This is an optimization exercise on Yosys and OpenROAD, whose aim is small area, a short achievable clock period and few clock cycles per item, not a production implementation.
At most, simulation tests tie the RTL to the original design; equivalence was not proved.
The series may have gaps, and a smaller design here may also do less where the tests do not look.
For runs 5 to 7 and 10, only the layout was checked, not whether the RTL still works.
No activity file was given, so power comes from the tool's default toggle rates.

Figure 1. Cell sizes after repair (run 1).
Drawn at 2 px/um.
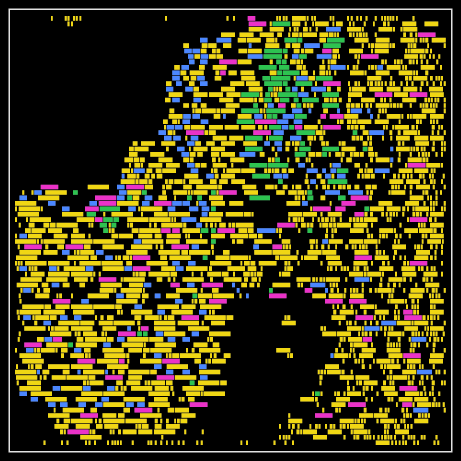
Figure 2. Clock network drawn from the DEF (run 1).
Drawn at 3 px/um.
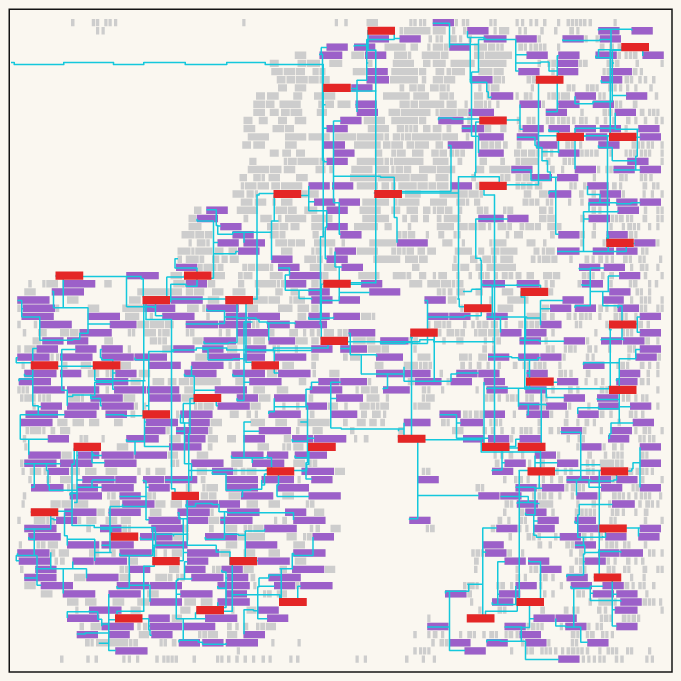
Figure 3. Routed metal per tile (run 1).
Drawn at 1.5 px/um. 22 x 22 tiles, from dark purple (low) to yellow (high), scaled to the fullest tile. Values are wire area over tile area, all layers added.
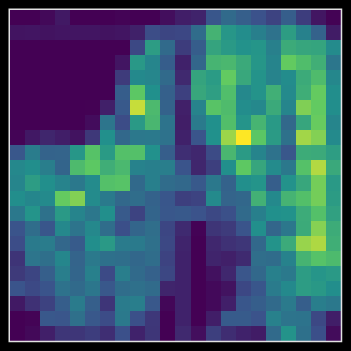
==> design.v <==
module top(
    input clk,
    input rst_n,
    input start,
    input Clr,
    output [191:0] C,
    output done,
    output [31:0] mem_address,
    output mem_read,
    input [63:0] mem_readdata,
    input mem_readdatavalid,
    input mem_waitrequest
);
    logic       run;        
    logic       rd_q;       
    logic [3:0] addr;       
    logic       have_b;     
    logic       done_q;
    logic       l_full;     
    logic       r_busy;     
    logic [2:0] r_cnt;      
    logic [2:0] rotcnt;     
    logic       a_v, a_last;   
    wire accept = rd_q & ~mem_waitrequest;
    wire row_v  = mem_readdatavalid & have_b;
    wire b_v    = mem_readdatavalid & ~have_b;
    wire r_end  = r_busy & (r_cnt == 3'd7);
    wire r_take_l  = r_end & l_full;
    wire r_take_rd = row_v & (~r_busy | (r_end & ~l_full));
    wire l_load    = row_v & ~r_take_rd;
    wire rot    = a_v & a_last;
    logic [3:0] addr_n;
    logic       l_full_n;
    always_comb begin
        addr_n = accept ? addr + 4'd1 : addr;
        l_full_n = l_load | (l_full & ~r_take_l);
    end
    always_ff @(posedge clk, negedge rst_n) begin
        if (!rst_n) begin
            run <= 1'b0;
            rd_q <= 1'b0;
            addr <= 4'd0;
            have_b <= 1'b0;
            done_q <= 1'b1;
            l_full <= 1'b0;
            r_busy <= 1'b0;
            r_cnt <= 3'd0;
            rotcnt <= 3'd0;
            a_v <= 1'b0;
            a_last <= 1'b0;
        end else begin
            if (start) begin
                run <= 1'b1;
                rd_q <= 1'b1;
                addr <= 4'd0;
                have_b <= 1'b0;
                done_q <= 1'b0;
                rotcnt <= 3'd0;
            end else begin
                addr <= addr_n;
                rd_q <= run & (addr_n != 4'd9) & ~l_full_n;
                if (b_v) have_b <= 1'b1;
                if (rot) begin
                    rotcnt <= rotcnt + 3'd1;
                    if (rotcnt == 3'd7) begin
                        done_q <= 1'b1;
                        run <= 1'b0;
                    end
                end
            end
            l_full <= l_full_n;
            if (r_take_rd | r_take_l) begin
                r_busy <= 1'b1;
                r_cnt <= 3'd0;
            end else if (r_busy) begin
                r_cnt <= r_cnt + 3'd1;
                if (r_cnt == 3'd7) r_busy <= 1'b0;
            end
            a_v <= r_busy;
            a_last <= r_end;
        end
    end
    assign mem_read = rd_q;
    assign mem_address = {28'd0, addr};
    assign done = done_q;
    logic [63:0] L, R, bv;
    logic [9:0]  t3;            
    logic [15:0] ps, pc;        
    always_ff @(posedge clk) begin
        if (l_load) L <= mem_readdata;
        if (r_take_rd) R <= mem_readdata;
        else if (r_take_l) R <= L;
        else R <= {8'd0, R[63:8]};
        if (b_v) bv <= mem_readdata;
        else if (r_busy) bv <= {bv[7:0], bv[63:8]};
    end
    wire [7:0] b_next = r_busy ? bv[15:8] : bv[7:0];
    always_ff @(posedge clk) t3 <= {2'b00, b_next} + {1'b0, b_next, 1'b0};
    wire [7:0] a = R[7:0];
    wire [7:0] b = bv[7:0];
    function automatic [9:0] pick(input [1:0] d, input [7:0] bb, input [9:0] bb3);
        case (d)
            2'd0: pick = 10'd0;
            2'd1: pick = {2'b00, bb};
            2'd2: pick = {1'b0, bb, 1'b0};
            default: pick = bb3;
        endcase
    endfunction
    wire [15:0] pr0 = {6'd0, pick(a[1:0], b, t3)};
    wire [15:0] pr1 = {4'd0, pick(a[3:2], b, t3), 2'd0};
    wire [15:0] pr2 = {2'd0, pick(a[5:4], b, t3), 4'd0};
    wire [15:0] pr3 = {pick(a[7:6], b, t3), 6'd0};
    wire [15:0] s1 = pr0 ^ pr1 ^ pr2;
    wire [15:0] c1 = {(pr0[14:0] & pr1[14:0]) | (pr0[14:0] & pr2[14:0]) | (pr1[14:0] & pr2[14:0]), 1'b0};
    wire [15:0] s2 = s1 ^ c1 ^ pr3;
    wire [15:0] c2 = {(s1[14:0] & c1[14:0]) | (s1[14:0] & pr3[14:0]) | (c1[14:0] & pr3[14:0]), 1'b0};
    always_ff @(posedge clk) begin
        ps <= s2;
        pc <= c2;
    end
    logic [7:0][23:0] acc;
    wire clr = Clr | ~rst_n;
    wire [23:0] hd  = acc[0];
    wire [23:0] xs = hd ^ {8'd0, ps} ^ {8'd0, pc};
    wire [23:0] yc = {(hd[22:0] & {7'd0, ps}) | (hd[22:0] & {7'd0, pc}) | ({7'd0, ps} & {7'd0, pc}), 1'b0};
    wire [23:0] sum = xs + yc;
    always_ff @(posedge clk) begin
        if (clr) begin
            for (int i = 0; i < 8; i++) acc[i] <= 24'd0;
        end else if (rot) begin
            for (int i = 0; i < 7; i++) acc[i] <= acc[i+1];
            acc[7] <= sum;
        end else if (a_v) begin
            acc[0] <= sum;
        end
    end
    assign C = acc;
endmodule
==> flow/run.sh <==
#!/bin/bash
# The standard layout (standard.sh), with sky130_fd_sc_hd__buf_1 as
# the buffer that buffer_ports puts on every input and output port.
set -o pipefail
export BUFFER_PORTS_ARGS="-buffer_cell sky130_fd_sc_hd__buf_1"
bash standard.sh 2>&1 | tee standard.log
==> standard.sh <==
#!/bin/bash
# synth_recipe.tcl (not shown) runs the flow's synth.tcl, then flattens the netlist and writes it again
# the make line also repeats each setting of config.mk as NAME=value (left out here)
make -C /OpenROAD-flow-scripts/flow DESIGN_CONFIG=/design/flow/config.mk WORK_HOME=/design/flow/orfs CLKGATE_MAP_FILE= SYNTH_SCRIPT=/design/flow/synth_recipe.tcl "${@:-finish}"
==> config.mk <==
export PLATFORM = sky130hd
export DESIGN_NAME = top
export DESIGN_NICKNAME = top
export VERILOG_FILES = /design/flow/design.v
export SDC_FILE = /design/flow/constraint.sdc
export NUM_CORES = 4
export LEC_CHECK = 0
export CAP_MARGIN = 20
export CORE_MARGIN = 2
export CORE_UTILIZATION = 40
export SETUP_SLACK_MARGIN = 3.5
export SLEW_MARGIN = 20
==> constraint.sdc <==
create_clock -name core_clock -period 6.0 [get_ports {clk}]
set_input_delay 1.2000 -clock core_clock [delete_from_list [all_inputs] [get_ports {clk}]]
set_output_delay 1.2000 -clock core_clock [all_outputs]
set_load 0.01 [all_outputs]
==> flow_summary.ini, run 1 <==
[sta]
setup_violations = 0
hold_viol = 0
setup_ws_ns = 3.364
slew_viol_final = 0
grt_setup_unrepaired = true
fmax_ghz = 0.3794
tns_ns = 0
holdWs_ns = 0.4621
skew_ns = 0.02286
post-route-period-util = 0.4393
relSlewSlack = 0.3108
tightest_slew_ns = 1.033

[floorplanning]
core_um2 = 46360
pin_count = 296

[job]
maxCapViolCount = 0

[layout]
design_area_um2 = 22490
final_common_cell = nand2_1
multi_input_area_um2 = 8356
top_register = acc
instances_no_fill = 2690
drive_gt1_frac = 0.1664
area_delta_synth_final_pct = 19.99
register_area_um2 = 10220
n_fill_cell = 4367
layout.nets = 2180

[routing]
route.detailed.drc = 0
vias_per_cell = 5.276
dr.max_layer_used = met5
ant_nets = 0
drt-total-wl_mm = 54.01
wl_met3_mm = 3.672
wl_met1_mm = 21.60
route.met2.wl_mm = 26.62

[power]
power_mw = 10.99
leakagePower_nw = 7.873
power.density_nw_per_um2 = 488.9

[setup_path]
crit_chain = fa_1, ha_4, a21o_4, a221o_1, a21bo_2, a31o_1, o211ai_1, a21oi_1
rr_endpoint = acc[183]
critPathKind = reg2reg
worst-path-max-fanout = 3
worstSetupEndpoint = acc[183]
required_ns = 6.45

[clock_network]
cts_tree = built
ctsResizeCount = 108
cts-buffers-inserted = 48
cts-htree-levels = 2
post_cts_buffers = 20

[global_routing]
busiest_layer = met2
met2_usage = 0.3764
track_usage = 0.2147
grt_pass1_vias = 13250
grt_start_max_net_pins = 116
antenna_found_initial = 8

[status]
status = complete, no violations

[synthesis]
synth_fa_ha_area_frac = 0.05649
synth_area_leader_cell = dfxtp_1
synth_simple_gate_area_share = 0.1169
ys_warn_count = 1
netlist.area_leader.share = 0.3130
synth_compound_area_frac = 0.1265
netlist_area_um2 = 18740

[place]
routabilityCongestion = 0.8715
dpl_cell_area_um2 = 20020

[hold_path]
hold_path.startpoint = L[59]
min_path_cells = 1
Testbench counts for the RTL of run 1, summed over its fixed seeds: cycles 14,956, items 192.
## Picture notes: Figure 1
- yellow: x1 and smaller (cells 1733)
- blue: x2 (cells 178)
- green: x3 and x4 (cells 91)
- magenta: x6 and larger (cells 77)

## Picture notes: Figure 2
- red: clock-net drivers (count 48)
- cyan: clock wires (length 5550 um)
- purple: flip-flops (count 439)
- routed clock nets: 49

## Picture notes: Figure 3
- densest ninth of the die: right middle
- fullest tile: 0.55
- tiles over half the peak: 24%
- mean over tiles: 0.18
- nearly empty tiles: 13%
- emptiest ninth of the die: top left

-- run 1: power by group --
| part | internal, mW | switching (mW) |
|---|---|---|
| clock network | 1.78 | 1.23 |
| logic | 1.71 | 2.00 |
| registers | 3.74 | 0.536 |
| total | 7.22 | 3.77 |
-- run 1: area by class of cell --
cell class / instances / area share
sequential: 439 / 0.4544
multi-input combinational: 1213 / 0.3716
timing repair buffer: 315 / 0.06332
clock buffer: 68 / 0.06266
tap: 607 / 0.03378
clock inverter: 20 / 0.009738
inverter: 24 / 0.004062
antenna: 4 / 0.0004452
-- run 1: critical path, delay by kind of cell, from the launching register on --
kind	cells	cell delay [ns]
adders and majority gates	2	0.79
DFF	1	0.32
AOI/OAI and AO/OA	6	1.37
-- run 1: Yosys cell counts (10+ instances only) --
cell type / count
nand2_1: 409
dfxtp_1: 293
a21oi_1: 186
edfxtp_1: 128
mux2_2: 99
clkbuf_1: 77
mux2i_1: 76
o21ai_0: 76
ha_1: 43
nor2_1: 41
a22o_1: 32
buf_4: 32
buf_2: 28
fa_1: 26
inv_1: 23
dfrtp_1: 17
nor2b_1: 17
nand3_1: 16
xnor2_1: 14
nor3_1: 12
a21o_1: 11
a22oi_1: 10
a31oi_1: 10
xor2_1: 10
==> inputs of run 2 (changes only) <==
--- a/config.mk
+++ b/config.mk
@@ -9,4 +9,5 @@
 export CORE_MARGIN = 2
 export CORE_UTILIZATION = 40
+export CTS_BUF_LIST = sky130_fd_sc_hd__clkbuf_4
 export SETUP_SLACK_MARGIN = 3.5
 export SLEW_MARGIN = 20
==> run 2 against run 1 <==
- via count is 12% higher
- sequential power hardly changed
- global-route usage is 3.2 points higher
- critical path type is now reg2out
- synthesized cell count stayed put
- synthesized area stayed put
- core utilization is 7.9 points higher
- cell area is 16% higher
- register-to-register slack worse by 0.06 ns
- still clean on timing, DRC and antenna
- final cell count is 13% higher
- largest power group unchanged
- wire length is 17% higher
- critical path depth is 7 lower
==> flow_summary.ini, run 2 <==
[floorplanning]
pin_count = 296
core_um2 = 46360

[layout]
layout.nets = 2471
drive_gt1_frac = 0.4386
instances_no_fill = 3032
final_common_cell = nand2_1
area_delta_synth_final_pct = 39.61
top_register = acc
design_area_um2 = 26160

[routing]
wl_per_cell_um = 20.80
route.detailed.drc = 0
drt-total-wl_mm = 63.07
ant_nets = 0

[global_routing]
grt_pass1_vias = 15420
track_usage = 0.2467
grt_start_max_net_pins = 116
antenna_found_initial = 10

[status]
status = complete, no violations

[sta]
skew_ns = 0.07917
hold_viol = 0
tightest_slew_ns = 0.9924
post-route-period-util = 0.4609
setup_ws_ns = 3.235
setup_violations = 0
relSlewSlack = 0.3384
holdWs_ns = 0.3431
slew_viol_final = 0
tns_ns = 0
fmax_ghz = 0.3616

[power]
power.density_nw_per_um2 = 427.0
power_mw = 11.17
leakagePower_nw = 10.27

[synthesis]
synth_fa_ha_area_frac = 0.05649
synth_area_leader_cell = dfxtp_1
ys_warn_count = 1
netlist_area_um2 = 18740
synthTopCellsByCount = 409 x nand2_1, 293 x dfxtp_1, 186 x a21oi_1
synth_most_common_cell = nand2_1
synth_compound_area_frac = 0.1265
synth_simple_gate_area_share = 0.1169

[setup_path]
crit_chain = buf_6
slowest_delay_ns = 0.59
path_buf_inv = 1
crit_family = flip-flops
worstSetupEndpoint = done
worst-path-max-fanout = 2
required_ns = 4.80
critPathKind = reg2out
rr_endpoint = acc[191]

[clock_network]
cts-htree-levels = 3
cts-buffers-inserted = 112
cts_tree = built

[place]
routabilityCongestion = 0.8715
io_buffers = 267

[job]
maxCapViolCount = 0
## run 2: cell count changes in the layout (fill, tap and decap cells not counted), moves of 19 or more
cell	before	now
buf_1	257	69
buf_4	40	257
buf_6	7	210
clkbuf_16	50	0
clkbuf_4	0	168
clkinv_1	2	21
dfxtp_1	269	98
dfxtp_2	18	137
dfxtp_4	6	58
## run 2: routing by layer
metal,wire [um],global-route usage,vias to the layer above
met5,80,0,-
met4,3564,0.1450,12
met3,5220,0.07615,191
met2,30900,0.4306,684
met1,23310,0.2625,7633
li1,-,-,7353
## run 2: what timing repair did
item / in CTS / in global routing
gates cloned: 2 / 1
setup buffers: 206 / 55
gates resized for setup: 771 / 52
setup endpoints to repair: 478 / 247
pin swaps: 54 / 42
## run 2: report_power, final
part / switching (mW) / internal, mW
Combinational: 2.18 / 2.07
Clock: 1.25 / 1.41
Sequential: 0.539 / 3.73
Total: 3.97 / 7.20
## run 2: layout make-up
cell class	instances	area, um^2
clock inverters	33	224.0
multi-input cells	1212	8558
inverters	24	91.34
clock buffers	168	1261
well taps	607	759.5
repair buffers	543	4688
flip-flops and latches	439	10560
fillers	3798	20200
diodes	6	15.01
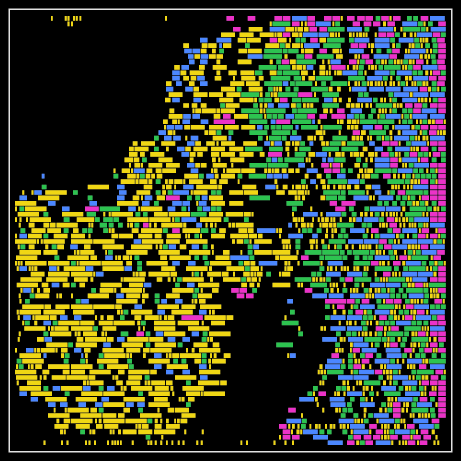
Figure 4: run 2, cell sizes after repair.
Drawn at 2 px/um.
- yellow: x1 and smaller (cells 1358)
- blue: x2 (cells 298)
- green: x3 and x4 (cells 540)
- magenta: x6 and larger (cells 223)

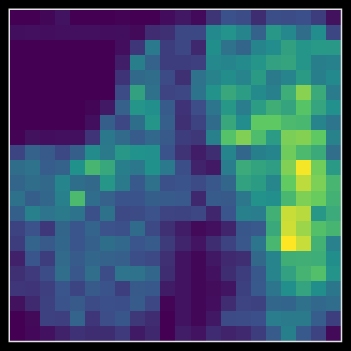
Figure 5: run 2, routed metal per tile.
Drawn at 1.5 px/um. 22 x 22 tiles, from dark purple (low) to yellow (high), scaled to the fullest tile. Values are wire area over tile area, all layers added.
- emptiest ninth of the die: top left
- tiles over half the peak: 19%
- fullest tile: 0.74

==> inputs of run 3 (changes only) <==
==> run.sh (new file) <==
#!/bin/bash
# synth_recipe.tcl (not shown) runs the flow's synth.tcl, then flattens the netlist and writes it again
# the make line also repeats each setting of config.mk as NAME=value (left out here)
make -C /OpenROAD-flow-scripts/flow DESIGN_CONFIG=/design/flow/config.mk WORK_HOME=/design/flow/orfs CLKGATE_MAP_FILE= SYNTH_SCRIPT=/design/flow/synth_recipe.tcl finish
--- a/config.mk
+++ b/config.mk
@@ -9,5 +9,3 @@
 export CORE_MARGIN = 2
 export CORE_UTILIZATION = 40
-export CTS_BUF_LIST = sky130_fd_sc_hd__clkbuf_4
-export SETUP_SLACK_MARGIN = 3.5
 export SLEW_MARGIN = 20
removed: flow/run.sh
removed: standard.sh
==> run 3 against run 2 <==
- still clean
- power down 9.7%
- core utilization down 6.6 points
- register-to-register slack worse by 0.46 ns
==> flow_summary.ini, run 3 <==
[global_routing]
grtUsageMet1 = 0.2710
antenna_found_initial = 0
grt_pass1_vias = 13040
met2_usage = 0.3594
use_met3 = 0.03588
grt_start_max_net_pins = 124

[setup_path]
required_ns = 6.52
slowest_delay_ns = 0.92
critPathKind = reg2reg
crit_chain = fa_1, ha_1, a21o_1, a31o_2, o211a_1, a2111oi_0, a21oi_1, nor2_1

[layout]
final_common_cell = nand2_1
layout.nets = 2144
n_fill_cell = 4365
drive_gt1_frac = 0.1028
multi_input_area_um2 = 7860
instances_no_fill = 2650

[power]
p_seq_frac = 0.419
pg_clk_mw = 2.75
largestPowerGroup = sequential cells
p_sw_mw = 3.477
power.density_nw_per_um2 = 436.5
intPower_mw = 6.615
power_mw = 10.09
leakagePower_nw = 8.148

[sta]
holdWs_ns = 0.4602
tns_ns = 0
hold_viol = 0
relSlewSlack = 0.2570
skew_ns = 0.01145

[clock_network]
cts-htree-levels = 2
post_cts_buffers = 0
cts_tree = built
ctsResizeCount = 0

[routing]
vias_per_cell = 5.172
wl_met1_mm = 21.89

[synthesis]
synth_most_common_cell = nand2_1
synth_fa_ha_area_frac = 0.05649
netlist_area_um2 = 18740
ys_warn_count = 1
synth_compound_area_frac = 0.1265
synth_simple_gate_area_share = 0.1169
synth_area_leader_cell = dfxtp_1
netlist.area_leader.share = 0.3130

[floorplanning]
pin_count = 296
core_um2 = 46360

[place]
routabilityCongestion = 0.8717
dpl_cell_area_um2 = 21660

[hold_path]
hold_path.startpoint = L[56]

[status]
status = complete, no violations
-- run 3: cell counts after synthesis --
No cell type changed its count.
-- run 3: worst paths after layout --
kind	to	slack, ns	cells past startpoint
max in group asynchronous	done_q	4.72	2
setup / recovery	acc[178]	2.84	8
setup reg to reg	acc[178]	2.84	8
hold reg to reg	R[56]	0.46	1
min in group asynchronous	have_b	0.97	2
hold / removal	R[56]	0.46	1
-- run 3: logic make-up (layout without fill, tap and decap cells) --
logic type,after synthesis,in the layout
AND/OR/NAND/NOR,529,529
other,1,29
AO/OA/AOI/OAI,385,385
XOR/XNOR,24,24
adder cells (fa/ha/maj),69,69
flip-flops,439,439
buffers and inverters,175,393
multiplexers,175,175
-- run 3: area by class of cell --
type	instances	share of cell area
clock inverters	16	0.005520
clock buffers	70	0.05720
diodes	1	0.0001082
repair buffers	283	0.1210
multi-input cells	1210	0.3400
flip-flops and latches	439	0.4395
inverters	24	0.003897
well taps	607	0.03285
-- run 3: worst reg2reg max path, delay by kind of cell (launching register included) --
kind	cells	cell delay, ns
compound gates	5	1.79
fa+ha+maj	2	0.84
flops	1	0.34
simple gates	1	0.12
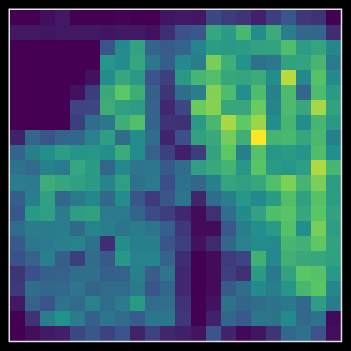
Figure 6: run 3, routed metal per tile.
Drawn at 1.5 px/um. 22 x 22 tiles, from dark purple (low) to yellow (high), scaled to the fullest tile. Values are wire area over tile area, all layers added.
vias post-DR: 13710
drt total wl: 52.67 mm
WL/cell: 19.88 um
global-route usage over all layers: 0.2138

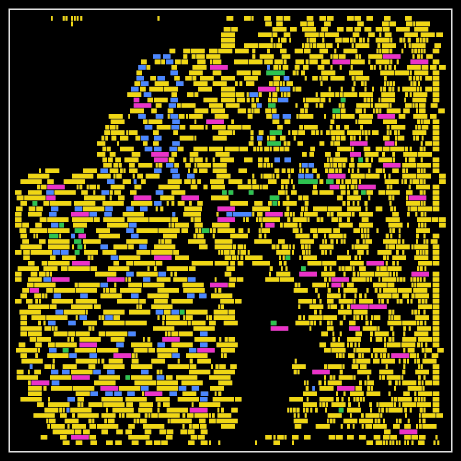
Figure 7: run 3, cell sizes after repair.
Drawn at 2 px/um.
- green: x3 and x4 (cells 30)
- magenta: x6 and larger (cells 58)
- blue: x2 (cells 122)
- yellow: x1 and smaller (cells 1832)

==> inputs of run 4 (changes only) <==
--- a/config.mk
+++ b/config.mk
@@ -9,3 +9,4 @@
 export CORE_MARGIN = 2
 export CORE_UTILIZATION = 40
+export SETUP_SLACK_MARGIN = 3.5
 export SLEW_MARGIN = 20
==> run 4 against run 3 <==
- still clean
- fmax grew 20%
- clock skew increased by 0.0059 ns
- worst hold slack got worse by 0.0067 ns
- sequential power about the same
- via count rose by 4.3%
- combinational power is 33% higher
- setup slack better by 0.52 ns
- largest power group unchanged
==> flow_summary.ini, run 4 <==
[sta]
min_period_ns = 2.644
skew_ns = 0.01730
slew_viol_final = 0
grt_setup_unrepaired = true
hold_viol = 0
relSlewSlack = 0.4321
fmax_ghz = 0.3782
tightest_slew_ns = 0.8519
holdWs_ns = 0.4535
tns_ns = 0
post-route-period-util = 0.4407
setup_violations = 0

[floorplanning]
core_um2 = 46360
start_util = 0.4042
pin_count = 296
dieArea_um2 = 48600
dieHeight_um = 220.4
nWellTaps = 607

[synthesis]
netlist.area_leader.share = 0.3130
syn_inst = 1797
synthFlopType = dfxtp_1
synthTopCellsByCount = 409 x nand2_1, 293 x dfxtp_1, 186 x a21oi_1
syn_avg_cell_area_um2 = 10.43
synth_most_common_cell = nand2_1
ys_warn_count = 1
seq_area_frac_synth = 0.5422
netlist_area_um2 = 18740
synth_enable_flop_cells = 128
synth_area_leader_cell = dfxtp_1

[power]
power.density_nw_per_um2 = 461.9
ir_worst_vdd_uv = 259.4
power_mw = 11.35
leakagePower_nw = 9.240

[setup_path]
worst-path-max-fanout = 5
crit_chain = fa_1, ha_4, and4_4, nand3_4, o22ai_4, buf_6, and2b_1, o211ai_1, a21oi_1
r2r_cells = 9
crit_family = adder cells
required_ns = 6.46
crit_arrival_ns = 3.10
crit_cells = 9
path_buf_inv = 1
critPathKind = reg2reg
crit_path_end_kind = flop
slowest_delay_ns = 0.50
crit_path_start_kind = flop

[layout]
register_area_um2 = 10320
n_antenna_cell = 1
clock_area_frac = 0.06474
final_cell_mix = 404 x nand2_1, 207 x dfxtp_1, 174 x a21oi_1
largest_class = flip-flops and latches
multi_input_area_um2 = 8597
final_common_cell = nand2_1
n_fill_cell = 4106
multi_input_comb_cells = 1219
inverters = 24
top_register = acc
multi_input_area_share = 0.3497
instances_no_fill = 2724
layout.nets = 2216
seq-cell-share = 0.4197
drive_gt1_frac = 0.2297
buf_share = 0.1311
nFlopsAndLatches = 439
clkbuf_count = 73
utilization = 0.5303

[routing]
wl_met1_mm = 22.89
wl_per_cell_um = 20.76
first_pass_iters = 5
ant_nets = 0
route.detailed.drc = 0
wl_met3_mm = 3.751
routed-via-count = 14290
dr.max_layer_used = met4
drt-total-wl_mm = 56.54
route.met2.wl_mm = 27.41
vias_per_cell = 5.247
drt_iter0_drc = 1144

[global_routing]
grt_pass1_vias = 13940
busiest_layer = met2
grt_start_max_net_pins = 99
antenna_found_initial = 0
track_usage = 0.2281
use_met3 = 0.04509
met2_usage = 0.3889
grt_overflow = 0
grtUsageMet1 = 0.2775

[clock_network]
ctsResizeCount = 475
clk_latency_ns = 0.60
cts-htree-levels = 2
post_cts_buffers = 45
cts_tree = built
clk_transition_reported_paths_ns = 0.06
cts-buffers-inserted = 48
cts.sinks = 439

[place]
dpl_cell_area_um2 = 21730
io_buffers = 267
routabilityCongestion = 0.8835
place_ws_ns = 2.143

[status]
status = complete, no violations

[job]
maxCapViolCount = 0

[hold_path]
min_path_cells = 1
min_path_type = reg2reg
==> run 4: cell counts after synthesis <==
Identical to the previous run, type by type.
==> run 4: final timing paths <==
kind / from / end / slack, ns
hold reg to reg: L[58] / R[58] / 0.45
hold / removal: L[58] / R[58] / 0.45
min in group asynchronous: rst_n / have_b / 0.99
setup / recovery: acc[8] / acc[183] / 3.36
max in group asynchronous: rst_n / done_q / 4.74
setup reg to reg: acc[8] / acc[183] / 3.36
==> run 4: report_power, final <==
group          total [mW]  switching (mW)  internal, mW  leakage [nW]
combinational        4.15            2.16          1.99          4.56
sequential           4.23           0.497          3.73          3.90
clock                2.97            1.24          1.73         0.778
total                11.4            3.90          7.45          9.24
==> run 4: cells by family (layout without fill, tap and decap cells) <==
logic type / count (synthesis) / in the layout / share of synthesized area
compound gates: 385 / 385 / 0.1265
xor+xnor: 24 / 24 / 0.01122
fa+ha+maj: 69 / 69 / 0.05649
buf+inv: 175 / 458 / 0.04640
flops: 439 / 439 / 0.5422
mux: 175 / 175 / 0.1001
other cells: 1 / 29 / 0.0002001
simple gates: 529 / 538 / 0.1169
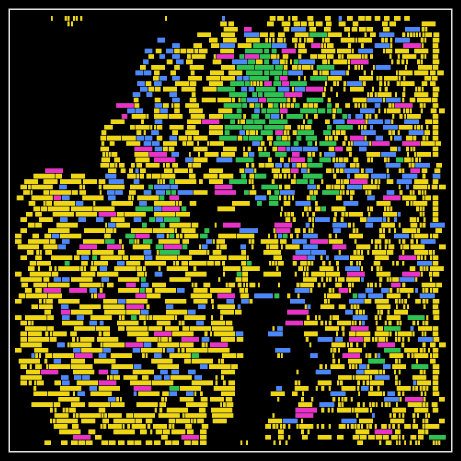
Figure 8: run 4, cell sizes after repair.
Drawn at 2 px/um.
fin area: 24580 um^2
bufs w/o clock: 345
post-layout worst setup margin: 3.356 ns
synthesis-to-finish area growth: 31.18%

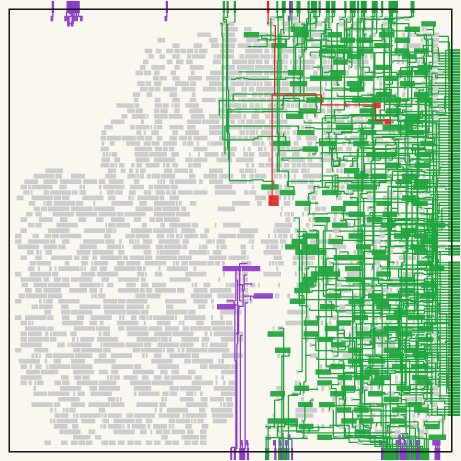
Figure 9: run 4, nets reached from selected ports.
Drawn at 2 px/um.
- purple: `mem_address` (bits 32; direction output; edge 22 bottom, 10 top; end cells 32; buffers 4; wire 536 um)
- red: `Clr` (bits 1; direction input; edge top; end cells 4; buffers 1; wire 169 um)
- green: `C` (bits 192; direction output; edge 132 right, 37 top, 23 bottom; end cells 192; buffers 193; wire 13500 um)

==> inputs of run 5 (changes only) <==
--- a/design.v
+++ b/design.v
@@ -85,6 +85,5 @@
     assign done = done_q;
     logic [63:0] L, R, bv;
-    logic [9:0]  t3;            
-    logic [15:0] ps, pc;        
+    logic [15:0] P;
     always_ff @(posedge clk) begin
         if (l_load) L <= mem_readdata;
@@ -94,35 +93,9 @@
         if (b_v) bv <= mem_readdata;
         else if (r_busy) bv <= {bv[7:0], bv[63:8]};
+        P <= R[7:0] * bv[7:0];
     end
-    wire [7:0] b_next = r_busy ? bv[15:8] : bv[7:0];
-    always_ff @(posedge clk) t3 <= {2'b00, b_next} + {1'b0, b_next, 1'b0};
-    wire [7:0] a = R[7:0];
-    wire [7:0] b = bv[7:0];
-    function automatic [9:0] pick(input [1:0] d, input [7:0] bb, input [9:0] bb3);
-        case (d)
-            2'd0: pick = 10'd0;
-            2'd1: pick = {2'b00, bb};
-            2'd2: pick = {1'b0, bb, 1'b0};
-            default: pick = bb3;
-        endcase
-    endfunction
-    wire [15:0] pr0 = {6'd0, pick(a[1:0], b, t3)};
-    wire [15:0] pr1 = {4'd0, pick(a[3:2], b, t3), 2'd0};
-    wire [15:0] pr2 = {2'd0, pick(a[5:4], b, t3), 4'd0};
-    wire [15:0] pr3 = {pick(a[7:6], b, t3), 6'd0};
-    wire [15:0] s1 = pr0 ^ pr1 ^ pr2;
-    wire [15:0] c1 = {(pr0[14:0] & pr1[14:0]) | (pr0[14:0] & pr2[14:0]) | (pr1[14:0] & pr2[14:0]), 1'b0};
-    wire [15:0] s2 = s1 ^ c1 ^ pr3;
-    wire [15:0] c2 = {(s1[14:0] & c1[14:0]) | (s1[14:0] & pr3[14:0]) | (c1[14:0] & pr3[14:0]), 1'b0};
-    always_ff @(posedge clk) begin
-        ps <= s2;
-        pc <= c2;
-    end
-    logic [7:0][23:0] acc;
+    logic [23:0] acc [0:7];
     wire clr = Clr | ~rst_n;
-    wire [23:0] hd  = acc[0];
-    wire [23:0] xs = hd ^ {8'd0, ps} ^ {8'd0, pc};
-    wire [23:0] yc = {(hd[22:0] & {7'd0, ps}) | (hd[22:0] & {7'd0, pc}) | ({7'd0, ps} & {7'd0, pc}), 1'b0};
-    wire [23:0] sum = xs + yc;
+    wire [23:0] sum = acc[0] + {8'd0, P};
     always_ff @(posedge clk) begin
         if (clr) begin
@@ -135,4 +108,9 @@
         end
     end
-    assign C = acc;
+    genvar gi;
+    generate
+        for (gi = 0; gi < 8; gi = gi + 1) begin : g_c
+            assign C[24*gi +: 24] = acc[gi];
+        end
+    endgenerate
 endmodule
--- a/config.mk
+++ b/config.mk
@@ -9,4 +9,3 @@
 export CORE_MARGIN = 2
 export CORE_UTILIZATION = 40
-export SETUP_SLACK_MARGIN = 3.5
 export SLEW_MARGIN = 20
==> run 5 against run 4 <==
- still clean
- critical path depth increased by 5
- power down 13%
- global-route usage fell by 2.1 points
- cell area shrank 6.9%
- critical path type unchanged
- critical endpoint is now P[15]
==> flow_summary.ini, run 5 <==
[place]
io_buffers = 267
routabilityCongestion = 0.8691

[sta]
setup_violations = 0
min_period_ns = 4.537
tightest_slew_ns = 1.087
fmax_ghz = 0.2204
grt_setup_unrepaired = false
tns_ns = 0
hold_viol = 0
skew_ns = 0.01195
holdWs_ns = 0.4563
slew_viol_final = 0

[floorplanning]
start_util = 0.4050
dieHeight_um = 218.1
dieArea_um2 = 47580
core_um2 = 45280
pin_count = 296

[synthesis]
synth_xor_area_frac = 0.01528
synth_fa_ha_area_frac = 0.07927
synth_area_leader_cell = dfxtp_1
syn_avg_cell_area_um2 = 9.989
synth_simple_gate_area_share = 0.1392
synth_top_family_by_area = simple AND/OR/NAND/NOR gates
synth_enable_flop_cells = 128
synth_compound_area_frac = 0.1145
seq_area_frac_synth = 0.5311
netlist_area_um2 = 18340
ys_warn_count = 2
netlist.area_leader.share = 0.2969
synthFlopType = dfxtp_1
synth_most_common_cell = nand2_1
synth.area.mux_share = 0.07484

[setup_path]
critPathKind = reg2reg
rrSetupSlack_ns = 1.46
required_ns = 6.46
crit_path_end_kind = flop
path_buf_inv = 2
crit_family = adder cells
critPathLaunch = bv[4]
r2r_cells = 14
rr_startpoint = bv[4]
crit_path_start_kind = flop
slowest_delay_ns = 0.57
worstSetupEndpoint = P[15]

[job]
maxCapViolCount = 0

[power]
power.density_nw_per_um2 = 430.0
intPower_mw = 6.507
largestPowerGroup = sequential cells
comb_power_mw = 3.31
pg_clk_mw = 2.69
pwr-share-comb = 0.337
ir_worst_vdd_uv = 355.2
power_frac_clock = 0.273
leakagePower_nw = 8.208
p_seq_frac = 0.390
pg_seq_mw = 3.84

[layout]
layout.nets = 2225
final_common_cell = nand2_1
area_delta_synth_final_pct = 24.83
top_register = acc
n_antenna_cell = 0

[clock_network]
cts_tree = built
cts-buffers-inserted = 45
cts.sinks = 418
clk_latency_ns = 0.57
clk_transition_reported_paths_ns = 0.06
post_cts_buffers = 0

[hold_path]
min_path_cells = 1
whs_endpoint = R[61]

[routing]
routed-via-count = 13730
first_pass_iters = 5
drt-total-wl_mm = 50.32
vias_per_cell = 5.088
route.met2.wl_mm = 23.81
wl_met1_mm = 22.56
route.detailed.drc = 0
ant_nets = 0

[global_routing]
grt_overflow = 0
use_met3 = 0.03591
met2_usage = 0.3417
grt_start_max_net_pins = 108
track_usage = 0.2069
grtUsageMet1 = 0.2813

[status]
status = complete, no violations
[run 5: cell count changes after synthesis, moves of 10 or more]
cell / before / now
a21oi_1: 186 / 199
inv_1: 23 / 61
nand2_1: 409 / 424
mux2i_1: 76 / 64
fa_1: 26 / 37
mux2_2: 99 / 65
buf_2: 28 / 4
and2_1: 1 / 60
o21ai_0: 76 / 91
a22oi_1: 10 / 0
ha_1: 43 / 57
clkbuf_1: 77 / 90
a22o_1: 32 / 8
dfxtp_1: 293 / 272
[run 5: per-stage QoR]
stage	instance area, um^2	power [mW]	setup WS (ns)	std cells	utilization
detailed placement	21430	7.227	1.456	2613	0.4732
global placement	21430	7.170	1.494	2613	0.4732
global route	22890	10.55	1.258	2698	0.5056
finish	22890	9.845	1.463	2698	0.5056
floorplan	18440	6.293	1.406	1863	-
CTS	22860	9.959	1.434	2697	0.5048
[run 5: area by class of cell]
type / instances / area, um^2
clock inverters: 21 / 185.2
inverters: 61 / 229.0
repair buffers: 283 / 2825
multi-input cells: 1252 / 7920
fillers: 4178 / 22390
well taps: 600 / 750.7
clock buffers: 63 / 1244
flip-flops and latches: 418 / 9741
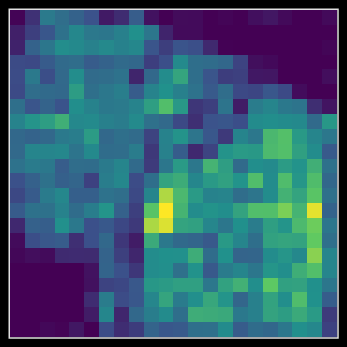
Figure 10: run 5, routed metal per tile.
Drawn at 1.5 px/um. 22 x 22 tiles, from dark purple (low) to yellow (high), scaled to the fullest tile. Values are wire area over tile area, all layers added.
- densest ninth of the die: right middle
- mean over tiles: 0.17
- fullest tile: 0.49
- nearly empty tiles: 12%

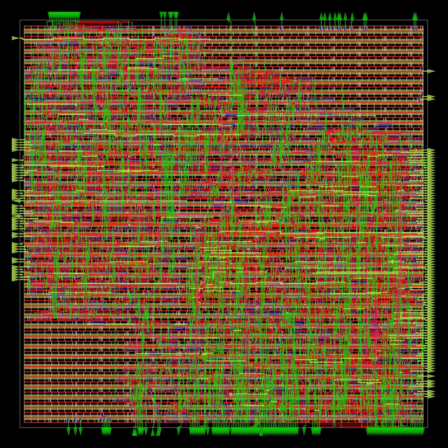
Figure 11: run 5, routing view.
Top Layer Used: met4
WL/cell: 18.65 um

==> inputs of run 6 (changes only) <==
--- a/design.v
+++ b/design.v
@@ -19,5 +19,5 @@
     logic       l_full;     
     logic       r_busy;     
-    logic [2:0] r_cnt;      
+    logic [1:0] r_cnt;      
     logic [2:0] rotcnt;     
     logic       a_v, a_last;   
@@ -25,5 +25,5 @@
     wire row_v  = mem_readdatavalid & have_b;
     wire b_v    = mem_readdatavalid & ~have_b;
-    wire r_end  = r_busy & (r_cnt == 3'd7);
+    wire r_end  = r_busy & (r_cnt == 2'd3);
     wire r_take_l  = r_end & l_full;
     wire r_take_rd = row_v & (~r_busy | (r_end & ~l_full));
@@ -45,5 +45,5 @@
             l_full <= 1'b0;
             r_busy <= 1'b0;
-            r_cnt <= 3'd0;
+            r_cnt <= 2'd0;
             rotcnt <= 3'd0;
             a_v <= 1'b0;
@@ -72,8 +72,8 @@
             if (r_take_rd | r_take_l) begin
                 r_busy <= 1'b1;
-                r_cnt <= 3'd0;
+                r_cnt <= 2'd0;
             end else if (r_busy) begin
-                r_cnt <= r_cnt + 3'd1;
-                if (r_cnt == 3'd7) r_busy <= 1'b0;
+                r_cnt <= r_cnt + 2'd1;
+                if (r_cnt == 2'd3) r_busy <= 1'b0;
             end
             a_v <= r_busy;
@@ -85,17 +85,55 @@
     assign done = done_q;
     logic [63:0] L, R, bv;
-    logic [15:0] P;
+    logic [9:0]  t3a, t3b;      
+    logic [16:0] ps, pc;        
     always_ff @(posedge clk) begin
         if (l_load) L <= mem_readdata;
         if (r_take_rd) R <= mem_readdata;
         else if (r_take_l) R <= L;
-        else R <= {8'd0, R[63:8]};
+        else R <= {16'd0, R[63:16]};
         if (b_v) bv <= mem_readdata;
-        else if (r_busy) bv <= {bv[7:0], bv[63:8]};
-        P <= R[7:0] * bv[7:0];
+        else if (r_busy) bv <= {bv[15:0], bv[63:16]};
     end
-    logic [23:0] acc [0:7];
+    wire [15:0] b_next = r_busy ? bv[31:16] : bv[15:0];
+    always_ff @(posedge clk) begin
+        t3a <= {2'b00, b_next[7:0]} + {1'b0, b_next[7:0], 1'b0};
+        t3b <= {2'b00, b_next[15:8]} + {1'b0, b_next[15:8], 1'b0};
+    end
+    function automatic [9:0] pick(input [1:0] d, input [7:0] bb, input [9:0] bb3);
+        case (d)
+            2'd0: pick = 10'd0;
+            2'd1: pick = {2'b00, bb};
+            2'd2: pick = {1'b0, bb, 1'b0};
+            default: pick = bb3;
+        endcase
+    endfunction
+    wire [16:0] r0 = {7'd0, pick(R[1:0],   bv[7:0],  t3a)};
+    wire [16:0] r1 = {5'd0, pick(R[3:2],   bv[7:0],  t3a), 2'd0};
+    wire [16:0] r2 = {3'd0, pick(R[5:4],   bv[7:0],  t3a), 4'd0};
+    wire [16:0] r3 = {1'd0, pick(R[7:6],   bv[7:0],  t3a), 6'd0};
+    wire [16:0] r4 = {7'd0, pick(R[9:8],   bv[15:8], t3b)};
+    wire [16:0] r5 = {5'd0, pick(R[11:10], bv[15:8], t3b), 2'd0};
+    wire [16:0] r6 = {3'd0, pick(R[13:12], bv[15:8], t3b), 4'd0};
+    wire [16:0] r7 = {1'd0, pick(R[15:14], bv[15:8], t3b), 6'd0};
+    function automatic [33:0] csa(input [16:0] x, input [16:0] y, input [16:0] z);
+        csa = {x ^ y ^ z, (x[15:0] & y[15:0]) | (x[15:0] & z[15:0]) | (y[15:0] & z[15:0]), 1'b0};
+    endfunction
+    wire [16:0] s1, c1, s2, c2, s3, c3, s4, c4, s5, c5, s6, c6;
+    assign {s1, c1} = csa(r0, r1, r2);
+    assign {s2, c2} = csa(r4, r5, r6);
+    assign {s3, c3} = csa(s1, c1, s2);
+    assign {s4, c4} = csa(c2, r3, r7);
+    assign {s5, c5} = csa(s3, c3, s4);
+    assign {s6, c6} = csa(s5, c5, c4);
+    always_ff @(posedge clk) begin
+        ps <= s6;
+        pc <= c6;
+    end
+    logic [7:0][23:0] acc;
     wire clr = Clr | ~rst_n;
-    wire [23:0] sum = acc[0] + {8'd0, P};
+    wire [23:0] hd  = acc[0];
+    wire [23:0] xs = hd ^ {7'd0, ps} ^ {7'd0, pc};
+    wire [23:0] yc = {(hd[22:0] & {6'd0, ps}) | (hd[22:0] & {6'd0, pc}) | ({6'd0, ps} & {6'd0, pc}), 1'b0};
+    wire [23:0] sum = xs + yc;
     always_ff @(posedge clk) begin
         if (clr) begin
@@ -108,9 +146,4 @@
         end
     end
-    genvar gi;
-    generate
-        for (gi = 0; gi < 8; gi = gi + 1) begin : g_c
-            assign C[24*gi +: 24] = acc[gi];
-        end
-    endgenerate
+    assign C = acc;
 endmodule
--- a/config.mk
+++ b/config.mk
@@ -9,3 +9,4 @@
 export CORE_MARGIN = 2
 export CORE_UTILIZATION = 40
+export SETUP_SLACK_MARGIN = 3.5
 export SLEW_MARGIN = 20
==> run 6 against run 5 <==
- clock power is 7.8% higher
- core utilization is 2.9 points higher
- fmax is 43% higher
- register-to-register slack better by 1.4 ns
- via count is 16% higher
- power is 38% higher
- critical path type unchanged
==> flow_summary.ini, run 6 <==
[power]
leakagePower_nw = 10.76
pg_seq_mw = 4.45
pwr-share-comb = 0.459
pg_clk_mw = 2.90
swShare = 0.3686
power_frac_clock = 0.213
comb_power_mw = 6.24
p_sw_mw = 5.011

[floorplanning]
pin_count = 296
nWellTaps = 680

[place]
routabilityCongestion = 0.9217
place_ws_ns = 2.171
io_buffers = 267

[synthesis]
synth_top_family_by_area = compound AO/OA/AOI/OAI gates
synth_enable_flop_cells = 128
synth.area.mux_share = 0.1066
syn_inst = 2020
synth_compound_area_frac = 0.1248
netlist.area_leader.share = 0.2940
syn_avg_cell_area_um2 = 10.35

[layout]
n_antenna_cell = 0
seq-cell-share = 0.3846
top_register = acc
clkbuf_count = 73
clock_area_frac = 0.05574
nFlopsAndLatches = 452
largest_class = multi-input gates
multi_input_area_um2 = 10620
inverters = 82
register_area_um2 = 10590

[clock_network]
clk_latency_ns = 0.60
clk_transition_reported_paths_ns = 0.06
cts-buffers-inserted = 48
cts_tree = built

[global_routing]
grt_overflow = 0
track_usage = 0.2143
met2_usage = 0.3642
use_met3 = 0.02966
antenna_found_initial = 0
grt_pass1_vias = 15480
grt_start_max_net_pins = 97

[sta]
grt_setup_unrepaired = true
skew_ns = 0.02825
setup_violations = 0
slew_viol_final = 0
setup_ws_ns = 2.837
tns_ns = 0

[setup_path]
worstSetupEndpoint = ps[8]
rr_endpoint = ps[8]
r2r_cells = 8
critPathKind = reg2reg
crit_arrival_ns = 3.70
crit_cells = 8
rrSetupSlack_ns = 2.84
slowest_delay_ns = 0.50

[routing]
drt_iter0_drc = 1296
routed-via-count = 15980
ant_nets = 0
drt-total-wl_mm = 60.59
wl_met1_mm = 25.02

[hold_path]
min_path_cells = 1
whs_endpoint = R[62]
min_path_type = reg2reg

[status]
status = complete, no violations
[run 6: per-stage QoR]
stage               cells  power, mW    util
global route         3047      14.56  0.5347
detailed placement   2839      9.407  0.4714
CTS                  2999      13.08  0.5220
finish               3047      13.59  0.5347
global placement     2839      9.308  0.4714
floorplan            2047      8.128       -
[run 6: kinds of logic (layout without fill, tap and decap cells)]
| kind of cell | Yosys count | after routing |
|---|---|---|
| AO/OA/AOI/OAI | 420 | 420 |
| XOR/XNOR | 33 | 33 |
| adder cells (fa/ha/maj) | 131 | 131 |
| buffers and inverters | 251 | 566 |
| flip-flops | 452 | 452 |
| multiplexers | 206 | 206 |
| other | 1 | 28 |
| AND/OR/NAND/NOR | 526 | 531 |
[run 6: worst reg2reg max path: stages, from the launching register on]
cell and delay [ns]:
edfxtp_1 0.49, mux2_4 0.32, a22o_1 0.20, fa_1 0.50, inv_1 0.06, fa_1 0.49
fa_1 0.49, inv_1 0.05, fa_2 0.51
[run 6: repair_timing]
action | CTS | global route
setup endpoints to repair | 583 | 329
gates resized for setup | 512 | 138
pin swaps | 62 | 54
buffers inserted | 69 | 43
cloned | 3 | 5
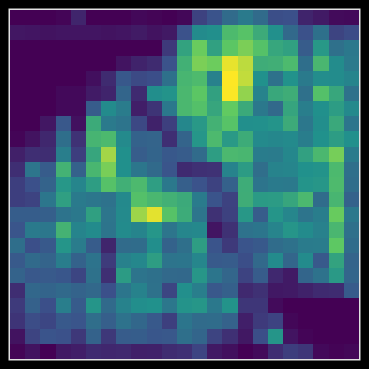
Figure 12: run 6, routed metal per tile.
Drawn at 1.5 px/um. 23 x 23 tiles, from dark purple (low) to yellow (high), scaled to the fullest tile. Values are wire area over tile area, all layers added.
- fullest tile: 0.54
- emptiest ninth of the die: top left
- tiles over half the peak: 23%
- mean over tiles: 0.18
- nearly empty tiles: 11%

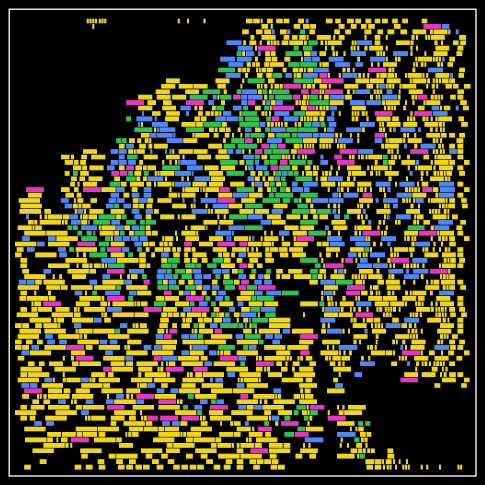
Figure 13: run 6, cell sizes after repair.
Drawn at 2 px/um.
- magenta: x6 and larger (cells 99)
- blue: x2 (cells 351)
- yellow: x1 and smaller (cells 1722)
- green: x3 and x4 (cells 195)

==> inputs of run 7 (changes only) <==
--- a/design.v
+++ b/design.v
@@ -21,5 +21,6 @@
     logic [1:0] r_cnt;      
     logic [2:0] rotcnt;     
-    logic       a_v, a_last;   
+    logic       a_v, a_first, a_last;   
+    logic       b_last;     
     wire accept = rd_q & ~mem_waitrequest;
     wire row_v  = mem_readdatavalid & have_b;
@@ -29,5 +30,5 @@
     wire r_take_rd = row_v & (~r_busy | (r_end & ~l_full));
     wire l_load    = row_v & ~r_take_rd;
-    wire rot    = a_v & a_last;
+    wire rot    = b_last;
     logic [3:0] addr_n;
     logic       l_full_n;
@@ -48,5 +49,7 @@
             rotcnt <= 3'd0;
             a_v <= 1'b0;
+            a_first <= 1'b0;
             a_last <= 1'b0;
+            b_last <= 1'b0;
         end else begin
             if (start) begin
@@ -78,5 +81,7 @@
             end
             a_v <= r_busy;
+            a_first <= r_busy & (r_cnt == 2'd0);
             a_last <= r_end;
+            b_last <= a_v & a_last;
         end
     end
@@ -86,5 +91,4 @@
     logic [63:0] L, R, bv;
     logic [9:0]  t3a, t3b;      
-    logic [16:0] ps, pc;        
     always_ff @(posedge clk) begin
         if (l_load) L <= mem_readdata;
@@ -116,23 +120,28 @@
     wire [16:0] r6 = {3'd0, pick(R[13:12], bv[15:8], t3b), 4'd0};
     wire [16:0] r7 = {1'd0, pick(R[15:14], bv[15:8], t3b), 6'd0};
-    function automatic [33:0] csa(input [16:0] x, input [16:0] y, input [16:0] z);
-        csa = {x ^ y ^ z, (x[15:0] & y[15:0]) | (x[15:0] & z[15:0]) | (y[15:0] & z[15:0]), 1'b0};
+    function automatic [37:0] csa(input [18:0] x, input [18:0] y, input [18:0] z);
+        csa = {x ^ y ^ z, (x[17:0] & y[17:0]) | (x[17:0] & z[17:0]) | (y[17:0] & z[17:0]), 1'b0};
     endfunction
-    wire [16:0] s1, c1, s2, c2, s3, c3, s4, c4, s5, c5, s6, c6;
-    assign {s1, c1} = csa(r0, r1, r2);
-    assign {s2, c2} = csa(r4, r5, r6);
-    assign {s3, c3} = csa(s1, c1, s2);
-    assign {s4, c4} = csa(c2, r3, r7);
+    logic [18:0] q0, q1, q2, q3;
+    wire  [18:0] s1, c1, s2, c2;
+    assign {s1, c1} = csa({2'd0, r0}, {2'd0, r1}, {2'd0, r2});
+    assign {s2, c2} = csa({2'd0, r4}, {2'd0, r5}, {2'd0, r6});
+    always_ff @(posedge clk) begin
+        {q0, q1} <= csa(s1, c1, {2'd0, r3});
+        {q2, q3} <= csa(s2, c2, {2'd0, r7});
+    end
+    logic [18:0] rs_s, rs_c;
+    wire  [18:0] u_s = a_first ? 19'd0 : rs_s;
+    wire  [18:0] u_c = a_first ? 19'd0 : rs_c;
+    wire  [18:0] s3, c3, s4, c4, s5, c5;
+    assign {s3, c3} = csa(q0, q1, q2);
+    assign {s4, c4} = csa(q3, u_s, u_c);
     assign {s5, c5} = csa(s3, c3, s4);
-    assign {s6, c6} = csa(s5, c5, c4);
-    always_ff @(posedge clk) begin
-        ps <= s6;
-        pc <= c6;
-    end
+    always_ff @(posedge clk) {rs_s, rs_c} <= csa(s5, c5, c4);
     logic [7:0][23:0] acc;
     wire clr = Clr | ~rst_n;
-    wire [23:0] hd  = acc[0];
-    wire [23:0] xs = hd ^ {7'd0, ps} ^ {7'd0, pc};
-    wire [23:0] yc = {(hd[22:0] & {6'd0, ps}) | (hd[22:0] & {6'd0, pc}) | ({6'd0, ps} & {6'd0, pc}), 1'b0};
+    wire [23:0] hd = acc[0];
+    wire [23:0] xs = hd ^ {5'd0, rs_s} ^ {5'd0, rs_c};
+    wire [23:0] yc = {(hd[22:0] & {4'd0, rs_s}) | (hd[22:0] & {4'd0, rs_c}) | ({4'd0, rs_s} & {4'd0, rs_c}), 1'b0};
     wire [23:0] sum = xs + yc;
     always_ff @(posedge clk) begin
@@ -142,6 +151,4 @@
             for (int i = 0; i < 7; i++) acc[i] <= acc[i+1];
             acc[7] <= sum;
-        end else if (a_v) begin
-            acc[0] <= sum;
         end
     end
==> flow/run.sh (new file) <==
#!/bin/bash
# The standard layout (standard.sh), with sky130_fd_sc_hd__buf_1 as
# the buffer that buffer_ports puts on every input and output port.
set -o pipefail
export BUFFER_PORTS_ARGS="-buffer_cell sky130_fd_sc_hd__buf_1"
bash standard.sh 2>&1 | tee standard.log
==> standard.sh (new file) <==
#!/bin/bash
# synth_recipe.tcl (not shown) runs the flow's synth.tcl, then flattens the netlist and writes it again
# the make line also repeats each setting of config.mk as NAME=value (left out here)
make -C /OpenROAD-flow-scripts/flow DESIGN_CONFIG=/design/flow/config.mk WORK_HOME=/design/flow/orfs CLKGATE_MAP_FILE= SYNTH_SCRIPT=/design/flow/synth_recipe.tcl "${@:-finish}"
removed: run.sh
==> run 7 against run 6 <==
- final cell count decreased by 1.1%
- clock skew about the same
- fmax grew 17%
- cell area is 0.50% lower
- worst hold slack got worse by 0.0061 ns
- sequential share of layout area rose by 4.2 points
- sequential power rose by 13%
- largest cell class is now flip-flops and latches
==> flow_summary.ini, run 7 <==
[status]
status = complete, no violations

[synthesis]
seq_area_frac_synth = 0.5043
netlist_area_um2 = 23100
synth_most_common_cell = dfxtp_1
netlist.area_leader.share = 0.3172
synthTopCellsByCount = 366 x dfxtp_1, 243 x mux2i_1, 202 x nor2_1
syn_inst = 1947

[global_routing]
met2_usage = 0.2740
use_met3 = 0.02667
grt_start_max_net_pins = 134

[sta]
holdWs_ns = 0.4482
tightest_slew_ns = 1.013
setup_ws_ns = 3.294
slew_viol_final = 0
relSlewSlack = 0.3243

[floorplanning]
dieArea_um2 = 59680
core_um2 = 57370

[setup_path]
rr_endpoint = acc[188]
critPathKind = reg2reg
r2r_cells = 8
crit_path_start_kind = flop
rr_startpoint = acc[11]
slowest_delay_ns = 0.50
worst-path-max-fanout = 5

[power]
leakagePower_nw = 10.22
intPower_mw = 8.800
pg_clk_mw = 3.37
p_seq_frac = 0.378
pwr-share-comb = 0.370

[layout]
utilization = 0.4777
n_antenna_cell = 0
instances_no_fill = 3013
clkbuf_count = 73
top_register = acc
nFlopsAndLatches = 513
layout.nets = 2447

[place]
io_buffers = 267
place_ws_ns = 2.511

[clock_network]
cts-buffers-inserted = 54
clk_latency_ns = 0.61

[routing]
drt-total-wl_mm = 54.72

[job]
maxCapViolCount = 0
run 7: cell types whose count changed after synthesis, moves of 22 or more:
cell	delta
a21oi_1	-156
buf_1	+22
clkbuf_1	-42
dfxtp_1	+59
fa_1	+32
inv_1	-24
mux2i_1	+170
nand2_1	-338
nor2_1	+167
nor2b_1	+31
run 7: cell families (layout without fill, tap and decap cells):
logic type / count (synthesis) / in the layout / share of synthesized area
fa+ha+maj: 172 / 172 / 0.1250
flops: 513 / 513 / 0.5043
simple gates: 409 / 415 / 0.07948
other cells: 1 / 28 / 0.0001624
xor+xnor: 24 / 24 / 0.009102
compound gates: 240 / 240 / 0.07211
buf+inv: 211 / 479 / 0.03917
mux: 377 / 377 / 0.1706
run 7: layer usage:
layer,routed length (um),part of all wire
met3,2542,0.046
met2,25380,0.46
met5,0,0
met1,25690,0.47
met4,1099,0.020
run 7: timing repair:
action | 4_1_cts | 5_1_grt
hold endpoints to repair | 0 | 0
endpoints found under the setup margin | 261 | 62
gates resized for setup | 53 | 38
pin swaps | 32 | 21
gates cloned | 4 | 4
setup buffers | 16 | 25
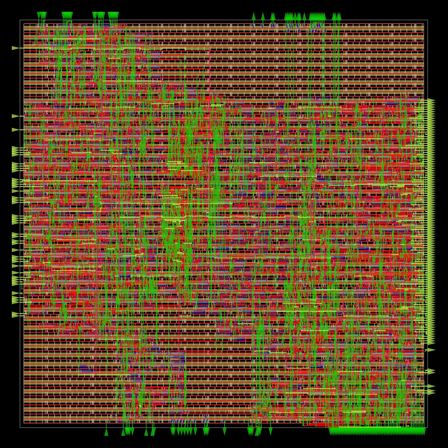
Figure 14: run 7, routing view.
WL/cell: 18.16 um
routed wire length on met2: 25.38 mm

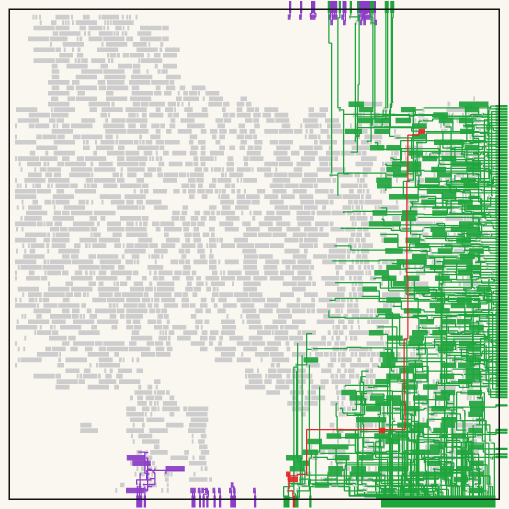
Figure 15: run 7, nets reached from selected ports.
Drawn at 2 px/um.
- green: `C` (bits 192; direction output; edge 114 right, 68 bottom, 10 top; end cells 192; buffers 193; wire 11300 um)
- red: `Clr` (bits 1; direction input; edge bottom; end cells 4; buffers 1; wire 255 um)
- purple: `mem_address` (bits 32; direction output; edge 17 top, 15 bottom; end cells 32; buffers 4; wire 252 um)

==> inputs of run 8 (changes only) <==
--- a/design.v
+++ b/design.v
@@ -62,5 +62,6 @@
             end else begin
                 addr <= addr_n;
-                rd_q <= run & (addr_n != 4'd9) & ~l_full_n;
+                rd_q <= run & (addr_n != 4'd9)
+                      & (~l_full_n | (r_busy & (r_cnt == 2'd2) & ~r_take_rd));
                 if (b_v) have_b <= 1'b1;
                 if (rot) begin
@@ -120,29 +121,27 @@
     wire [16:0] r6 = {3'd0, pick(R[13:12], bv[15:8], t3b), 4'd0};
     wire [16:0] r7 = {1'd0, pick(R[15:14], bv[15:8], t3b), 6'd0};
-    function automatic [37:0] csa(input [18:0] x, input [18:0] y, input [18:0] z);
-        csa = {x ^ y ^ z, (x[17:0] & y[17:0]) | (x[17:0] & z[17:0]) | (y[17:0] & z[17:0]), 1'b0};
+    function automatic [47:0] csa(input [23:0] x, input [23:0] y, input [23:0] z);
+        csa = {x ^ y ^ z, (x[22:0] & y[22:0]) | (x[22:0] & z[22:0]) | (y[22:0] & z[22:0]), 1'b0};
     endfunction
-    logic [18:0] q0, q1, q2, q3;
-    wire  [18:0] s1, c1, s2, c2;
-    assign {s1, c1} = csa({2'd0, r0}, {2'd0, r1}, {2'd0, r2});
-    assign {s2, c2} = csa({2'd0, r4}, {2'd0, r5}, {2'd0, r6});
+    logic [23:0] q0, q1, q2, q3;
+    wire  [23:0] s1, c1, s2, c2;
+    assign {s1, c1} = csa({7'd0, r0}, {7'd0, r1}, {7'd0, r2});
+    assign {s2, c2} = csa({7'd0, r4}, {7'd0, r5}, {7'd0, r6});
     always_ff @(posedge clk) begin
-        {q0, q1} <= csa(s1, c1, {2'd0, r3});
-        {q2, q3} <= csa(s2, c2, {2'd0, r7});
+        {q0, q1} <= csa(s1, c1, {7'd0, r3});
+        {q2, q3} <= csa(s2, c2, {7'd0, r7});
     end
-    logic [18:0] rs_s, rs_c;
-    wire  [18:0] u_s = a_first ? 19'd0 : rs_s;
-    wire  [18:0] u_c = a_first ? 19'd0 : rs_c;
-    wire  [18:0] s3, c3, s4, c4, s5, c5;
+    logic [7:0][23:0] acc;
+    logic [23:0] rs_s, rs_c;
+    wire  [23:0] init = rot ? acc[1] : acc[0];
+    wire  [23:0] u_s = a_first ? init : rs_s;
+    wire  [23:0] u_c = a_first ? 24'd0 : rs_c;
+    wire  [23:0] s3, c3, s4, c4, s5, c5;
     assign {s3, c3} = csa(q0, q1, q2);
     assign {s4, c4} = csa(q3, u_s, u_c);
     assign {s5, c5} = csa(s3, c3, s4);
     always_ff @(posedge clk) {rs_s, rs_c} <= csa(s5, c5, c4);
-    logic [7:0][23:0] acc;
     wire clr = Clr | ~rst_n;
-    wire [23:0] hd = acc[0];
-    wire [23:0] xs = hd ^ {5'd0, rs_s} ^ {5'd0, rs_c};
-    wire [23:0] yc = {(hd[22:0] & {4'd0, rs_s}) | (hd[22:0] & {4'd0, rs_c}) | ({4'd0, rs_s} & {4'd0, rs_c}), 1'b0};
-    wire [23:0] sum = xs + yc;
+    wire [23:0] sum = rs_s + rs_c;
     always_ff @(posedge clk) begin
         if (clr) begin
==> run 8 against run 7 <==
- still clean on timing, DRC and antenna
- register-to-register slack improved by 0.07 ns
- synthesized area rose by 1.8%
- core utilization barely moved
- sequential share of layout area rose by 0.17 points
- worst hold slack improved by 0.0079 ns
- combinational power rose by 4%
- sequential power rose by 2%
- critical path depth did not move
- synthesized cell count rose by 3.8%
- wire length rose by 0.14%
- via count rose by 2.3%
- clock skew rose by 0.018 ns
- critical path type unchanged
- critical endpoint is now rs_s[14]
- largest cell class unchanged
- highest routed layer is now met5
==> flow_summary.ini, run 8 <==
[layout]
drive_gt1_frac = 0.1570
final_common_cell = dfxtp_1
instances_no_fill = 3078
utilization = 0.4776
final_cell_mix = 375 x dfxtp_1, 258 x buf_1, 232 x mux2i_1
top_register = acc
layout.nets = 2500

[routing]
wl_met3_mm = 3.123
ant_nets = 0
vias_per_cell = 5.009
route.detailed.drc = 0
drt_iter0_drc = 808
first_pass_iters = 4
wl_per_cell_um = 17.80

[synthesis]
synth_simple_gate_area_share = 0.08200
synth_compound_area_frac = 0.07418
synth_area_leader_cell = dfxtp_1
synth_xor_area_frac = 0.01117
synthTopCellsByCount = 376 x dfxtp_1, 247 x mux2i_1, 219 x nor2_1
syn_inst = 2021
netlist.area_leader.share = 0.3201
ys_warn_count = 1
synth_most_common_cell = dfxtp_1
synth_top_family_by_area = multiplexers
synth.area.mux_share = 0.1703
seq_area_frac_synth = 0.5039
netlist_area_um2 = 23510
ys_ff_latch = 523
synth_fa_ha_area_frac = 0.1142

[setup_path]
crit_path_start_kind = flop
r2r_cells = 8
rrSetupSlack_ns = 3.36
rr_startpoint = b_last
crit_chain = buf_12, mux2i_4, nand2_1, o21ai_2, fa_1, inv_1, fa_2, fa_2
path_buf_inv = 2
crit_arrival_ns = 3.14
worst-path-max-fanout = 7
slowest_delay_ns = 0.53
crit_family = adder cells

[sta]
setup_violations = 0
post-route-period-util = 0.4399
holdWs_ns = 0.4561
slew_viol_final = 0
hold_viol = 0
min_period_ns = 2.640
tns_ns = 0
relSlewSlack = 0.3138
fmax_ghz = 0.3788
tightest_slew_ns = 1.029
skew_ns = 0.04627
grt_setup_unrepaired = true

[power]
leakagePower_nw = 10.32
ir_worst_vdd_uv = 259.2
power.density_nw_per_um2 = 495.6
power_mw = 13.71

[hold_path]
min_path_type = reg2reg
hold_path.startpoint = L[58]
whs_endpoint = R[58]

[job]
maxCapViolCount = 0

[global_routing]
grt_pass1_wl_mm = 86.14
antenna_found_initial = 4
grt_start_max_net_pins = 115
grt_pass1_vias = 15400
grt_overflow = 0

[clock_network]
clk_latency_ns = 0.62
cts.sinks = 523
ctsResizeCount = 79
clk_transition_reported_paths_ns = 0.06
cts_tree = built
post_cts_buffers = 17
cts-buffers-inserted = 56
cts-htree-levels = 2

[floorplanning]
dieArea_um2 = 60740
start_util = 0.4060

[status]
status = complete, no violations

[place]
place_ws_ns = 2.210
dpl_cell_area_um2 = 24960
io_buffers = 267
Testbench counts for the RTL of run 8, summed over its fixed seeds: cycles 11,161, items 192.
run 8: report_power, final:
group | switching (mW) | internal (mW)
combinational | 2.67 | 2.45
clock | 1.43 | 2.02
sequential | 0.618 | 4.53
run 8: metal layers:
layer  vias to the layer above  track usage
li1                       7478            -
met5                         -            0
met4                         6      0.04890
met1                      7416       0.2437
met2                       431       0.2858
met3                        87      0.03312
run 8: worst max-delay path by stage:
stage | startpoint | end | slack (ns) | depth (start not counted)
after floorplan | mem_readdatavalid | L[0] | 3.39 | 2
after global placement | rst_n | acc[120] | 2.27 | 4
after detailed placement | rst_n | acc[28] | 2.21 | 4
after CTS | b_last | rs_s[14] | 3.35 | 8
after global routing | b_last | rs_s[14] | 3.29 | 8
final | b_last | rs_s[14] | 3.36 | 8
run 8: cell type report:
class | instances | area (um^2)
Tap cell | 765 | 957.2
Sequential cell | 523 | 11860
Clock buffer | 79 | 1579
Fill cell | 5322 | 30250
Multi-Input combinational cell | 1298 | 11160
Antenna cell | 1 | 2.502
Timing Repair Buffer | 310 | 1534
Inverter | 75 | 281.5
Clock inverter | 27 | 287.8
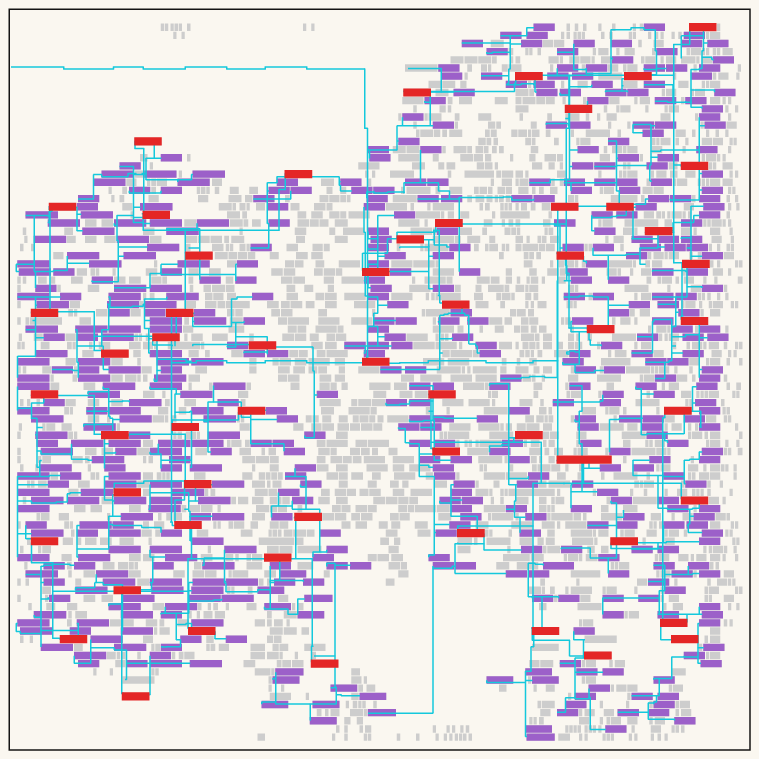
Figure 16: run 8, clock network drawn from the DEF.
Drawn at 3 px/um.
- purple: flip-flops (count 523)
- cyan: clock wires (length 6500 um)
- red: clock-net drivers (count 56)
- routed clock nets: 57

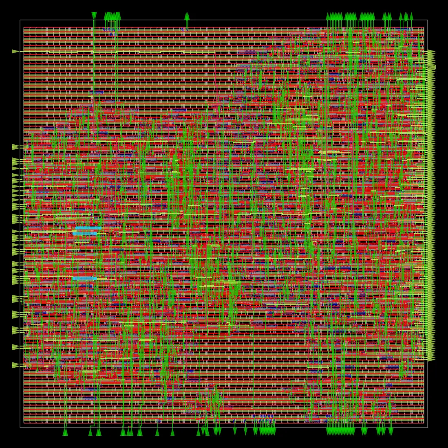
Figure 17: run 8, routing view.
global-route usage over all layers: 0.1774
Met1 Routed Length: 25.34 mm
Top Layer Used: met5
drt total wl: 54.80 mm

==> inputs of run 9 (changes only) <==
--- a/config.mk
+++ b/config.mk
@@ -9,4 +9,6 @@
 export CORE_MARGIN = 2
 export CORE_UTILIZATION = 40
+export CTS_CLUSTER_DIAMETER = 100
+export CTS_CLUSTER_SIZE = 30
 export SETUP_SLACK_MARGIN = 3.5
 export SLEW_MARGIN = 20
==> run 9 against run 8 <==
- still clean on timing, DRC and antenna
- via count is 1.6% lower
- fmax shrank 2.2%
- power fell by 11%
- sequential share of layout area increased by 1.7 points
- register-to-register slack worse by 0.06 ns
- critical endpoint is now rs_s[3]
- largest power group is now combinational cells
==> flow_summary.ini, run 9 <==
[floorplanning]
pin_count = 296
start_util = 0.4060
core_um2 = 57920
nWellTaps = 765
dieArea_um2 = 60740
dieHeight_um = 246.5

[setup_path]
crit_path_end_kind = flop
crit_family = adder cells
r2r_cells = 12
rr_startpoint = b_last
slowest_delay_ns = 0.52
worst-path-max-fanout = 7
crit_arrival_ns = 3.17
rrSetupSlack_ns = 3.30
path_buf_inv = 7
crit_path_start_kind = flop
required_ns = 6.47

[synthesis]
netlist_area_um2 = 23510
seq_area_frac_synth = 0.5039
synth_enable_flop_cells = 128
syn_inst = 2021
synth_area_leader_cell = dfxtp_1
synthFlopType = dfxtp_1
synthTopCellsByCount = 376 x dfxtp_1, 247 x mux2i_1, 219 x nor2_1
netlist.area_leader.share = 0.3201
synth_most_common_cell = dfxtp_1
syn_avg_cell_area_um2 = 11.63
ys_warn_count = 1

[routing]
first_pass_iters = 5
dr.max_layer_used = met5
ant_nets = 0
drt_iter0_drc = 830
wl_met3_mm = 2.813
route.detailed.drc = 0

[clock_network]
cts_tree = built
cts-htree-levels = 1
cts-buffers-inserted = 23
clk_latency_ns = 0.58
clk_transition_reported_paths_ns = 0.11

[hold_path]
hold_path.startpoint = L[56]
min_path_type = reg2reg
whs_endpoint = R[56]
min_path_cells = 1

[layout]
buffers = 321
area_delta_synth_final_pct = 13.19
nFlopsAndLatches = 523
final_common_cell = dfxtp_1
utilization = 0.4595
n_fill_cell = 5412
largest_class = flip-flops and latches
clock_area_frac = 0.02651
drive_gt1_frac = 0.1414
n_antenna_cell = 1
buf_share = 0.06149
design_area_um2 = 26610
multi_input_comb_cells = 1298
multi_input_area_um2 = 11170
multi_input_area_share = 0.4199
instances_no_fill = 3022
seq-cell-share = 0.4455
inverters = 75
top_register = acc
final_cell_mix = 375 x dfxtp_1, 261 x buf_1, 231 x mux2i_1
layout.nets = 2478
register_area_um2 = 11860

[sta]
slew_viol_final = 0
skew_ns = 0.01987
min_period_ns = 2.700
relSlewSlack = 0.3318
fmax_ghz = 0.3704
holdWs_ns = 0.4597
grt_setup_unrepaired = true
tightest_slew_ns = 1.002
post-route-period-util = 0.4499
setup_ws_ns = 3.300
hold_viol = 0
setup_violations = 0

[power]
power_mw = 12.21
power.density_nw_per_um2 = 458.9
leakagePower_nw = 9.785

[place]
io_buffers = 267
dpl_cell_area_um2 = 24960
routabilityCongestion = 0.8497
place_ws_ns = 2.210

[global_routing]
antenna_found_initial = 4
busiest_layer = met2
grt_overflow = 0
grt_start_max_net_pins = 115
grtUsageMet1 = 0.2436
grt_pass1_vias = 15030
use_met3 = 0.02669

[job]
maxCapViolCount = 0

[status]
status = complete, no violations
==> run 9: worst max-delay path by stage <==
stage                       from        to  cells after the start
6_report                  b_last   rs_s[3]                     12
3_3_place_gp               rst_n  acc[120]                      4
4_1_cts                   b_last   rs_s[8]                      9
5_1_grt                   b_last   rs_s[3]                     12
2_1_floorplan  mem_readdatavalid      L[0]                      2
3_5_place_dp               rst_n   acc[28]                      4
==> run 9: power breakdown <==
group          total [mW]  switching (mW)  internal [mW]
logic                5.18            2.69           2.49
registers            5.12           0.609           4.51
clock network        1.91            1.15          0.759
==> run 9: cells by family (layout without fill, tap and decap cells) <==
logic type | count (synthesis) | after routing | share of synthesized area
compound gates | 249 | 249 | 0.07418
xor+xnor | 30 | 30 | 0.01117
fa+ha+maj | 166 | 166 | 0.1142
buf+inv | 232 | 435 | 0.04417
flops | 523 | 523 | 0.5039
mux | 383 | 383 | 0.1703
other cells | 1 | 29 | 0.0001595
simple gates | 437 | 442 | 0.08200
==> run 9: what timing repair did <==
action	4_1_cts	5_1_grt
pin swaps	8	14
setup endpoints to repair	289	129
resized for setup	77	41
cloned	6	1
buffers inserted	14	28
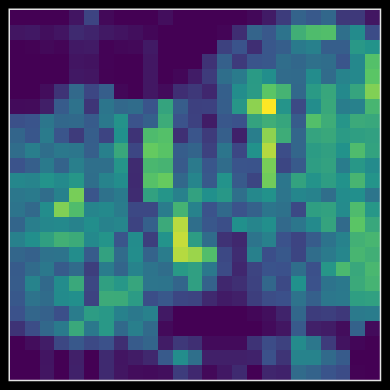
Figure 18: run 9, routed metal per tile.
Drawn at 1.5 px/um. 25 x 25 tiles, from dark purple (low) to yellow (high), scaled to the fullest tile. Values are wire area over tile area, all layers added.
global-route usage over all layers: 0.1729
drt total wl: 53.96 mm
vias post-DR: 15170
WL/cell: 17.86 um

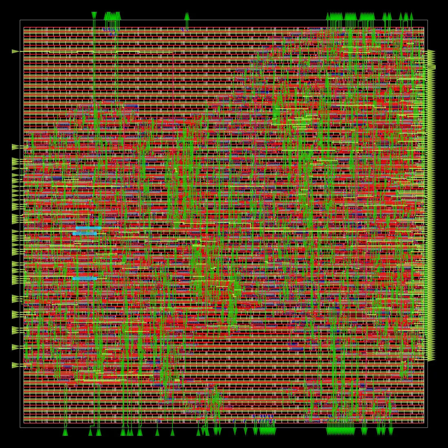
Figure 19: run 9, routing view.
routed wire length on met2: 24.74 mm
Met1 Routed Length: 25.33 mm

==> inputs of run 10 (changes only) <==
--- a/design.v
+++ b/design.v
@@ -23,4 +23,5 @@
     logic       a_v, a_first, a_last;   
     logic       b_last;     
+    logic       u_acc0, u_acc1, u_rs;   
     wire accept = rd_q & ~mem_waitrequest;
     wire row_v  = mem_readdatavalid & have_b;
@@ -52,4 +53,7 @@
             a_last <= 1'b0;
             b_last <= 1'b0;
+            u_acc0 <= 1'b0;
+            u_acc1 <= 1'b0;
+            u_rs <= 1'b1;
         end else begin
             if (start) begin
@@ -85,4 +89,7 @@
             a_last <= r_end;
             b_last <= a_v & a_last;
+            u_acc0 <= (r_busy & (r_cnt == 2'd0)) & ~(a_v & a_last);
+            u_acc1 <= (r_busy & (r_cnt == 2'd0)) & (a_v & a_last);
+            u_rs <= ~(r_busy & (r_cnt == 2'd0));
         end
     end
@@ -134,10 +141,9 @@
     logic [7:0][23:0] acc;
     logic [23:0] rs_s, rs_c;
-    wire  [23:0] init = rot ? acc[1] : acc[0];
-    wire  [23:0] u_s = a_first ? init : rs_s;
-    wire  [23:0] u_c = a_first ? 24'd0 : rs_c;
+    wire  [23:0] u_s = ({24{u_acc0}} & acc[0]) | ({24{u_acc1}} & acc[1]) | ({24{u_rs}} & rs_s);
+    wire  [23:0] u_c = {24{u_rs}} & rs_c;
     wire  [23:0] s3, c3, s4, c4, s5, c5;
     assign {s3, c3} = csa(q0, q1, q2);
-    assign {s4, c4} = csa(q3, u_s, u_c);
+    assign {s4, c4} = csa(q3, u_c, u_s);
     assign {s5, c5} = csa(s3, c3, s4);
     always_ff @(posedge clk) {rs_s, rs_c} <= csa(s5, c5, c4);
--- a/config.mk
+++ b/config.mk
@@ -9,6 +9,4 @@
 export CORE_MARGIN = 2
 export CORE_UTILIZATION = 40
-export CTS_CLUSTER_DIAMETER = 100
-export CTS_CLUSTER_SIZE = 30
 export SETUP_SLACK_MARGIN = 3.5
 export SLEW_MARGIN = 20
==> run 10 against run 9 <==
- highest routed layer is now met4
- sequential cell count increased by 2
- still clean
- critical path type unchanged
- critical path depth is 6 lower
- global-route usage grew 0.57 points
- cell area grew 2.4%
- final cell count increased by 0.76%
- sequential power about the same
- combinational power fell by 9.3%
==> flow_summary.ini, run 10 <==
[synthesis]
syn_inst = 1997
ys_warn_count = 1
netlist.area_leader.share = 0.3215

[floorplanning]
nWellTaps = 765
dieArea_um2 = 60480
start_util = 0.4050

[clock_network]
cts-buffers-inserted = 57
cts-htree-levels = 2
ctsResizeCount = 39
cts_tree = built

[setup_path]
crit_path_end_kind = flop
crit_chain = buf_12, a222oi_1, fa_1, inv_2, fa_1, fa_2
crit_arrival_ns = 3.18
crit_path_start_kind = flop
worst-path-max-fanout = 13
slowest_delay_ns = 0.53

[layout]
utilization = 0.4717
layout.nets = 2470
register_area_um2 = 11920
instances_no_fill = 3045
multi_input_area_um2 = 10780
buf_share = 0.04951
multi_input_area_share = 0.3952
top_register = acc

[power]
comb_power_mw = 4.70
p_sw_mw = 4.535
swShare = 0.3383
power_frac_clock = 0.265
power.density_nw_per_um2 = 491.7
pg_clk_mw = 3.56

[place]
routabilityCongestion = 0.8522
place_ws_ns = 2.845

[global_routing]
busiest_layer = met2
met2_usage = 0.2909
grt_start_max_net_pins = 65
antenna_found_initial = 0
grt_pass1_vias = 15290

[sta]
tns_ns = 0
grt_setup_unrepaired = true
post-route-period-util = 0.4395
min_period_ns = 2.637
skew_ns = 0.02776

[hold_path]
min_path_type = reg2reg

[routing]
first_pass_iters = 5
drt_iter0_drc = 842
routed-via-count = 15260

[status]
status = complete, no violations
run 10: logic make-up (layout without fill, tap and decap cells):
kind of cell,after synthesis,in the layout,synth area share
buffers and inverters,244,497,0.04500
AOI/OAI and AO/OA,250,250,0.07797
xor gates and xnor gates,27,27,0.01010
adders and majority gates,166,166,0.1147
other,1,28,0.0001602
and+or+nand+nor,408,411,0.07594
DFF,525,525,0.5082
muxes,376,376,0.1679
run 10: layer usage:
metal,share of wire,up-vias
li1,-,7411
met1,0.46,7395
met2,0.46,374
met3,0.049,84
met4,0.022,0
met5,0,-
run 10: worst max-delay path: cells and delay by family, from the launching register on:
| family | cells | cell delay [ns] |
|---|---|---|
| flops | 1 | 0.48 |
| buf+inv | 2 | 0.22 |
| compound gates | 1 | 0.42 |
| fa+ha+maj | 3 | 1.45 |
run 10: final timing paths:
path                            cells past startpoint        to  startpoint  slack (ns)
worst max-delay path                                6  rs_s[13]        u_rs        3.36
worst min-delay path                                1     R[52]       L[52]        0.45
worst max register to register                      6  rs_s[13]        u_rs        3.36
worst min register to register                      1     R[52]       L[52]        0.45
max in group asynchronous                           2    done_q       rst_n        5.08
min in group asynchronous                           2    u_acc1       rst_n        0.61
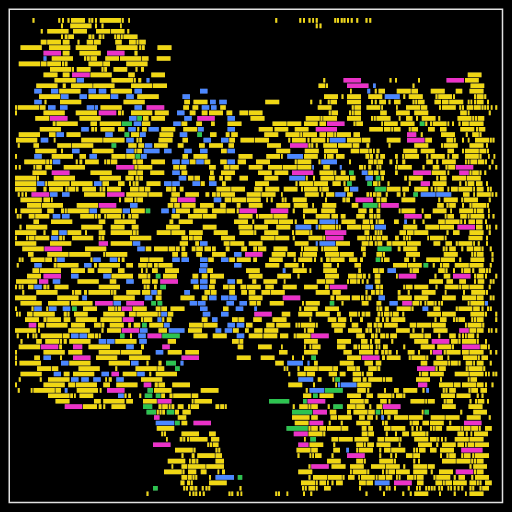
Figure 20: run 10, cell sizes after repair.
Drawn at 2 px/um.
post-layout worst setup margin: 3.363 ns
synthesis-to-finish area growth: 16.46%
bufs w/o clock: 302

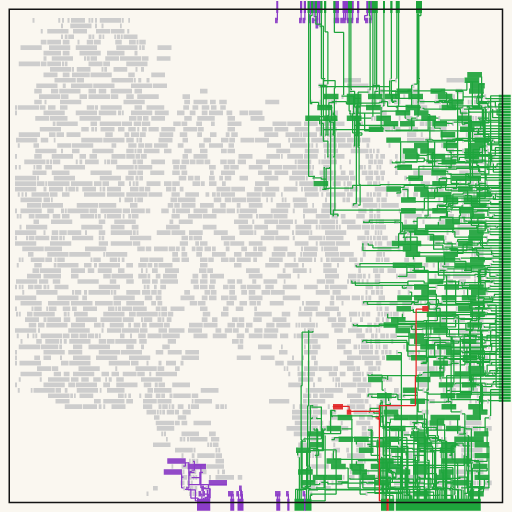
Figure 21: run 10, nets reached from selected ports.
Drawn at 2 px/um.
num ports: 296
I/O Buffers: 267

==> inputs of run 11 (changes only) <==
--- a/design.v
+++ b/design.v
@@ -44,5 +44,5 @@
             addr <= 4'd0;
             have_b <= 1'b0;
-            done_q <= 1'b1;
+            done_q <= 1'b0;
             l_full <= 1'b0;
             r_busy <= 1'b0;
@@ -55,5 +55,5 @@
             u_acc0 <= 1'b0;
             u_acc1 <= 1'b0;
-            u_rs <= 1'b1;
+            u_rs <= 1'b0;
         end else begin
             if (start) begin
@@ -66,4 +66,5 @@
             end else begin
                 addr <= addr_n;
+                if (!run) done_q <= 1'b1;
                 rd_q <= run & (addr_n != 4'd9)
                       & (~l_full_n | (r_busy & (r_cnt == 2'd2) & ~r_take_rd));
@@ -145,7 +146,7 @@
     wire  [23:0] s3, c3, s4, c4, s5, c5;
     assign {s3, c3} = csa(q0, q1, q2);
-    assign {s4, c4} = csa(q3, u_c, u_s);
-    assign {s5, c5} = csa(s3, c3, s4);
-    always_ff @(posedge clk) {rs_s, rs_c} <= csa(s5, c5, c4);
+    assign {s4, c4} = csa(s3, c3, q3);
+    assign {s5, c5} = csa(s4, c4, u_c);
+    always_ff @(posedge clk) {rs_s, rs_c} <= csa(s5, c5, u_s);
     wire clr = Clr | ~rst_n;
     wire [23:0] sum = rs_s + rs_c;
--- a/config.mk
+++ b/config.mk
@@ -8,5 +8,7 @@
 export CAP_MARGIN = 20
 export CORE_MARGIN = 2
-export CORE_UTILIZATION = 40
+export CORE_UTILIZATION = 60
+export CTS_CLUSTER_DIAMETER = 100
+export CTS_CLUSTER_SIZE = 30
 export SETUP_SLACK_MARGIN = 3.5
 export SLEW_MARGIN = 20
==> run 11 against run 10 <==
- first-iteration DRC count decreased by 0.48%
- critical endpoint is now acc[191]
- largest power group unchanged
- core utilization increased by 19 points
- clock-buffer cell count is 46 lower
- fmax grew 3.4%
- worst hold slack improved by 0.0014 ns
==> flow_summary.ini, run 11 <==
[sta]
holdWs_ns = 0.4546
tns_ns = 0
relSlewSlack = 0.1744
setup_violations = 0
hold_viol = 0
slew_viol_final = 0
setup_ws_ns = 3.449
grt_setup_unrepaired = true
tightest_slew_ns = 1.238
fmax_ghz = 0.3920
skew_ns = 0.02509

[setup_path]
crit_path_end_kind = flop
required_ns = 6.45
crit_path_start_kind = flop
r2r_cells = 10
crit_chain = ha_1, inv_1, fa_2, nor2b_2, o31a_1, o311ai_4, a2111o_1, a31oi_4, nor4_1, a221o_1
rrSetupSlack_ns = 3.45
slowest_delay_ns = 0.44
worst-path-max-fanout = 3
critPathKind = reg2reg
crit_family = compound AO/OA/AOI/OAI gates
crit_arrival_ns = 3.01

[global_routing]
grtUsageMet1 = 0.3370
use_met3 = 0.03209
grt_pass1_vias = 15260
antenna_found_initial = 1
grt_overflow = 0
met2_usage = 0.4955
busiest_layer = met2
grt_pass1_wl_mm = 86.84

[layout]
layout.nets = 2434
nFlopsAndLatches = 526
buf_share = 0.05088
clkbuf_count = 32
n_antenna_cell = 1
utilization = 0.6631
top_register = acc
final_common_cell = dfxtp_1
design_area_um2 = 25630
drive_gt1_frac = 0.1071
n_fill_cell = 3117
instances_no_fill = 2732
clock_area_frac = 0.02309
multi_input_comb_cells = 1257
seq-cell-share = 0.4656
largest_class = flip-flops and latches
buffers = 293
inverters = 103
final_cell_mix = 370 x dfxtp_1, 265 x buf_1, 245 x mux2i_1

[hold_path]
hold_path.startpoint = L[57]
min_path_cells = 1
min_path_type = reg2reg
whs_endpoint = R[57]

[clock_network]
cts_tree = built
clk_transition_reported_paths_ns = 0.12
cts-htree-levels = 1
cts.sinks = 526
cts-buffers-inserted = 21
clk_latency_ns = 0.57

[job]
maxCapViolCount = 0

[floorplanning]
dieHeight_um = 201.9
pin_count = 296
dieArea_um2 = 40760
core_um2 = 38650
rows = 72
start_util = 0.6079
nWellTaps = 518

[synthesis]
syn_avg_cell_area_um2 = 11.68
synth_most_common_cell = dfxtp_1
seq_area_frac_synth = 0.5072
ys_warn_count = 1
synth_area_leader_cell = dfxtp_1
synth_enable_flop_cells = 128
ys_ff_latch = 526
netlist_area_um2 = 23500
syn_inst = 2012

[routing]
route.detailed.drc = 0
routed-via-count = 15330
drt_iter0_drc = 838
dr.max_layer_used = met4
vias_per_cell = 5.609
first_pass_iters = 7
wl_met1_mm = 23.11
route.met2.wl_mm = 29.02
ant_nets = 0

[power]
power.density_nw_per_um2 = 459.4
ir_worst_vdd_uv = 377.6
power_mw = 11.77

[place]
routabilityCongestion = 0.8915
dp.cells = 2679
io_buffers = 267

[status]
status = complete, no violations
Testbench counts for the RTL of run 11, summed over its fixed seeds: cycles 11,161, items 192.
-- run 11: worst max path at each step --
stage / startpoint / endpoint / cells past startpoint / slack (ns)
final: rs_s[1] / acc[191] / 10 / 3.45
after global placement: mem_readdatavalid / L[4] / 4 / 2.76
after CTS: rs_s[1] / acc[191] / 10 / 3.32
after global routing: rs_s[1] / acc[191] / 10 / 3.34
after floorplan: mem_readdatavalid / L[0] / 2 / 3.38
after detailed placement: mem_readdatavalid / L[4] / 4 / 2.72
-- run 11: cell families (layout without fill, tap and decap cells) --
logic type,after synthesis,after routing,share of synthesized area
fa+ha+maj,162,162,0.1128
xor+xnor,32,32,0.01193
mux,382,382,0.1700
other cells,1,29,0.0001596
compound gates,252,252,0.07653
buf+inv,258,430,0.04686
flops,526,526,0.5072
simple gates,399,401,0.07450
-- run 11: where the power goes --
part	switching (mW)	total, mW	internal [mW]
Sequential	0.745	5.26	4.52
Clock	1.07	1.74	0.674
Combinational	2.50	4.77	2.27
Total	4.31	11.8	7.46
-- run 11: timing repair --
item / 4_1_cts / 5_1_grt
resized for setup: 10 / 30
setup endpoints to repair: 46 / 240
gates cloned: 2 / 2
pin swaps: 4 / 13
hold buffers: 0 / 0
setup buffers: 7 / 7
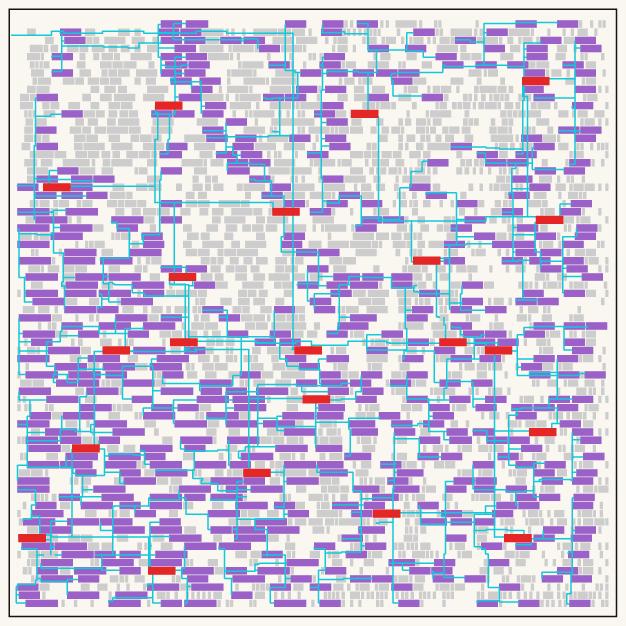
Figure 22: run 11, clock network drawn from the DEF.
Drawn at 3 px/um.
- red: clock-net drivers (count 21)
- purple: flip-flops (count 526)
- cyan: clock wires (length 5240 um)
- flops lie: all over the die
- routed clock nets: 22

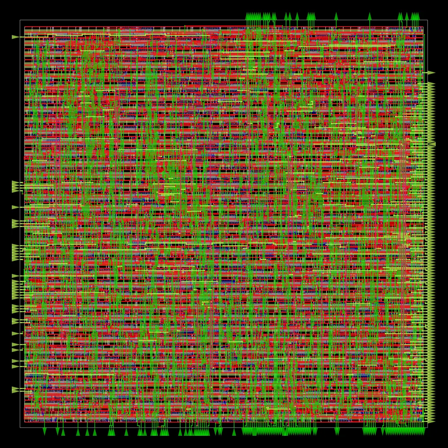
Figure 23: run 11, routing view.
wire length on met3: 2.803 mm
WL/cell: 20.79 um
drt total wl: 56.79 mm
global-route usage over all layers: 0.2721

==> inputs of run 12 (changes only) <==
--- a/config.mk
+++ b/config.mk
@@ -8,7 +8,7 @@
 export CAP_MARGIN = 20
 export CORE_MARGIN = 2
-export CORE_UTILIZATION = 60
+export CORE_UTILIZATION = 40
 export CTS_CLUSTER_DIAMETER = 100
 export CTS_CLUSTER_SIZE = 30
-export SETUP_SLACK_MARGIN = 3.5
+export SETUP_SLACK_MARGIN = 3.3
 export SLEW_MARGIN = 20
==> run 12 against run 11 <==
- wire length down 5.6%
- highest routed layer unchanged
- non-clock buffer count up 3
- sequential power down 2%
- setup slack worse by 0.031 ns
- critical path type unchanged
- die area up 49%
- critical endpoint is now q2[8]
- final cell count up 9.2%
- power down 1.3%
==> flow_summary.ini, run 12 <==
[global_routing]
antenna_found_initial = 1
use_met3 = 0.02048
busiest_layer = met2

[routing]
routed-via-count = 15070
wl_met3_mm = 2.554
vias_per_cell = 5.054
dr.max_layer_used = met4
route.met2.wl_mm = 24.88
drt-total-wl_mm = 53.62
first_pass_iters = 5
ant_nets = 0

[synthesis]
synthFlopType = dfxtp_1
netlist_area_um2 = 23500
seq_area_frac_synth = 0.5072
synthTopCellsByCount = 377 x dfxtp_1, 245 x mux2i_1, 208 x nor2_1
ys_warn_count = 1
synth_enable_flop_cells = 128

[power]
power.density_nw_per_um2 = 449.5
pg_seq_mw = 5.16
pg_clk_mw = 1.84
swShare = 0.3636

[place]
dpl_cell_area_um2 = 24990
io_buffers = 267

[job]
maxCapViolCount = 0

[layout]
multi_input_area_share = 0.4132
instances_no_fill = 2982
multi_input_area_um2 = 10690
seq-cell-share = 0.4610
register_area_um2 = 11920
n_antenna_cell = 0
inverters = 103
final_common_cell = dfxtp_1
layout.nets = 2438

[clock_network]
cts.sinks = 526
clk_latency_ns = 0.59
ctsResizeCount = 5
cts-hold-fix-buffers = 0
cts-htree-levels = 1
clk_transition_reported_paths_ns = 0.12

[setup_path]
r2r_cells = 4
worst-path-max-fanout = 11
crit_path_end_kind = flop
crit_chain = nor2b_1, a22o_1, fa_1, fa_1
critPathKind = reg2reg
crit_family = adder cells
rrSetupSlack_ns = 3.42

[floorplanning]
core_um2 = 57920
dieArea_um2 = 60690
dieHeight_um = 246.4
pin_count = 296
start_util = 0.4057

[sta]
hold_viol = 0
relSlewSlack = 0.3290
holdWs_ns = 0.4490
fmax_ghz = 0.3873

[hold_path]
min_path_type = reg2reg
hold_path.startpoint = L[63]
whs_endpoint = R[63]

[status]
status = complete, no violations
[run 12: cell count changes in the layout (fill, tap and decap cells not counted), moves of 3 or more]
cell	previous run	this run
buf_4	17	26
dfxtp_1	370	377
dfxtp_2	7	0
clkbuf_1	11	5
a21oi_1	25	30
a21oi_2	6	1
mux2_2	133	136
mux2_4	4	1
[run 12: worst max path at each step]
stage,startpoint,end,slack [ns],cells after the start
floorplan,mem_readdatavalid,bv[0],3.33,4
global placement,rst_n,acc[4],2.52,5
detailed placement,rst_n,acc[99],2.42,5
CTS,r_busy,t3b[9],3.31,11
global route,rs_s[1],acc[191],3.29,10
finish,R[12],q2[8],3.42,4
[run 12: kinds of logic (layout without fill, tap and decap cells)]
family / Yosys count / in the layout / synth area share
multiplexers: 382 / 382 / 0.1700
other: 1 / 28 / 0.0001596
AND/OR/NAND/NOR: 399 / 401 / 0.07450
adder cells (fa/ha/maj): 162 / 162 / 0.1128
buffers and inverters: 258 / 434 / 0.04686
AO/OA/AOI/OAI: 252 / 252 / 0.07653
flip-flops: 526 / 526 / 0.5072
XOR/XNOR: 32 / 32 / 0.01193
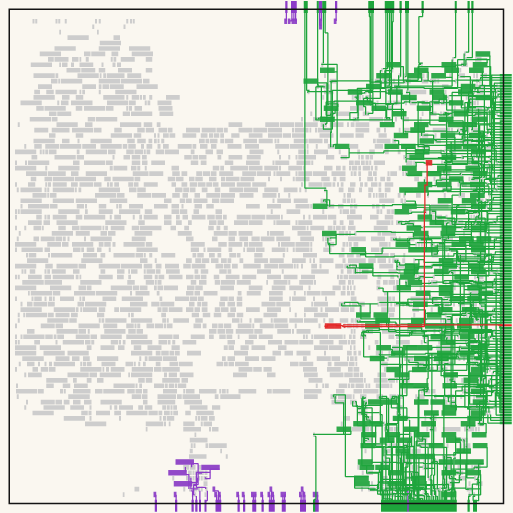
Figure 24: run 12, nets reached from selected ports.
Drawn at 2 px/um.

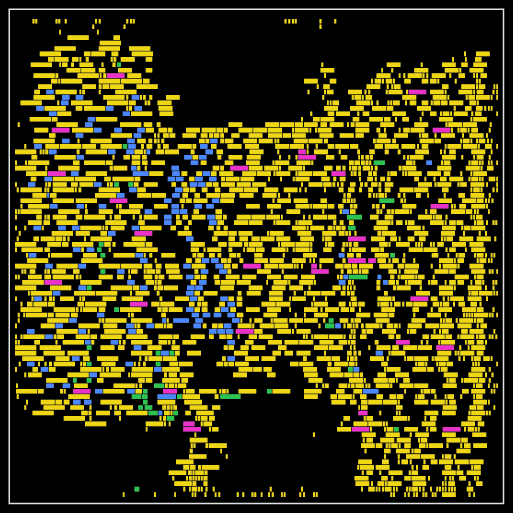
Figure 25: run 12, cell sizes after repair.
Drawn at 2 px/um.
bufs w/o clock: 296
post-layout worst setup margin: 3.418 ns
fin area: 25860 um^2
synthesis-to-finish area growth: 10.07%

==> inputs of run 13 (changes only) <==
--- a/config.mk
+++ b/config.mk
@@ -11,4 +11,4 @@
 export CTS_CLUSTER_DIAMETER = 100
 export CTS_CLUSTER_SIZE = 30
-export SETUP_SLACK_MARGIN = 3.3
+export SETUP_SLACK_MARGIN = 3.8
 export SLEW_MARGIN = 20
==> run 13 against run 12 <==
- register-to-register slack better by 0.11 ns
- wire length is 12% higher
- synthesized cell count stayed put
- die area stayed put
- worst hold slack better by 0.018 ns
- via count is 8.5% higher
- clock power is 9% higher
- critical path type unchanged
- critical endpoint is now acc[191]
==> flow_summary.ini, run 13 <==
[sta]
holdWs_ns = 0.4671
relSlewSlack = 0.3443
min_period_ns = 2.473
tightest_slew_ns = 0.9835
post-route-period-util = 0.4121
setup_violations = 0
setup_ws_ns = 3.527
tns_ns = 0
grt_setup_unrepaired = true
skew_ns = 0.03105
fmax_ghz = 0.4044
slew_viol_final = 0

[layout]
utilization = 0.5288
register_area_um2 = 12280
top_register = acc
instances_no_fill = 3257
multi_input_area_um2 = 11310
area_delta_synth_final_pct = 30.35
final_cell_mix = 278 x buf_4, 244 x mux2i_1, 206 x nor2_1
final_common_cell = buf_4
n_fill_cell = 4923
n_antenna_cell = 0
layout.nets = 2711

[setup_path]
required_ns = 6.50
critPathKind = reg2reg
critPathLaunch = rs_s[1]
crit_path_start_kind = flop
crit_arrival_ns = 2.97
crit_chain = ha_4, inv_2, fa_2, nor2b_4, o31a_1, o311ai_4, a2111o_1, a31oi_4, nor4_1, a221o_1
worst-path-max-fanout = 2
worstSetupEndpoint = acc[191]
rr_startpoint = rs_s[1]
rrSetupSlack_ns = 3.53
rr_endpoint = acc[191]
crit_path_end_kind = flop
slowest_delay_ns = 0.47
r2r_cells = 10

[routing]
wl_met1_mm = 26.23
route.met2.wl_mm = 29.70
wl_per_cell_um = 18.45
wl_met3_mm = 2.763
first_pass_iters = 6
routed-via-count = 16350
route.detailed.drc = 0
drt_iter0_drc = 972
drt-total-wl_mm = 60.10
dr.max_layer_used = met5
vias_per_cell = 5.020
ant_nets = 0

[power]
p_sw_mw = 4.658
p_seq_frac = 0.399
intPower_mw = 8.214
largestPowerGroup = combinational cells
swShare = 0.3619
ir_worst_vdd_uv = 245.4
pg_seq_mw = 5.13
pg_clk_mw = 2.01
comb_power_mw = 5.73
power.density_nw_per_um2 = 420.3
power_mw = 12.87
pwr-share-comb = 0.445
power_frac_clock = 0.156

[clock_network]
cts_tree = built
clk_transition_reported_paths_ns = 0.11
cts-hold-fix-buffers = 0
cts-htree-levels = 1
clk_latency_ns = 0.59
cts.sinks = 526

[place]
routabilityCongestion = 0.8585
io_buffers = 267
dp.cells = 2927
dpl_cell_area_um2 = 25290
place_ws_ns = 2.385

[global_routing]
grt_overflow = 0
busiest_layer = met2
met2_usage = 0.3289
use_met3 = 0.02658
grt_pass1_wl_mm = 92.09
antenna_found_initial = 2
grtUsageMet1 = 0.2517
track_usage = 0.1903
grt_pass1_vias = 16450
grt_start_max_net_pins = 124

[synthesis]
ys_warn_count = 1
synth_enable_flop_cells = 128
synth_most_common_cell = dfxtp_1
synth_area_leader_cell = dfxtp_1
synthTopCellsByCount = 377 x dfxtp_1, 245 x mux2i_1, 208 x nor2_1
netlist_area_um2 = 23500
syn_inst = 2012
syn_avg_cell_area_um2 = 11.68
seq_area_frac_synth = 0.5072
ys_ff_latch = 526
netlist.area_leader.share = 0.3212
synthFlopType = dfxtp_1

[floorplanning]
dieHeight_um = 246.4
core_um2 = 57920
start_util = 0.4057
rows = 88
pin_count = 296
dieArea_um2 = 60690

[job]
maxCapViolCount = 0

[hold_path]
hold_path.startpoint = L[56]
min_path_type = reg2reg
min_path_cells = 1
whs_endpoint = R[56]

[status]
status = complete, no violations
[run 13: cell counts after synthesis]
Identical to the previous run, type by type.
[run 13: kinds of logic (layout without fill, tap and decap cells)]
logic type | Yosys count | after routing | synth area share
DFF | 526 | 526 | 0.5072
other | 1 | 28 | 0.0001596
muxes | 382 | 382 | 0.1700
buffers and inverters | 258 | 708 | 0.04686
and+or+nand+nor | 399 | 402 | 0.07450
xor gates and xnor gates | 32 | 32 | 0.01193
adders and majority gates | 162 | 162 | 0.1128
AOI/OAI and AO/OA | 252 | 252 | 0.07653
[run 13: cell type report]
class | count | share of cell area
repair buffers | 566 | 0.1602
clock inverters | 11 | 0.005475
clock buffers | 28 | 0.02010
inverters | 103 | 0.01262
well taps | 765 | 0.03125
flip-flops and latches | 526 | 0.4010
multi-input cells | 1258 | 0.3694
[run 13: timing repair]
action / CTS / global route
gates resized for setup: 711 / 81
endpoints found under the hold margin: 0 / 0
endpoints found under the setup margin: 614 / 404
pin swaps: 29 / 25
gates cloned: 5 / 1
buffers inserted: 245 / 40
[run 13: critical path, delay by kind of cell, from the launching register on]
kind            cells  cell delay (ns)
simple gates        2             0.19
buf+inv             1             0.03
flops               1             0.37
compound gates      5             1.27
fa+ha+maj           2             0.50
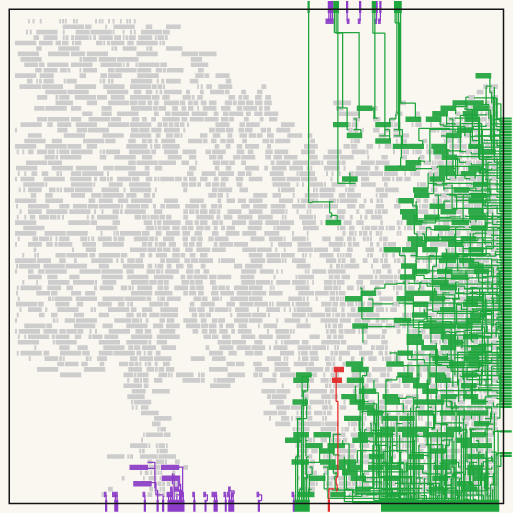
Figure 26: run 13, nets reached from selected ports.
Drawn at 2 px/um.
- red: `Clr` (bits 1; direction input; edge bottom; end cells 2; buffers 1; wire 74.8 um)
- purple: `mem_address` (bits 32; direction output; edge 25 bottom, 7 top; end cells 32; buffers 4; wire 230 um)
- green: `C` (bits 192; direction output; edge 110 right, 72 bottom, 10 top; end cells 192; buffers 192; wire 9390 um)

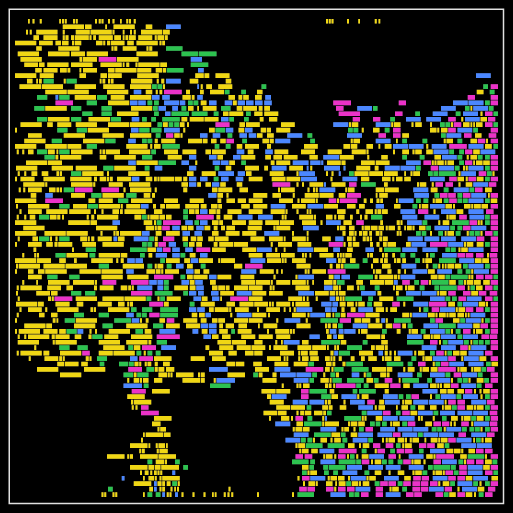
Figure 27: run 13, cell sizes after repair.
Drawn at 2 px/um.
- yellow: x1 and smaller (cells 1499)
- green: x3 and x4 (cells 402)
- blue: x2 (cells 345)
- magenta: x6 and larger (cells 246)

==> inputs of run 14 (changes only) <==
--- a/config.mk
+++ b/config.mk
@@ -6,4 +6,5 @@
 export NUM_CORES = 4
 export LEC_CHECK = 0
+export ABC_AREA = 1
 export CAP_MARGIN = 20
 export CORE_MARGIN = 2
@@ -11,4 +12,4 @@
 export CTS_CLUSTER_DIAMETER = 100
 export CTS_CLUSTER_SIZE = 30
-export SETUP_SLACK_MARGIN = 3.8
+export SETUP_SLACK_MARGIN = 3.5
 export SLEW_MARGIN = 20
==> run 14 against run 13 <==
- still clean
- synthesized area rose by 0.85%
- final cell count rose by 12%
- sequential share of layout area rose by 5.6 points
- core utilization fell by 8.4 points
- clock skew fell by 0.010 ns
- sequential power fell by 3%
- register-to-register slack barely moved
- fmax rose by 0.50%
- global-route usage rose by 2.3 points
- cell area fell by 15%
- non-clock buffer count fell by 279
- largest cell class unchanged
- largest power group is now sequential cells
==> flow_summary.ini, run 14 <==
[layout]
multi_input_area_um2 = 10240
drive_gt1_frac = 0.05613
clkbuf_count = 30
top_register = acc
inverters = 262
final_cell_mix = 746 x nand2_1, 358 x dfxtp_1, 255 x inv_1
clock_area_frac = 0.03056
layout.nets = 3101
design_area_um2 = 26160
area_delta_synth_final_pct = 10.40
multi_input_area_share = 0.3913
n_antenna_cell = 0
multi_input_comb_cells = 1768
buffers = 287
instances_no_fill = 3659

[synthesis]
netlist_area_um2 = 23700
syn_avg_cell_area_um2 = 8.842
ys_warn_count = 1
seq_area_frac_synth = 0.5029
syn_inst = 2680
synth_enable_flop_cells = 128
synthTopCellsByCount = 749 x nand2_1, 377 x dfxtp_1, 257 x inv_1

[setup_path]
path_buf_inv = 1
crit_path_end_kind = primary output
r2r_cells = 6
critPathLaunch = acc[147]
rrSetupSlack_ns = 3.54
slowest_delay_ns = 0.48
crit_arrival_ns = 1.26
rr_startpoint = q0[14]
critPathKind = reg2out
worstSetupEndpoint = C[147]
crit_family = flip-flops

[power]
comb_power_mw = 4.78
power_frac_clock = 0.174
p_sw_mw = 4.772
pg_clk_mw = 2.05
power.density_nw_per_um2 = 452.2
leakagePower_nw = 10.61
power_mw = 11.83
pwr-share-comb = 0.404
pg_seq_mw = 4.99
swShare = 0.4034

[global_routing]
grt_overflow = 0
antenna_found_initial = 0
grt_start_max_net_pins = 114
grt_pass1_wl_mm = 102.8

[routing]
ant_nets = 0
drt_iter0_drc = 1308
vias_per_cell = 5.045
route.detailed.drc = 0
routed-via-count = 18460
wl_per_cell_um = 18.33

[clock_network]
clk_transition_reported_paths_ns = 0.11
cts-buffers-inserted = 24
cts-htree-levels = 1

[floorplanning]
dieArea_um2 = 61200
start_util = 0.4030
dieHeight_um = 247.4
nWellTaps = 773

[hold_path]
whs_endpoint = R[27]
min_path_cells = 2
hold_path.startpoint = R[43]

[sta]
setup_ws_ns = 3.540
tightest_slew_ns = 1.131
setup_violations = 0
fmax_ghz = 0.4064
holdWs_ns = 0.4639
skew_ns = 0.02089
post-route-period-util = 0.4101

[place]
routabilityCongestion = 0.8877
place_ws_ns = 2.755

[status]
status = complete, no violations
==> run 14: cell types whose count changed in the layout (fill, tap and decap cells not counted), moves of 55 or more <==
cell,change
buf_4,-265
inv_1,+159
mux2_4,-55
a21oi_1,+223
mux2i_1,-244
dfxtp_1,+200
buf_1,+185
buf_6,-195
dfxtp_2,-167
a22o_1,-68
nand3_1,+130
nand2_1,+652
==> run 14: per-layer routing <==
layer	up-vias	global-route usage	wire length (um)
met5	-	0	0
met4	0	0.04544	1231
met3	65	0.02455	3013
met2	446	0.3853	33980
met1	8911	0.2742	28840
li1	9036	-	-
==> run 14: cells by family after synthesis <==
group / Yosys count / synth area share
DFF: 526 / 0.5029
other: 1 / 0.0001583
adders and majority gates: 162 / 0.1118
AOI/OAI and AO/OA: 416 / 0.09864
and+or+nand+nor: 1091 / 0.1826
xor gates and xnor gates: 26 / 0.009610
muxes: 44 / 0.02091
buffers and inverters: 414 / 0.07329
==> run 14: what timing repair did <==
action,4_1_cts,5_1_grt
pin swaps,1,1
gates resized for setup,29,23
setup buffers,1,5
endpoints found under the setup margin,184,225
gates cloned,1,0
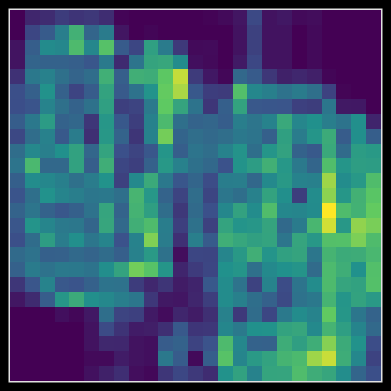
Figure 28: run 14, routed metal per tile.
Drawn at 1.5 px/um. 25 x 25 tiles, from dark purple (low) to yellow (high), scaled to the fullest tile. Values are wire area over tile area, all layers added.
- fullest tile: 0.50
- tiles over half the peak: 26%
- mean over tiles: 0.17
- nearly empty tiles: 11%
- densest ninth of the die: right middle

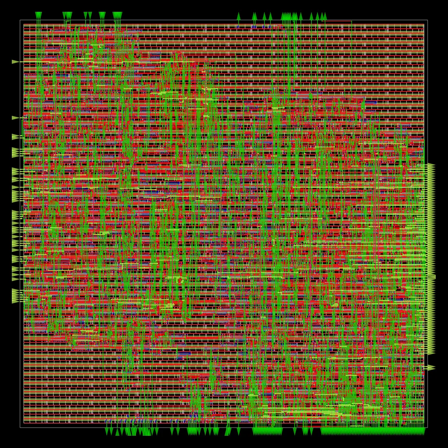
Figure 29: run 14, routing view.
wire length on met3: 3.013 mm
global-route usage over all layers: 0.2135

==> inputs of run 15 (changes only) <==
--- a/config.mk
+++ b/config.mk
@@ -6,5 +6,4 @@
 export NUM_CORES = 4
 export LEC_CHECK = 0
-export ABC_AREA = 1
 export CAP_MARGIN = 20
 export CORE_MARGIN = 2
==> run 15 against run 14 <==
- still clean
- synthesized cell count is 25% lower
- clock power hardly changed
- setup slack worse by 0.032 ns
- cell area is 0.12% higher
- core utilization is 0.73 points higher
- critical endpoint is now acc[191]
- highest routed layer unchanged
==> flow_summary.ini, run 15 <==
[status]
status = complete, no violations

[routing]
vias_per_cell = 5.020
routed-via-count = 15040
route.detailed.drc = 0
ant_nets = 0
first_pass_iters = 6
drt_iter0_drc = 941
wl_per_cell_um = 17.87
drt-total-wl_mm = 53.52

[setup_path]
path_buf_inv = 1
crit_arrival_ns = 2.98
crit_chain = ha_2, inv_2, fa_2, nor2b_2, o31a_1, o311ai_4, a2111o_1, a31oi_4, nor4_1, a221o_1
crit_cells = 10
critPathKind = reg2reg
r2r_cells = 10
crit_path_end_kind = flop
worst-path-max-fanout = 2
crit_family = compound AO/OA/AOI/OAI gates

[layout]
layout.nets = 2448
clock_area_frac = 0.03124
final_common_cell = dfxtp_1
clkbuf_count = 29
area_delta_synth_final_pct = 11.48
n_antenna_cell = 0
drive_gt1_frac = 0.1193
multi_input_comb_cells = 1261
design_area_um2 = 26190
inverters = 103
multi_input_area_share = 0.4119
instances_no_fill = 2995
nFlopsAndLatches = 526
buf_share = 0.04983
register_area_um2 = 11940
seq-cell-share = 0.4557
n_fill_cell = 5428
buffers = 300

[floorplanning]
dieArea_um2 = 60690
pin_count = 296
nWellTaps = 765
core_um2 = 57920
start_util = 0.4057

[sta]
post-route-period-util = 0.4155
setup_ws_ns = 3.507
grt_setup_unrepaired = true
tns_ns = 0
hold_viol = 0
relSlewSlack = 0.3015
min_period_ns = 2.493
skew_ns = 0.02142
holdWs_ns = 0.4683
tightest_slew_ns = 1.048
fmax_ghz = 0.4012
setup_violations = 0

[synthesis]
synth_top_family_by_area = multiplexers
seq_area_frac_synth = 0.5072
synth.area.mux_share = 0.1700
synth_enable_flop_cells = 128
syn_inst = 2012
synthTopCellsByCount = 377 x dfxtp_1, 245 x mux2i_1, 208 x nor2_1
ys_ff_latch = 526
synth_simple_gate_area_share = 0.07450
syn_avg_cell_area_um2 = 11.68
synth_fa_ha_area_frac = 0.1128
netlist.area_leader.share = 0.3212
netlist_area_um2 = 23500
synth_xor_area_frac = 0.01193
synth_area_leader_cell = dfxtp_1
synthFlopType = dfxtp_1

[global_routing]
track_usage = 0.1712
grt_overflow = 0
antenna_found_initial = 0
grt_pass1_wl_mm = 83.61
grt_start_max_net_pins = 69
use_met3 = 0.02320
grt_pass1_vias = 14970
met2_usage = 0.2883

[place]
place_ws_ns = 2.317
routabilityCongestion = 0.8561
io_buffers = 267
dpl_cell_area_um2 = 25010

[clock_network]
clk_latency_ns = 0.59
clk_transition_reported_paths_ns = 0.11
cts-buffers-inserted = 24
cts-htree-levels = 1
cts-hold-fix-buffers = 0
cts.sinks = 526
cts_tree = built
cts_buffer_depth = 3

[power]
ir_worst_vdd_uv = 265.2
power_mw = 12.01
leakagePower_nw = 9.876

[hold_path]
min_path_type = reg2reg
min_path_cells = 1
[run 15: timing repair]
item / in CTS / in global routing
gates cloned: 7 / 0
setup endpoints to repair: 253 / 125
setup buffers: 10 / 9
gates resized for setup: 21 / 26
pin swaps: 9 / 8
[run 15: power breakdown]
group	switching (mW)	internal (mW)	total, mW
Combinational	2.56	2.26	4.82
Sequential	0.626	4.51	5.14
Clock	1.16	0.892	2.06
[run 15: logic make-up (layout without fill, tap and decap cells)]
group / after synthesis / count (layout)
compound gates: 252 / 252
xor+xnor: 32 / 32
fa+ha+maj: 162 / 162
buf+inv: 258 / 443
flops: 526 / 526
mux: 382 / 382
other cells: 1 / 28
simple gates: 399 / 405
[run 15: path summary, 6_finish.rpt]
check | startpoint | end | slack [ns]
worst max-delay path | rs_c[1] | acc[191] | 3.51
worst min-delay path | L[56] | R[56] | 0.47
worst max register to register | rs_c[1] | acc[191] | 3.51
worst min register to register | L[56] | R[56] | 0.47
max in group asynchronous | rst_n | b_last | 4.92
min in group asynchronous | rst_n | u_acc0 | 0.49
[run 15: per-layer routing]
layer / wire, um / vias up
met3: 2406 / 52
met5: 0 / -
met1: 24880 / 7326
met2: 25280 / 343
li1: - / 7315
met4: 960 / 0
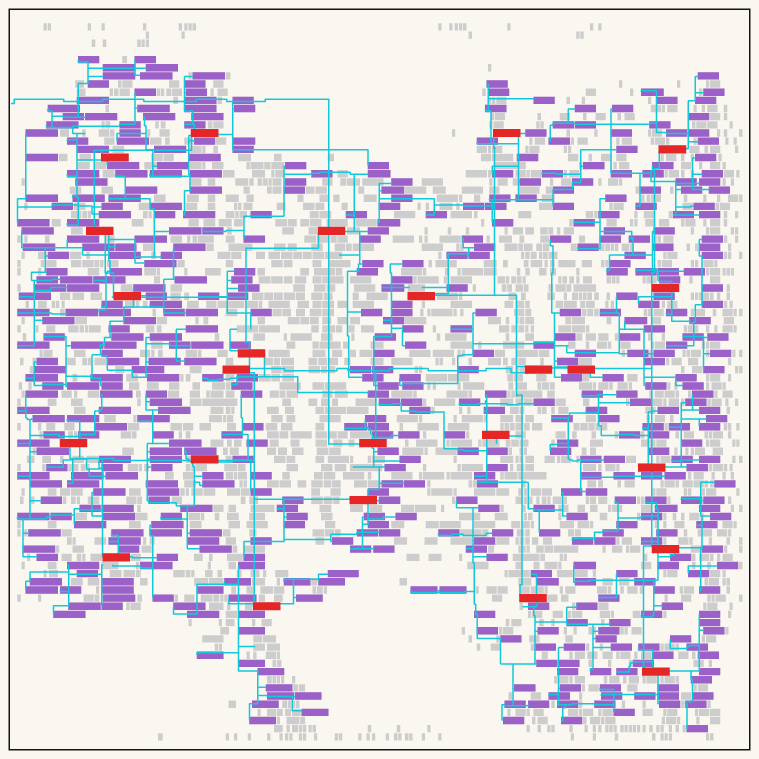
Figure 30: run 15, clock network drawn from the DEF.
Drawn at 3 px/um.
- cyan: clock wires (length 5600 um)
- purple: flip-flops (count 526)
- red: clock-net drivers (count 24)
- flops lie: all over the die

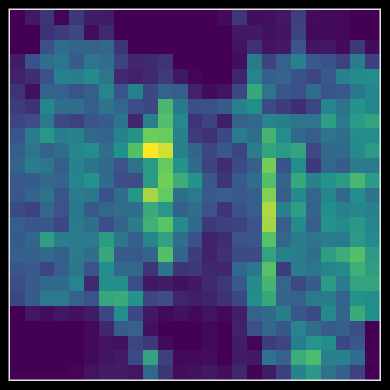
Figure 31: run 15, routed metal per tile.
Drawn at 1.5 px/um. 25 x 25 tiles, from dark purple (low) to yellow (high), scaled to the fullest tile. Values are wire area over tile area, all layers added.
- nearly empty tiles: 12%
- tiles over half the peak: 12%
- mean over tiles: 0.14
- fullest tile: 0.49
- densest ninth of the die: right middle

==> inputs of run 16 (changes only) <==
--- a/config.mk
+++ b/config.mk
@@ -9,6 +9,6 @@
 export CORE_MARGIN = 2
 export CORE_UTILIZATION = 40
-export CTS_CLUSTER_DIAMETER = 100
-export CTS_CLUSTER_SIZE = 30
+export CTS_CLUSTER_DIAMETER = 80
+export CTS_CLUSTER_SIZE = 25
 export SETUP_SLACK_MARGIN = 3.5
 export SLEW_MARGIN = 20
==> run 16 against run 15 <==
- fmax is 0.72% lower
- largest power group unchanged
- sequential share of layout area shrank 0.34 points
- cell area grew 0.77%
- worst hold slack got worse by 0.0034 ns
- via count grew 0.89%
- global-route usage shrank 0.084 points
- still clean on timing, DRC and antenna
- die area did not move
==> flow_summary.ini, run 16 <==
[floorplanning]
dieArea_um2 = 60690
core_um2 = 57920
start_util = 0.4057
pin_count = 296
dieHeight_um = 246.4
rows = 88

[synthesis]
synth_fa_ha_area_frac = 0.1128
synth_simple_gate_area_share = 0.07450
synth_compound_area_frac = 0.07653
synth.area.mux_share = 0.1700
synth_top_family_by_area = multiplexers
netlist_area_um2 = 23500
synth_area_leader_cell = dfxtp_1
ys_ff_latch = 526
syn_inst = 2012
ys_warn_count = 1
seq_area_frac_synth = 0.5072
synth_enable_flop_cells = 128
synth_xor_area_frac = 0.01193
synth_most_common_cell = dfxtp_1
syn_avg_cell_area_um2 = 11.68
synthFlopType = dfxtp_1
synthTopCellsByCount = 377 x dfxtp_1, 245 x mux2i_1, 208 x nor2_1

[setup_path]
crit_path_top_delay_cell = a2111o_1
critPathLaunch = rs_c[1]
required_ns = 6.50
rr_startpoint = rs_c[1]
crit_cells = 10
rrSetupSlack_ns = 3.49
crit_family = compound AO/OA/AOI/OAI gates
critPathKind = reg2reg
crit_arrival_ns = 3.01
worst-path-max-fanout = 2
path_buf_inv = 1
crit_chain = ha_4, inv_1, fa_2, nor2b_2, o31a_1, o311ai_4, a2111o_1, a31oi_4, nor4_2, a221o_1
r2r_cells = 10
crit_path_end_kind = flop
crit_path_start_kind = flop
slowest_delay_ns = 0.46
worstSetupEndpoint = acc[191]
rr_endpoint = acc[191]

[sta]
grt_setup_unrepaired = true
slew_viol_final = 0
min_period_ns = 2.511
setup_violations = 0
holdWs_ns = 0.4649
relSlewSlack = 0.3041
tightest_slew_ns = 1.044
tns_ns = 0
setup_ws_ns = 3.489
post-route-period-util = 0.4185
skew_ns = 0.01988
fmax_ghz = 0.3983

[global_routing]
antenna_found_initial = 0
grt_pass1_wl_mm = 83.30
grt_pass1_vias = 14960
grt_overflow = 0
track_usage = 0.1704
grt_start_max_net_pins = 69

[place]
io_buffers = 267
dpl_cell_area_um2 = 25010
dp.cells = 2929
place_ws_ns = 2.317
routabilityCongestion = 0.8561

[job]
maxCapViolCount = 0

[power]
leakagePower_nw = 9.973
p_sw_mw = 4.437
ir_worst_vdd_uv = 304.5
pg_seq_mw = 5.15
swShare = 0.3609
p_seq_frac = 0.419
largestPowerGroup = sequential cells
intPower_mw = 7.856
power_frac_clock = 0.192
power.density_nw_per_um2 = 465.8
pg_clk_mw = 2.36
comb_power_mw = 4.78
pwr-share-comb = 0.389

[layout]
final_cell_mix = 365 x dfxtp_1, 263 x buf_1, 245 x mux2i_1
drive_gt1_frac = 0.1237
top_register = acc
layout.nets = 2450
area_delta_synth_final_pct = 12.33
n_fill_cell = 5416
final_common_cell = dfxtp_1
n_antenna_cell = 0
design_area_um2 = 26390

[clock_network]
cts-hold-fix-buffers = 0
cts_tree = built
cts-buffers-inserted = 30
cts-htree-levels = 1
clk_transition_reported_paths_ns = 0.09
post_cts_buffers = 9
cts.sinks = 526
clk_latency_ns = 0.61
cts_buffer_depth = 3
ctsResizeCount = 22

[routing]
vias_per_cell = 5.050
routed-via-count = 15170
route.detailed.drc = 0
first_pass_iters = 9
ant_nets = 0
wl_per_cell_um = 17.79
drt_iter0_drc = 876

[hold_path]
min_path_type = reg2reg

[status]
status = complete, no violations
[run 16: cell counts after synthesis]
Identical to the previous run, type by type.
[run 16: cell families after synthesis]
group | Yosys count
flops | 526
buf+inv | 258
fa+ha+maj | 162
compound gates | 252
other cells | 1
mux | 382
xor+xnor | 32
simple gates | 399
[run 16: worst min-delay path by stage]
| stage | start | cells after the start | end | slack (ns) |
|---|---|---|---|---|
| detailed placement | L[51] | 1 | R[51] | 0.44 |
| global placement | L[60] | 1 | R[60] | 0.44 |
| CTS | rst_n | 1 | u_acc0 | 0.46 |
| floorplan | r_busy | 0 | a_v | 0.37 |
| finish | L[51] | 1 | R[51] | 0.46 |
| global route | rst_n | 1 | u_acc0 | 0.47 |
[run 16: final cells by class]
cell class	instances	area [um^2]	share of cell area
sequential	526	11940	0.4523
multi-input combinational	1261	10810	0.4096
timing repair buffer	296	1266	0.04798
tap	765	957.2	0.03627
clock buffer	38	812.0	0.03077
inverter	103	386.6	0.01465
clock inverter	15	222.7	0.008438
[run 16: metal layers]
metal  track usage  wire, um
met1        0.2359     24810
met2        0.2823     24770
met3       0.02647      2726
met4       0.03508      1139
met5             0         0
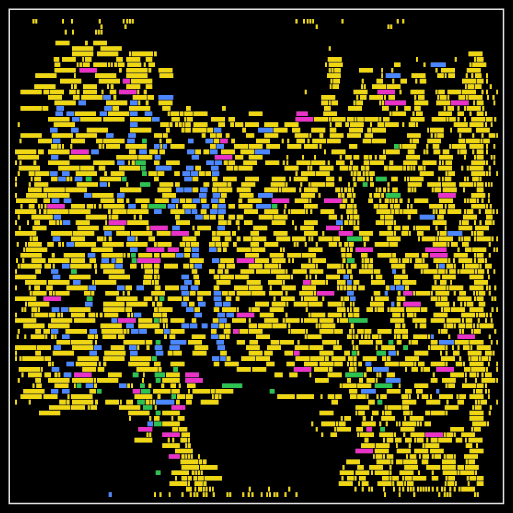
Figure 32: run 16, cell sizes after repair.
Drawn at 2 px/um.
- yellow: x1 and smaller (cells 1962)
- green: x3 and x4 (cells 48)
- magenta: x6 and larger (cells 50)
- blue: x2 (cells 179)

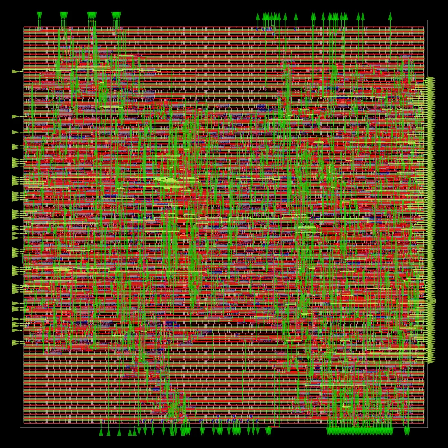
Figure 33: run 16, routing view.
drt total wl: 53.45 mm
Met1 Routed Length: 24.81 mm
routed wire length on met2: 24.77 mm
Top Layer Used: met4


==> layout pictures side by side <==
Cell sizes after repair.
Drawn at 2 px/um.
Plate I
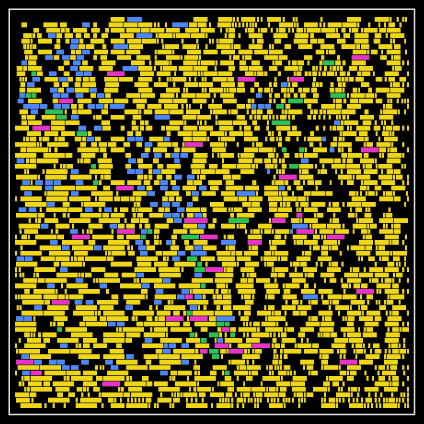
Plate II
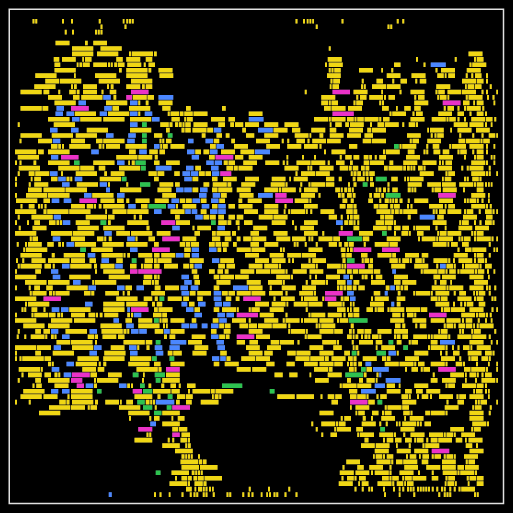
Plate III
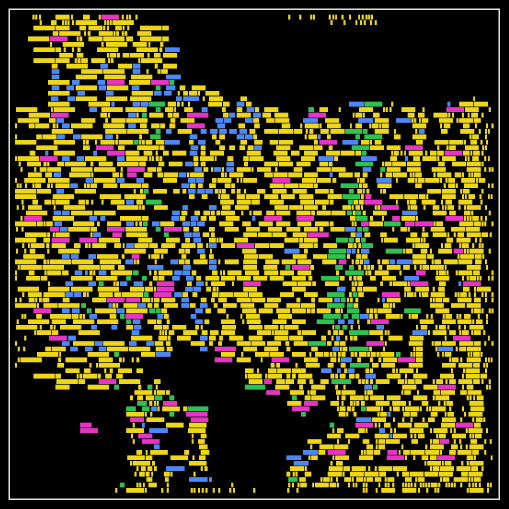
Plate IV
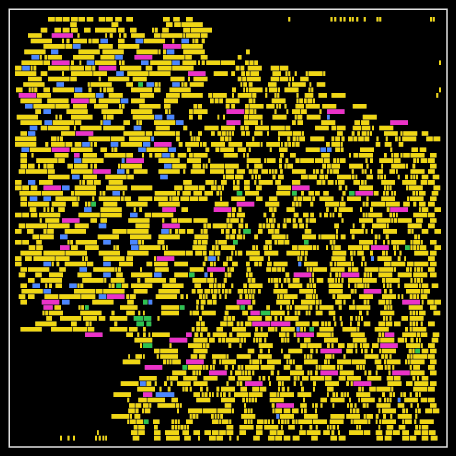
Plate V
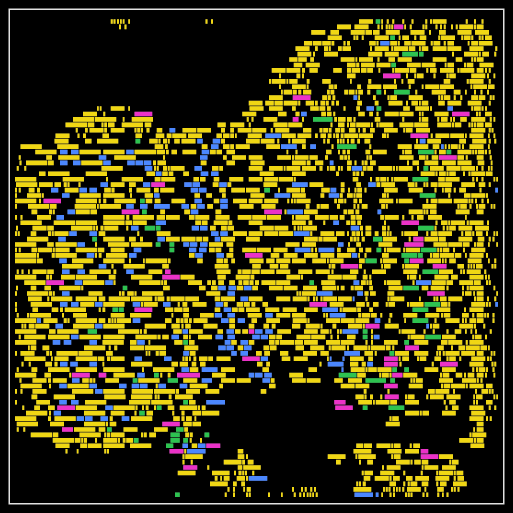
- smallest die: Plate I
Plate IV is run 5.
Plate I is run 11.
Plate V is run 9.
Plate II is run 15.
Plate III is run 7.


## Gallery

Routing view.
panel A
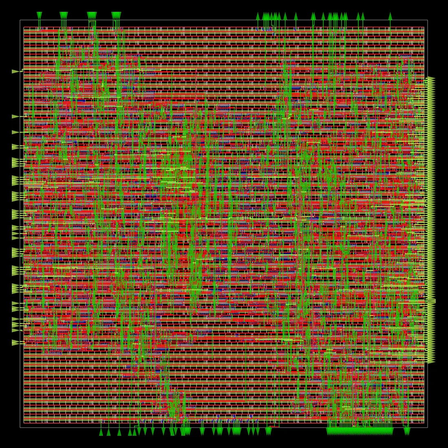
panel B
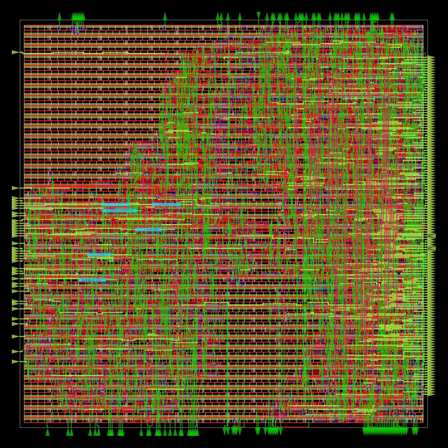
- run 15 = panel A
- run 2 = panel B

## separate check: timing with driven ports
The flow's constraints put no driver on any port. The routed layouts listed below were extracted and timed again, unchanged, in two steps.
Step 1 assumes that a clkbuf_16 drives the clock port and a buf_2 every other input.
Step 2, shift: input delay + t, output delay - t, t = (earliest + latest rising clock arrival at the registers) / 2. This alone moves slack from input paths to output paths.
Slacks: no drivers / after step 1 / after step 2; pairs: no drivers / after step 1.
run | t, ns | setup slack, ns | latest minus earliest clock arrival (ns) | worst data-port slew with drivers (ns) | cell pins on the clock port's net
run 1 | 0.633 | 3.364 / 3.364 / 3.003 | 0.023 / 0.023 | 0.10 | 1
run 2 | 0.918 | 3.235 / 3.185 / 2.684 | 0.100 / 0.100 | 0.10 | 1
run 3 | 0.633 | 2.838 / 2.838 / 2.539 | 0.017 / 0.017 | 0.10 | 1
run 4 | 0.643 | 3.356 / 3.356 / 2.902 | 0.017 / 0.017 | 0.09 | 1
run 5 | 0.622 | 1.463 / 1.463 / 1.463 | 0.016 / 0.016 | 0.06 | 1
run 6 | 0.635 | 2.837 / 2.837 / 2.672 | 0.029 / 0.029 | 0.05 | 1
run 7 | 0.657 | 3.294 / 3.294 / 2.967 | 0.031 / 0.031 | 0.06 | 1
run 8 | 0.651 | 3.360 / 3.360 / 2.929 | 0.049 / 0.049 | 0.14 | 1
run 9 | 0.629 | 3.300 / 3.300 / 2.944 | 0.035 / 0.035 | 0.13 | 1
run 10 | 0.651 | 3.363 / 3.363 / 3.035 | 0.029 / 0.028 | 0.06 | 1
run 11 | 0.615 | 3.449 / 3.449 / 3.020 | 0.032 / 0.031 | 0.09 | 1
run 12 | 0.631 | 3.418 / 3.418 / 2.915 | 0.022 / 0.023 | 0.09 | 1
run 13 | 0.644 | 3.527 / 3.527 / 3.292 | 0.037 / 0.036 | 0.07 | 1
run 14 | 0.646 | 3.540 / 3.481 / 3.080 | 0.026 / 0.026 | 0.12 | 1
run 15 | 0.637 | 3.507 / 3.494 / 3.021 | 0.022 / 0.022 | 0.06 | 1
run 16 | 0.655 | 3.489 / 3.489 / 2.938 | 0.022 / 0.023 | 0.07 | 1
After both steps setup and hold are still met in every run listed.
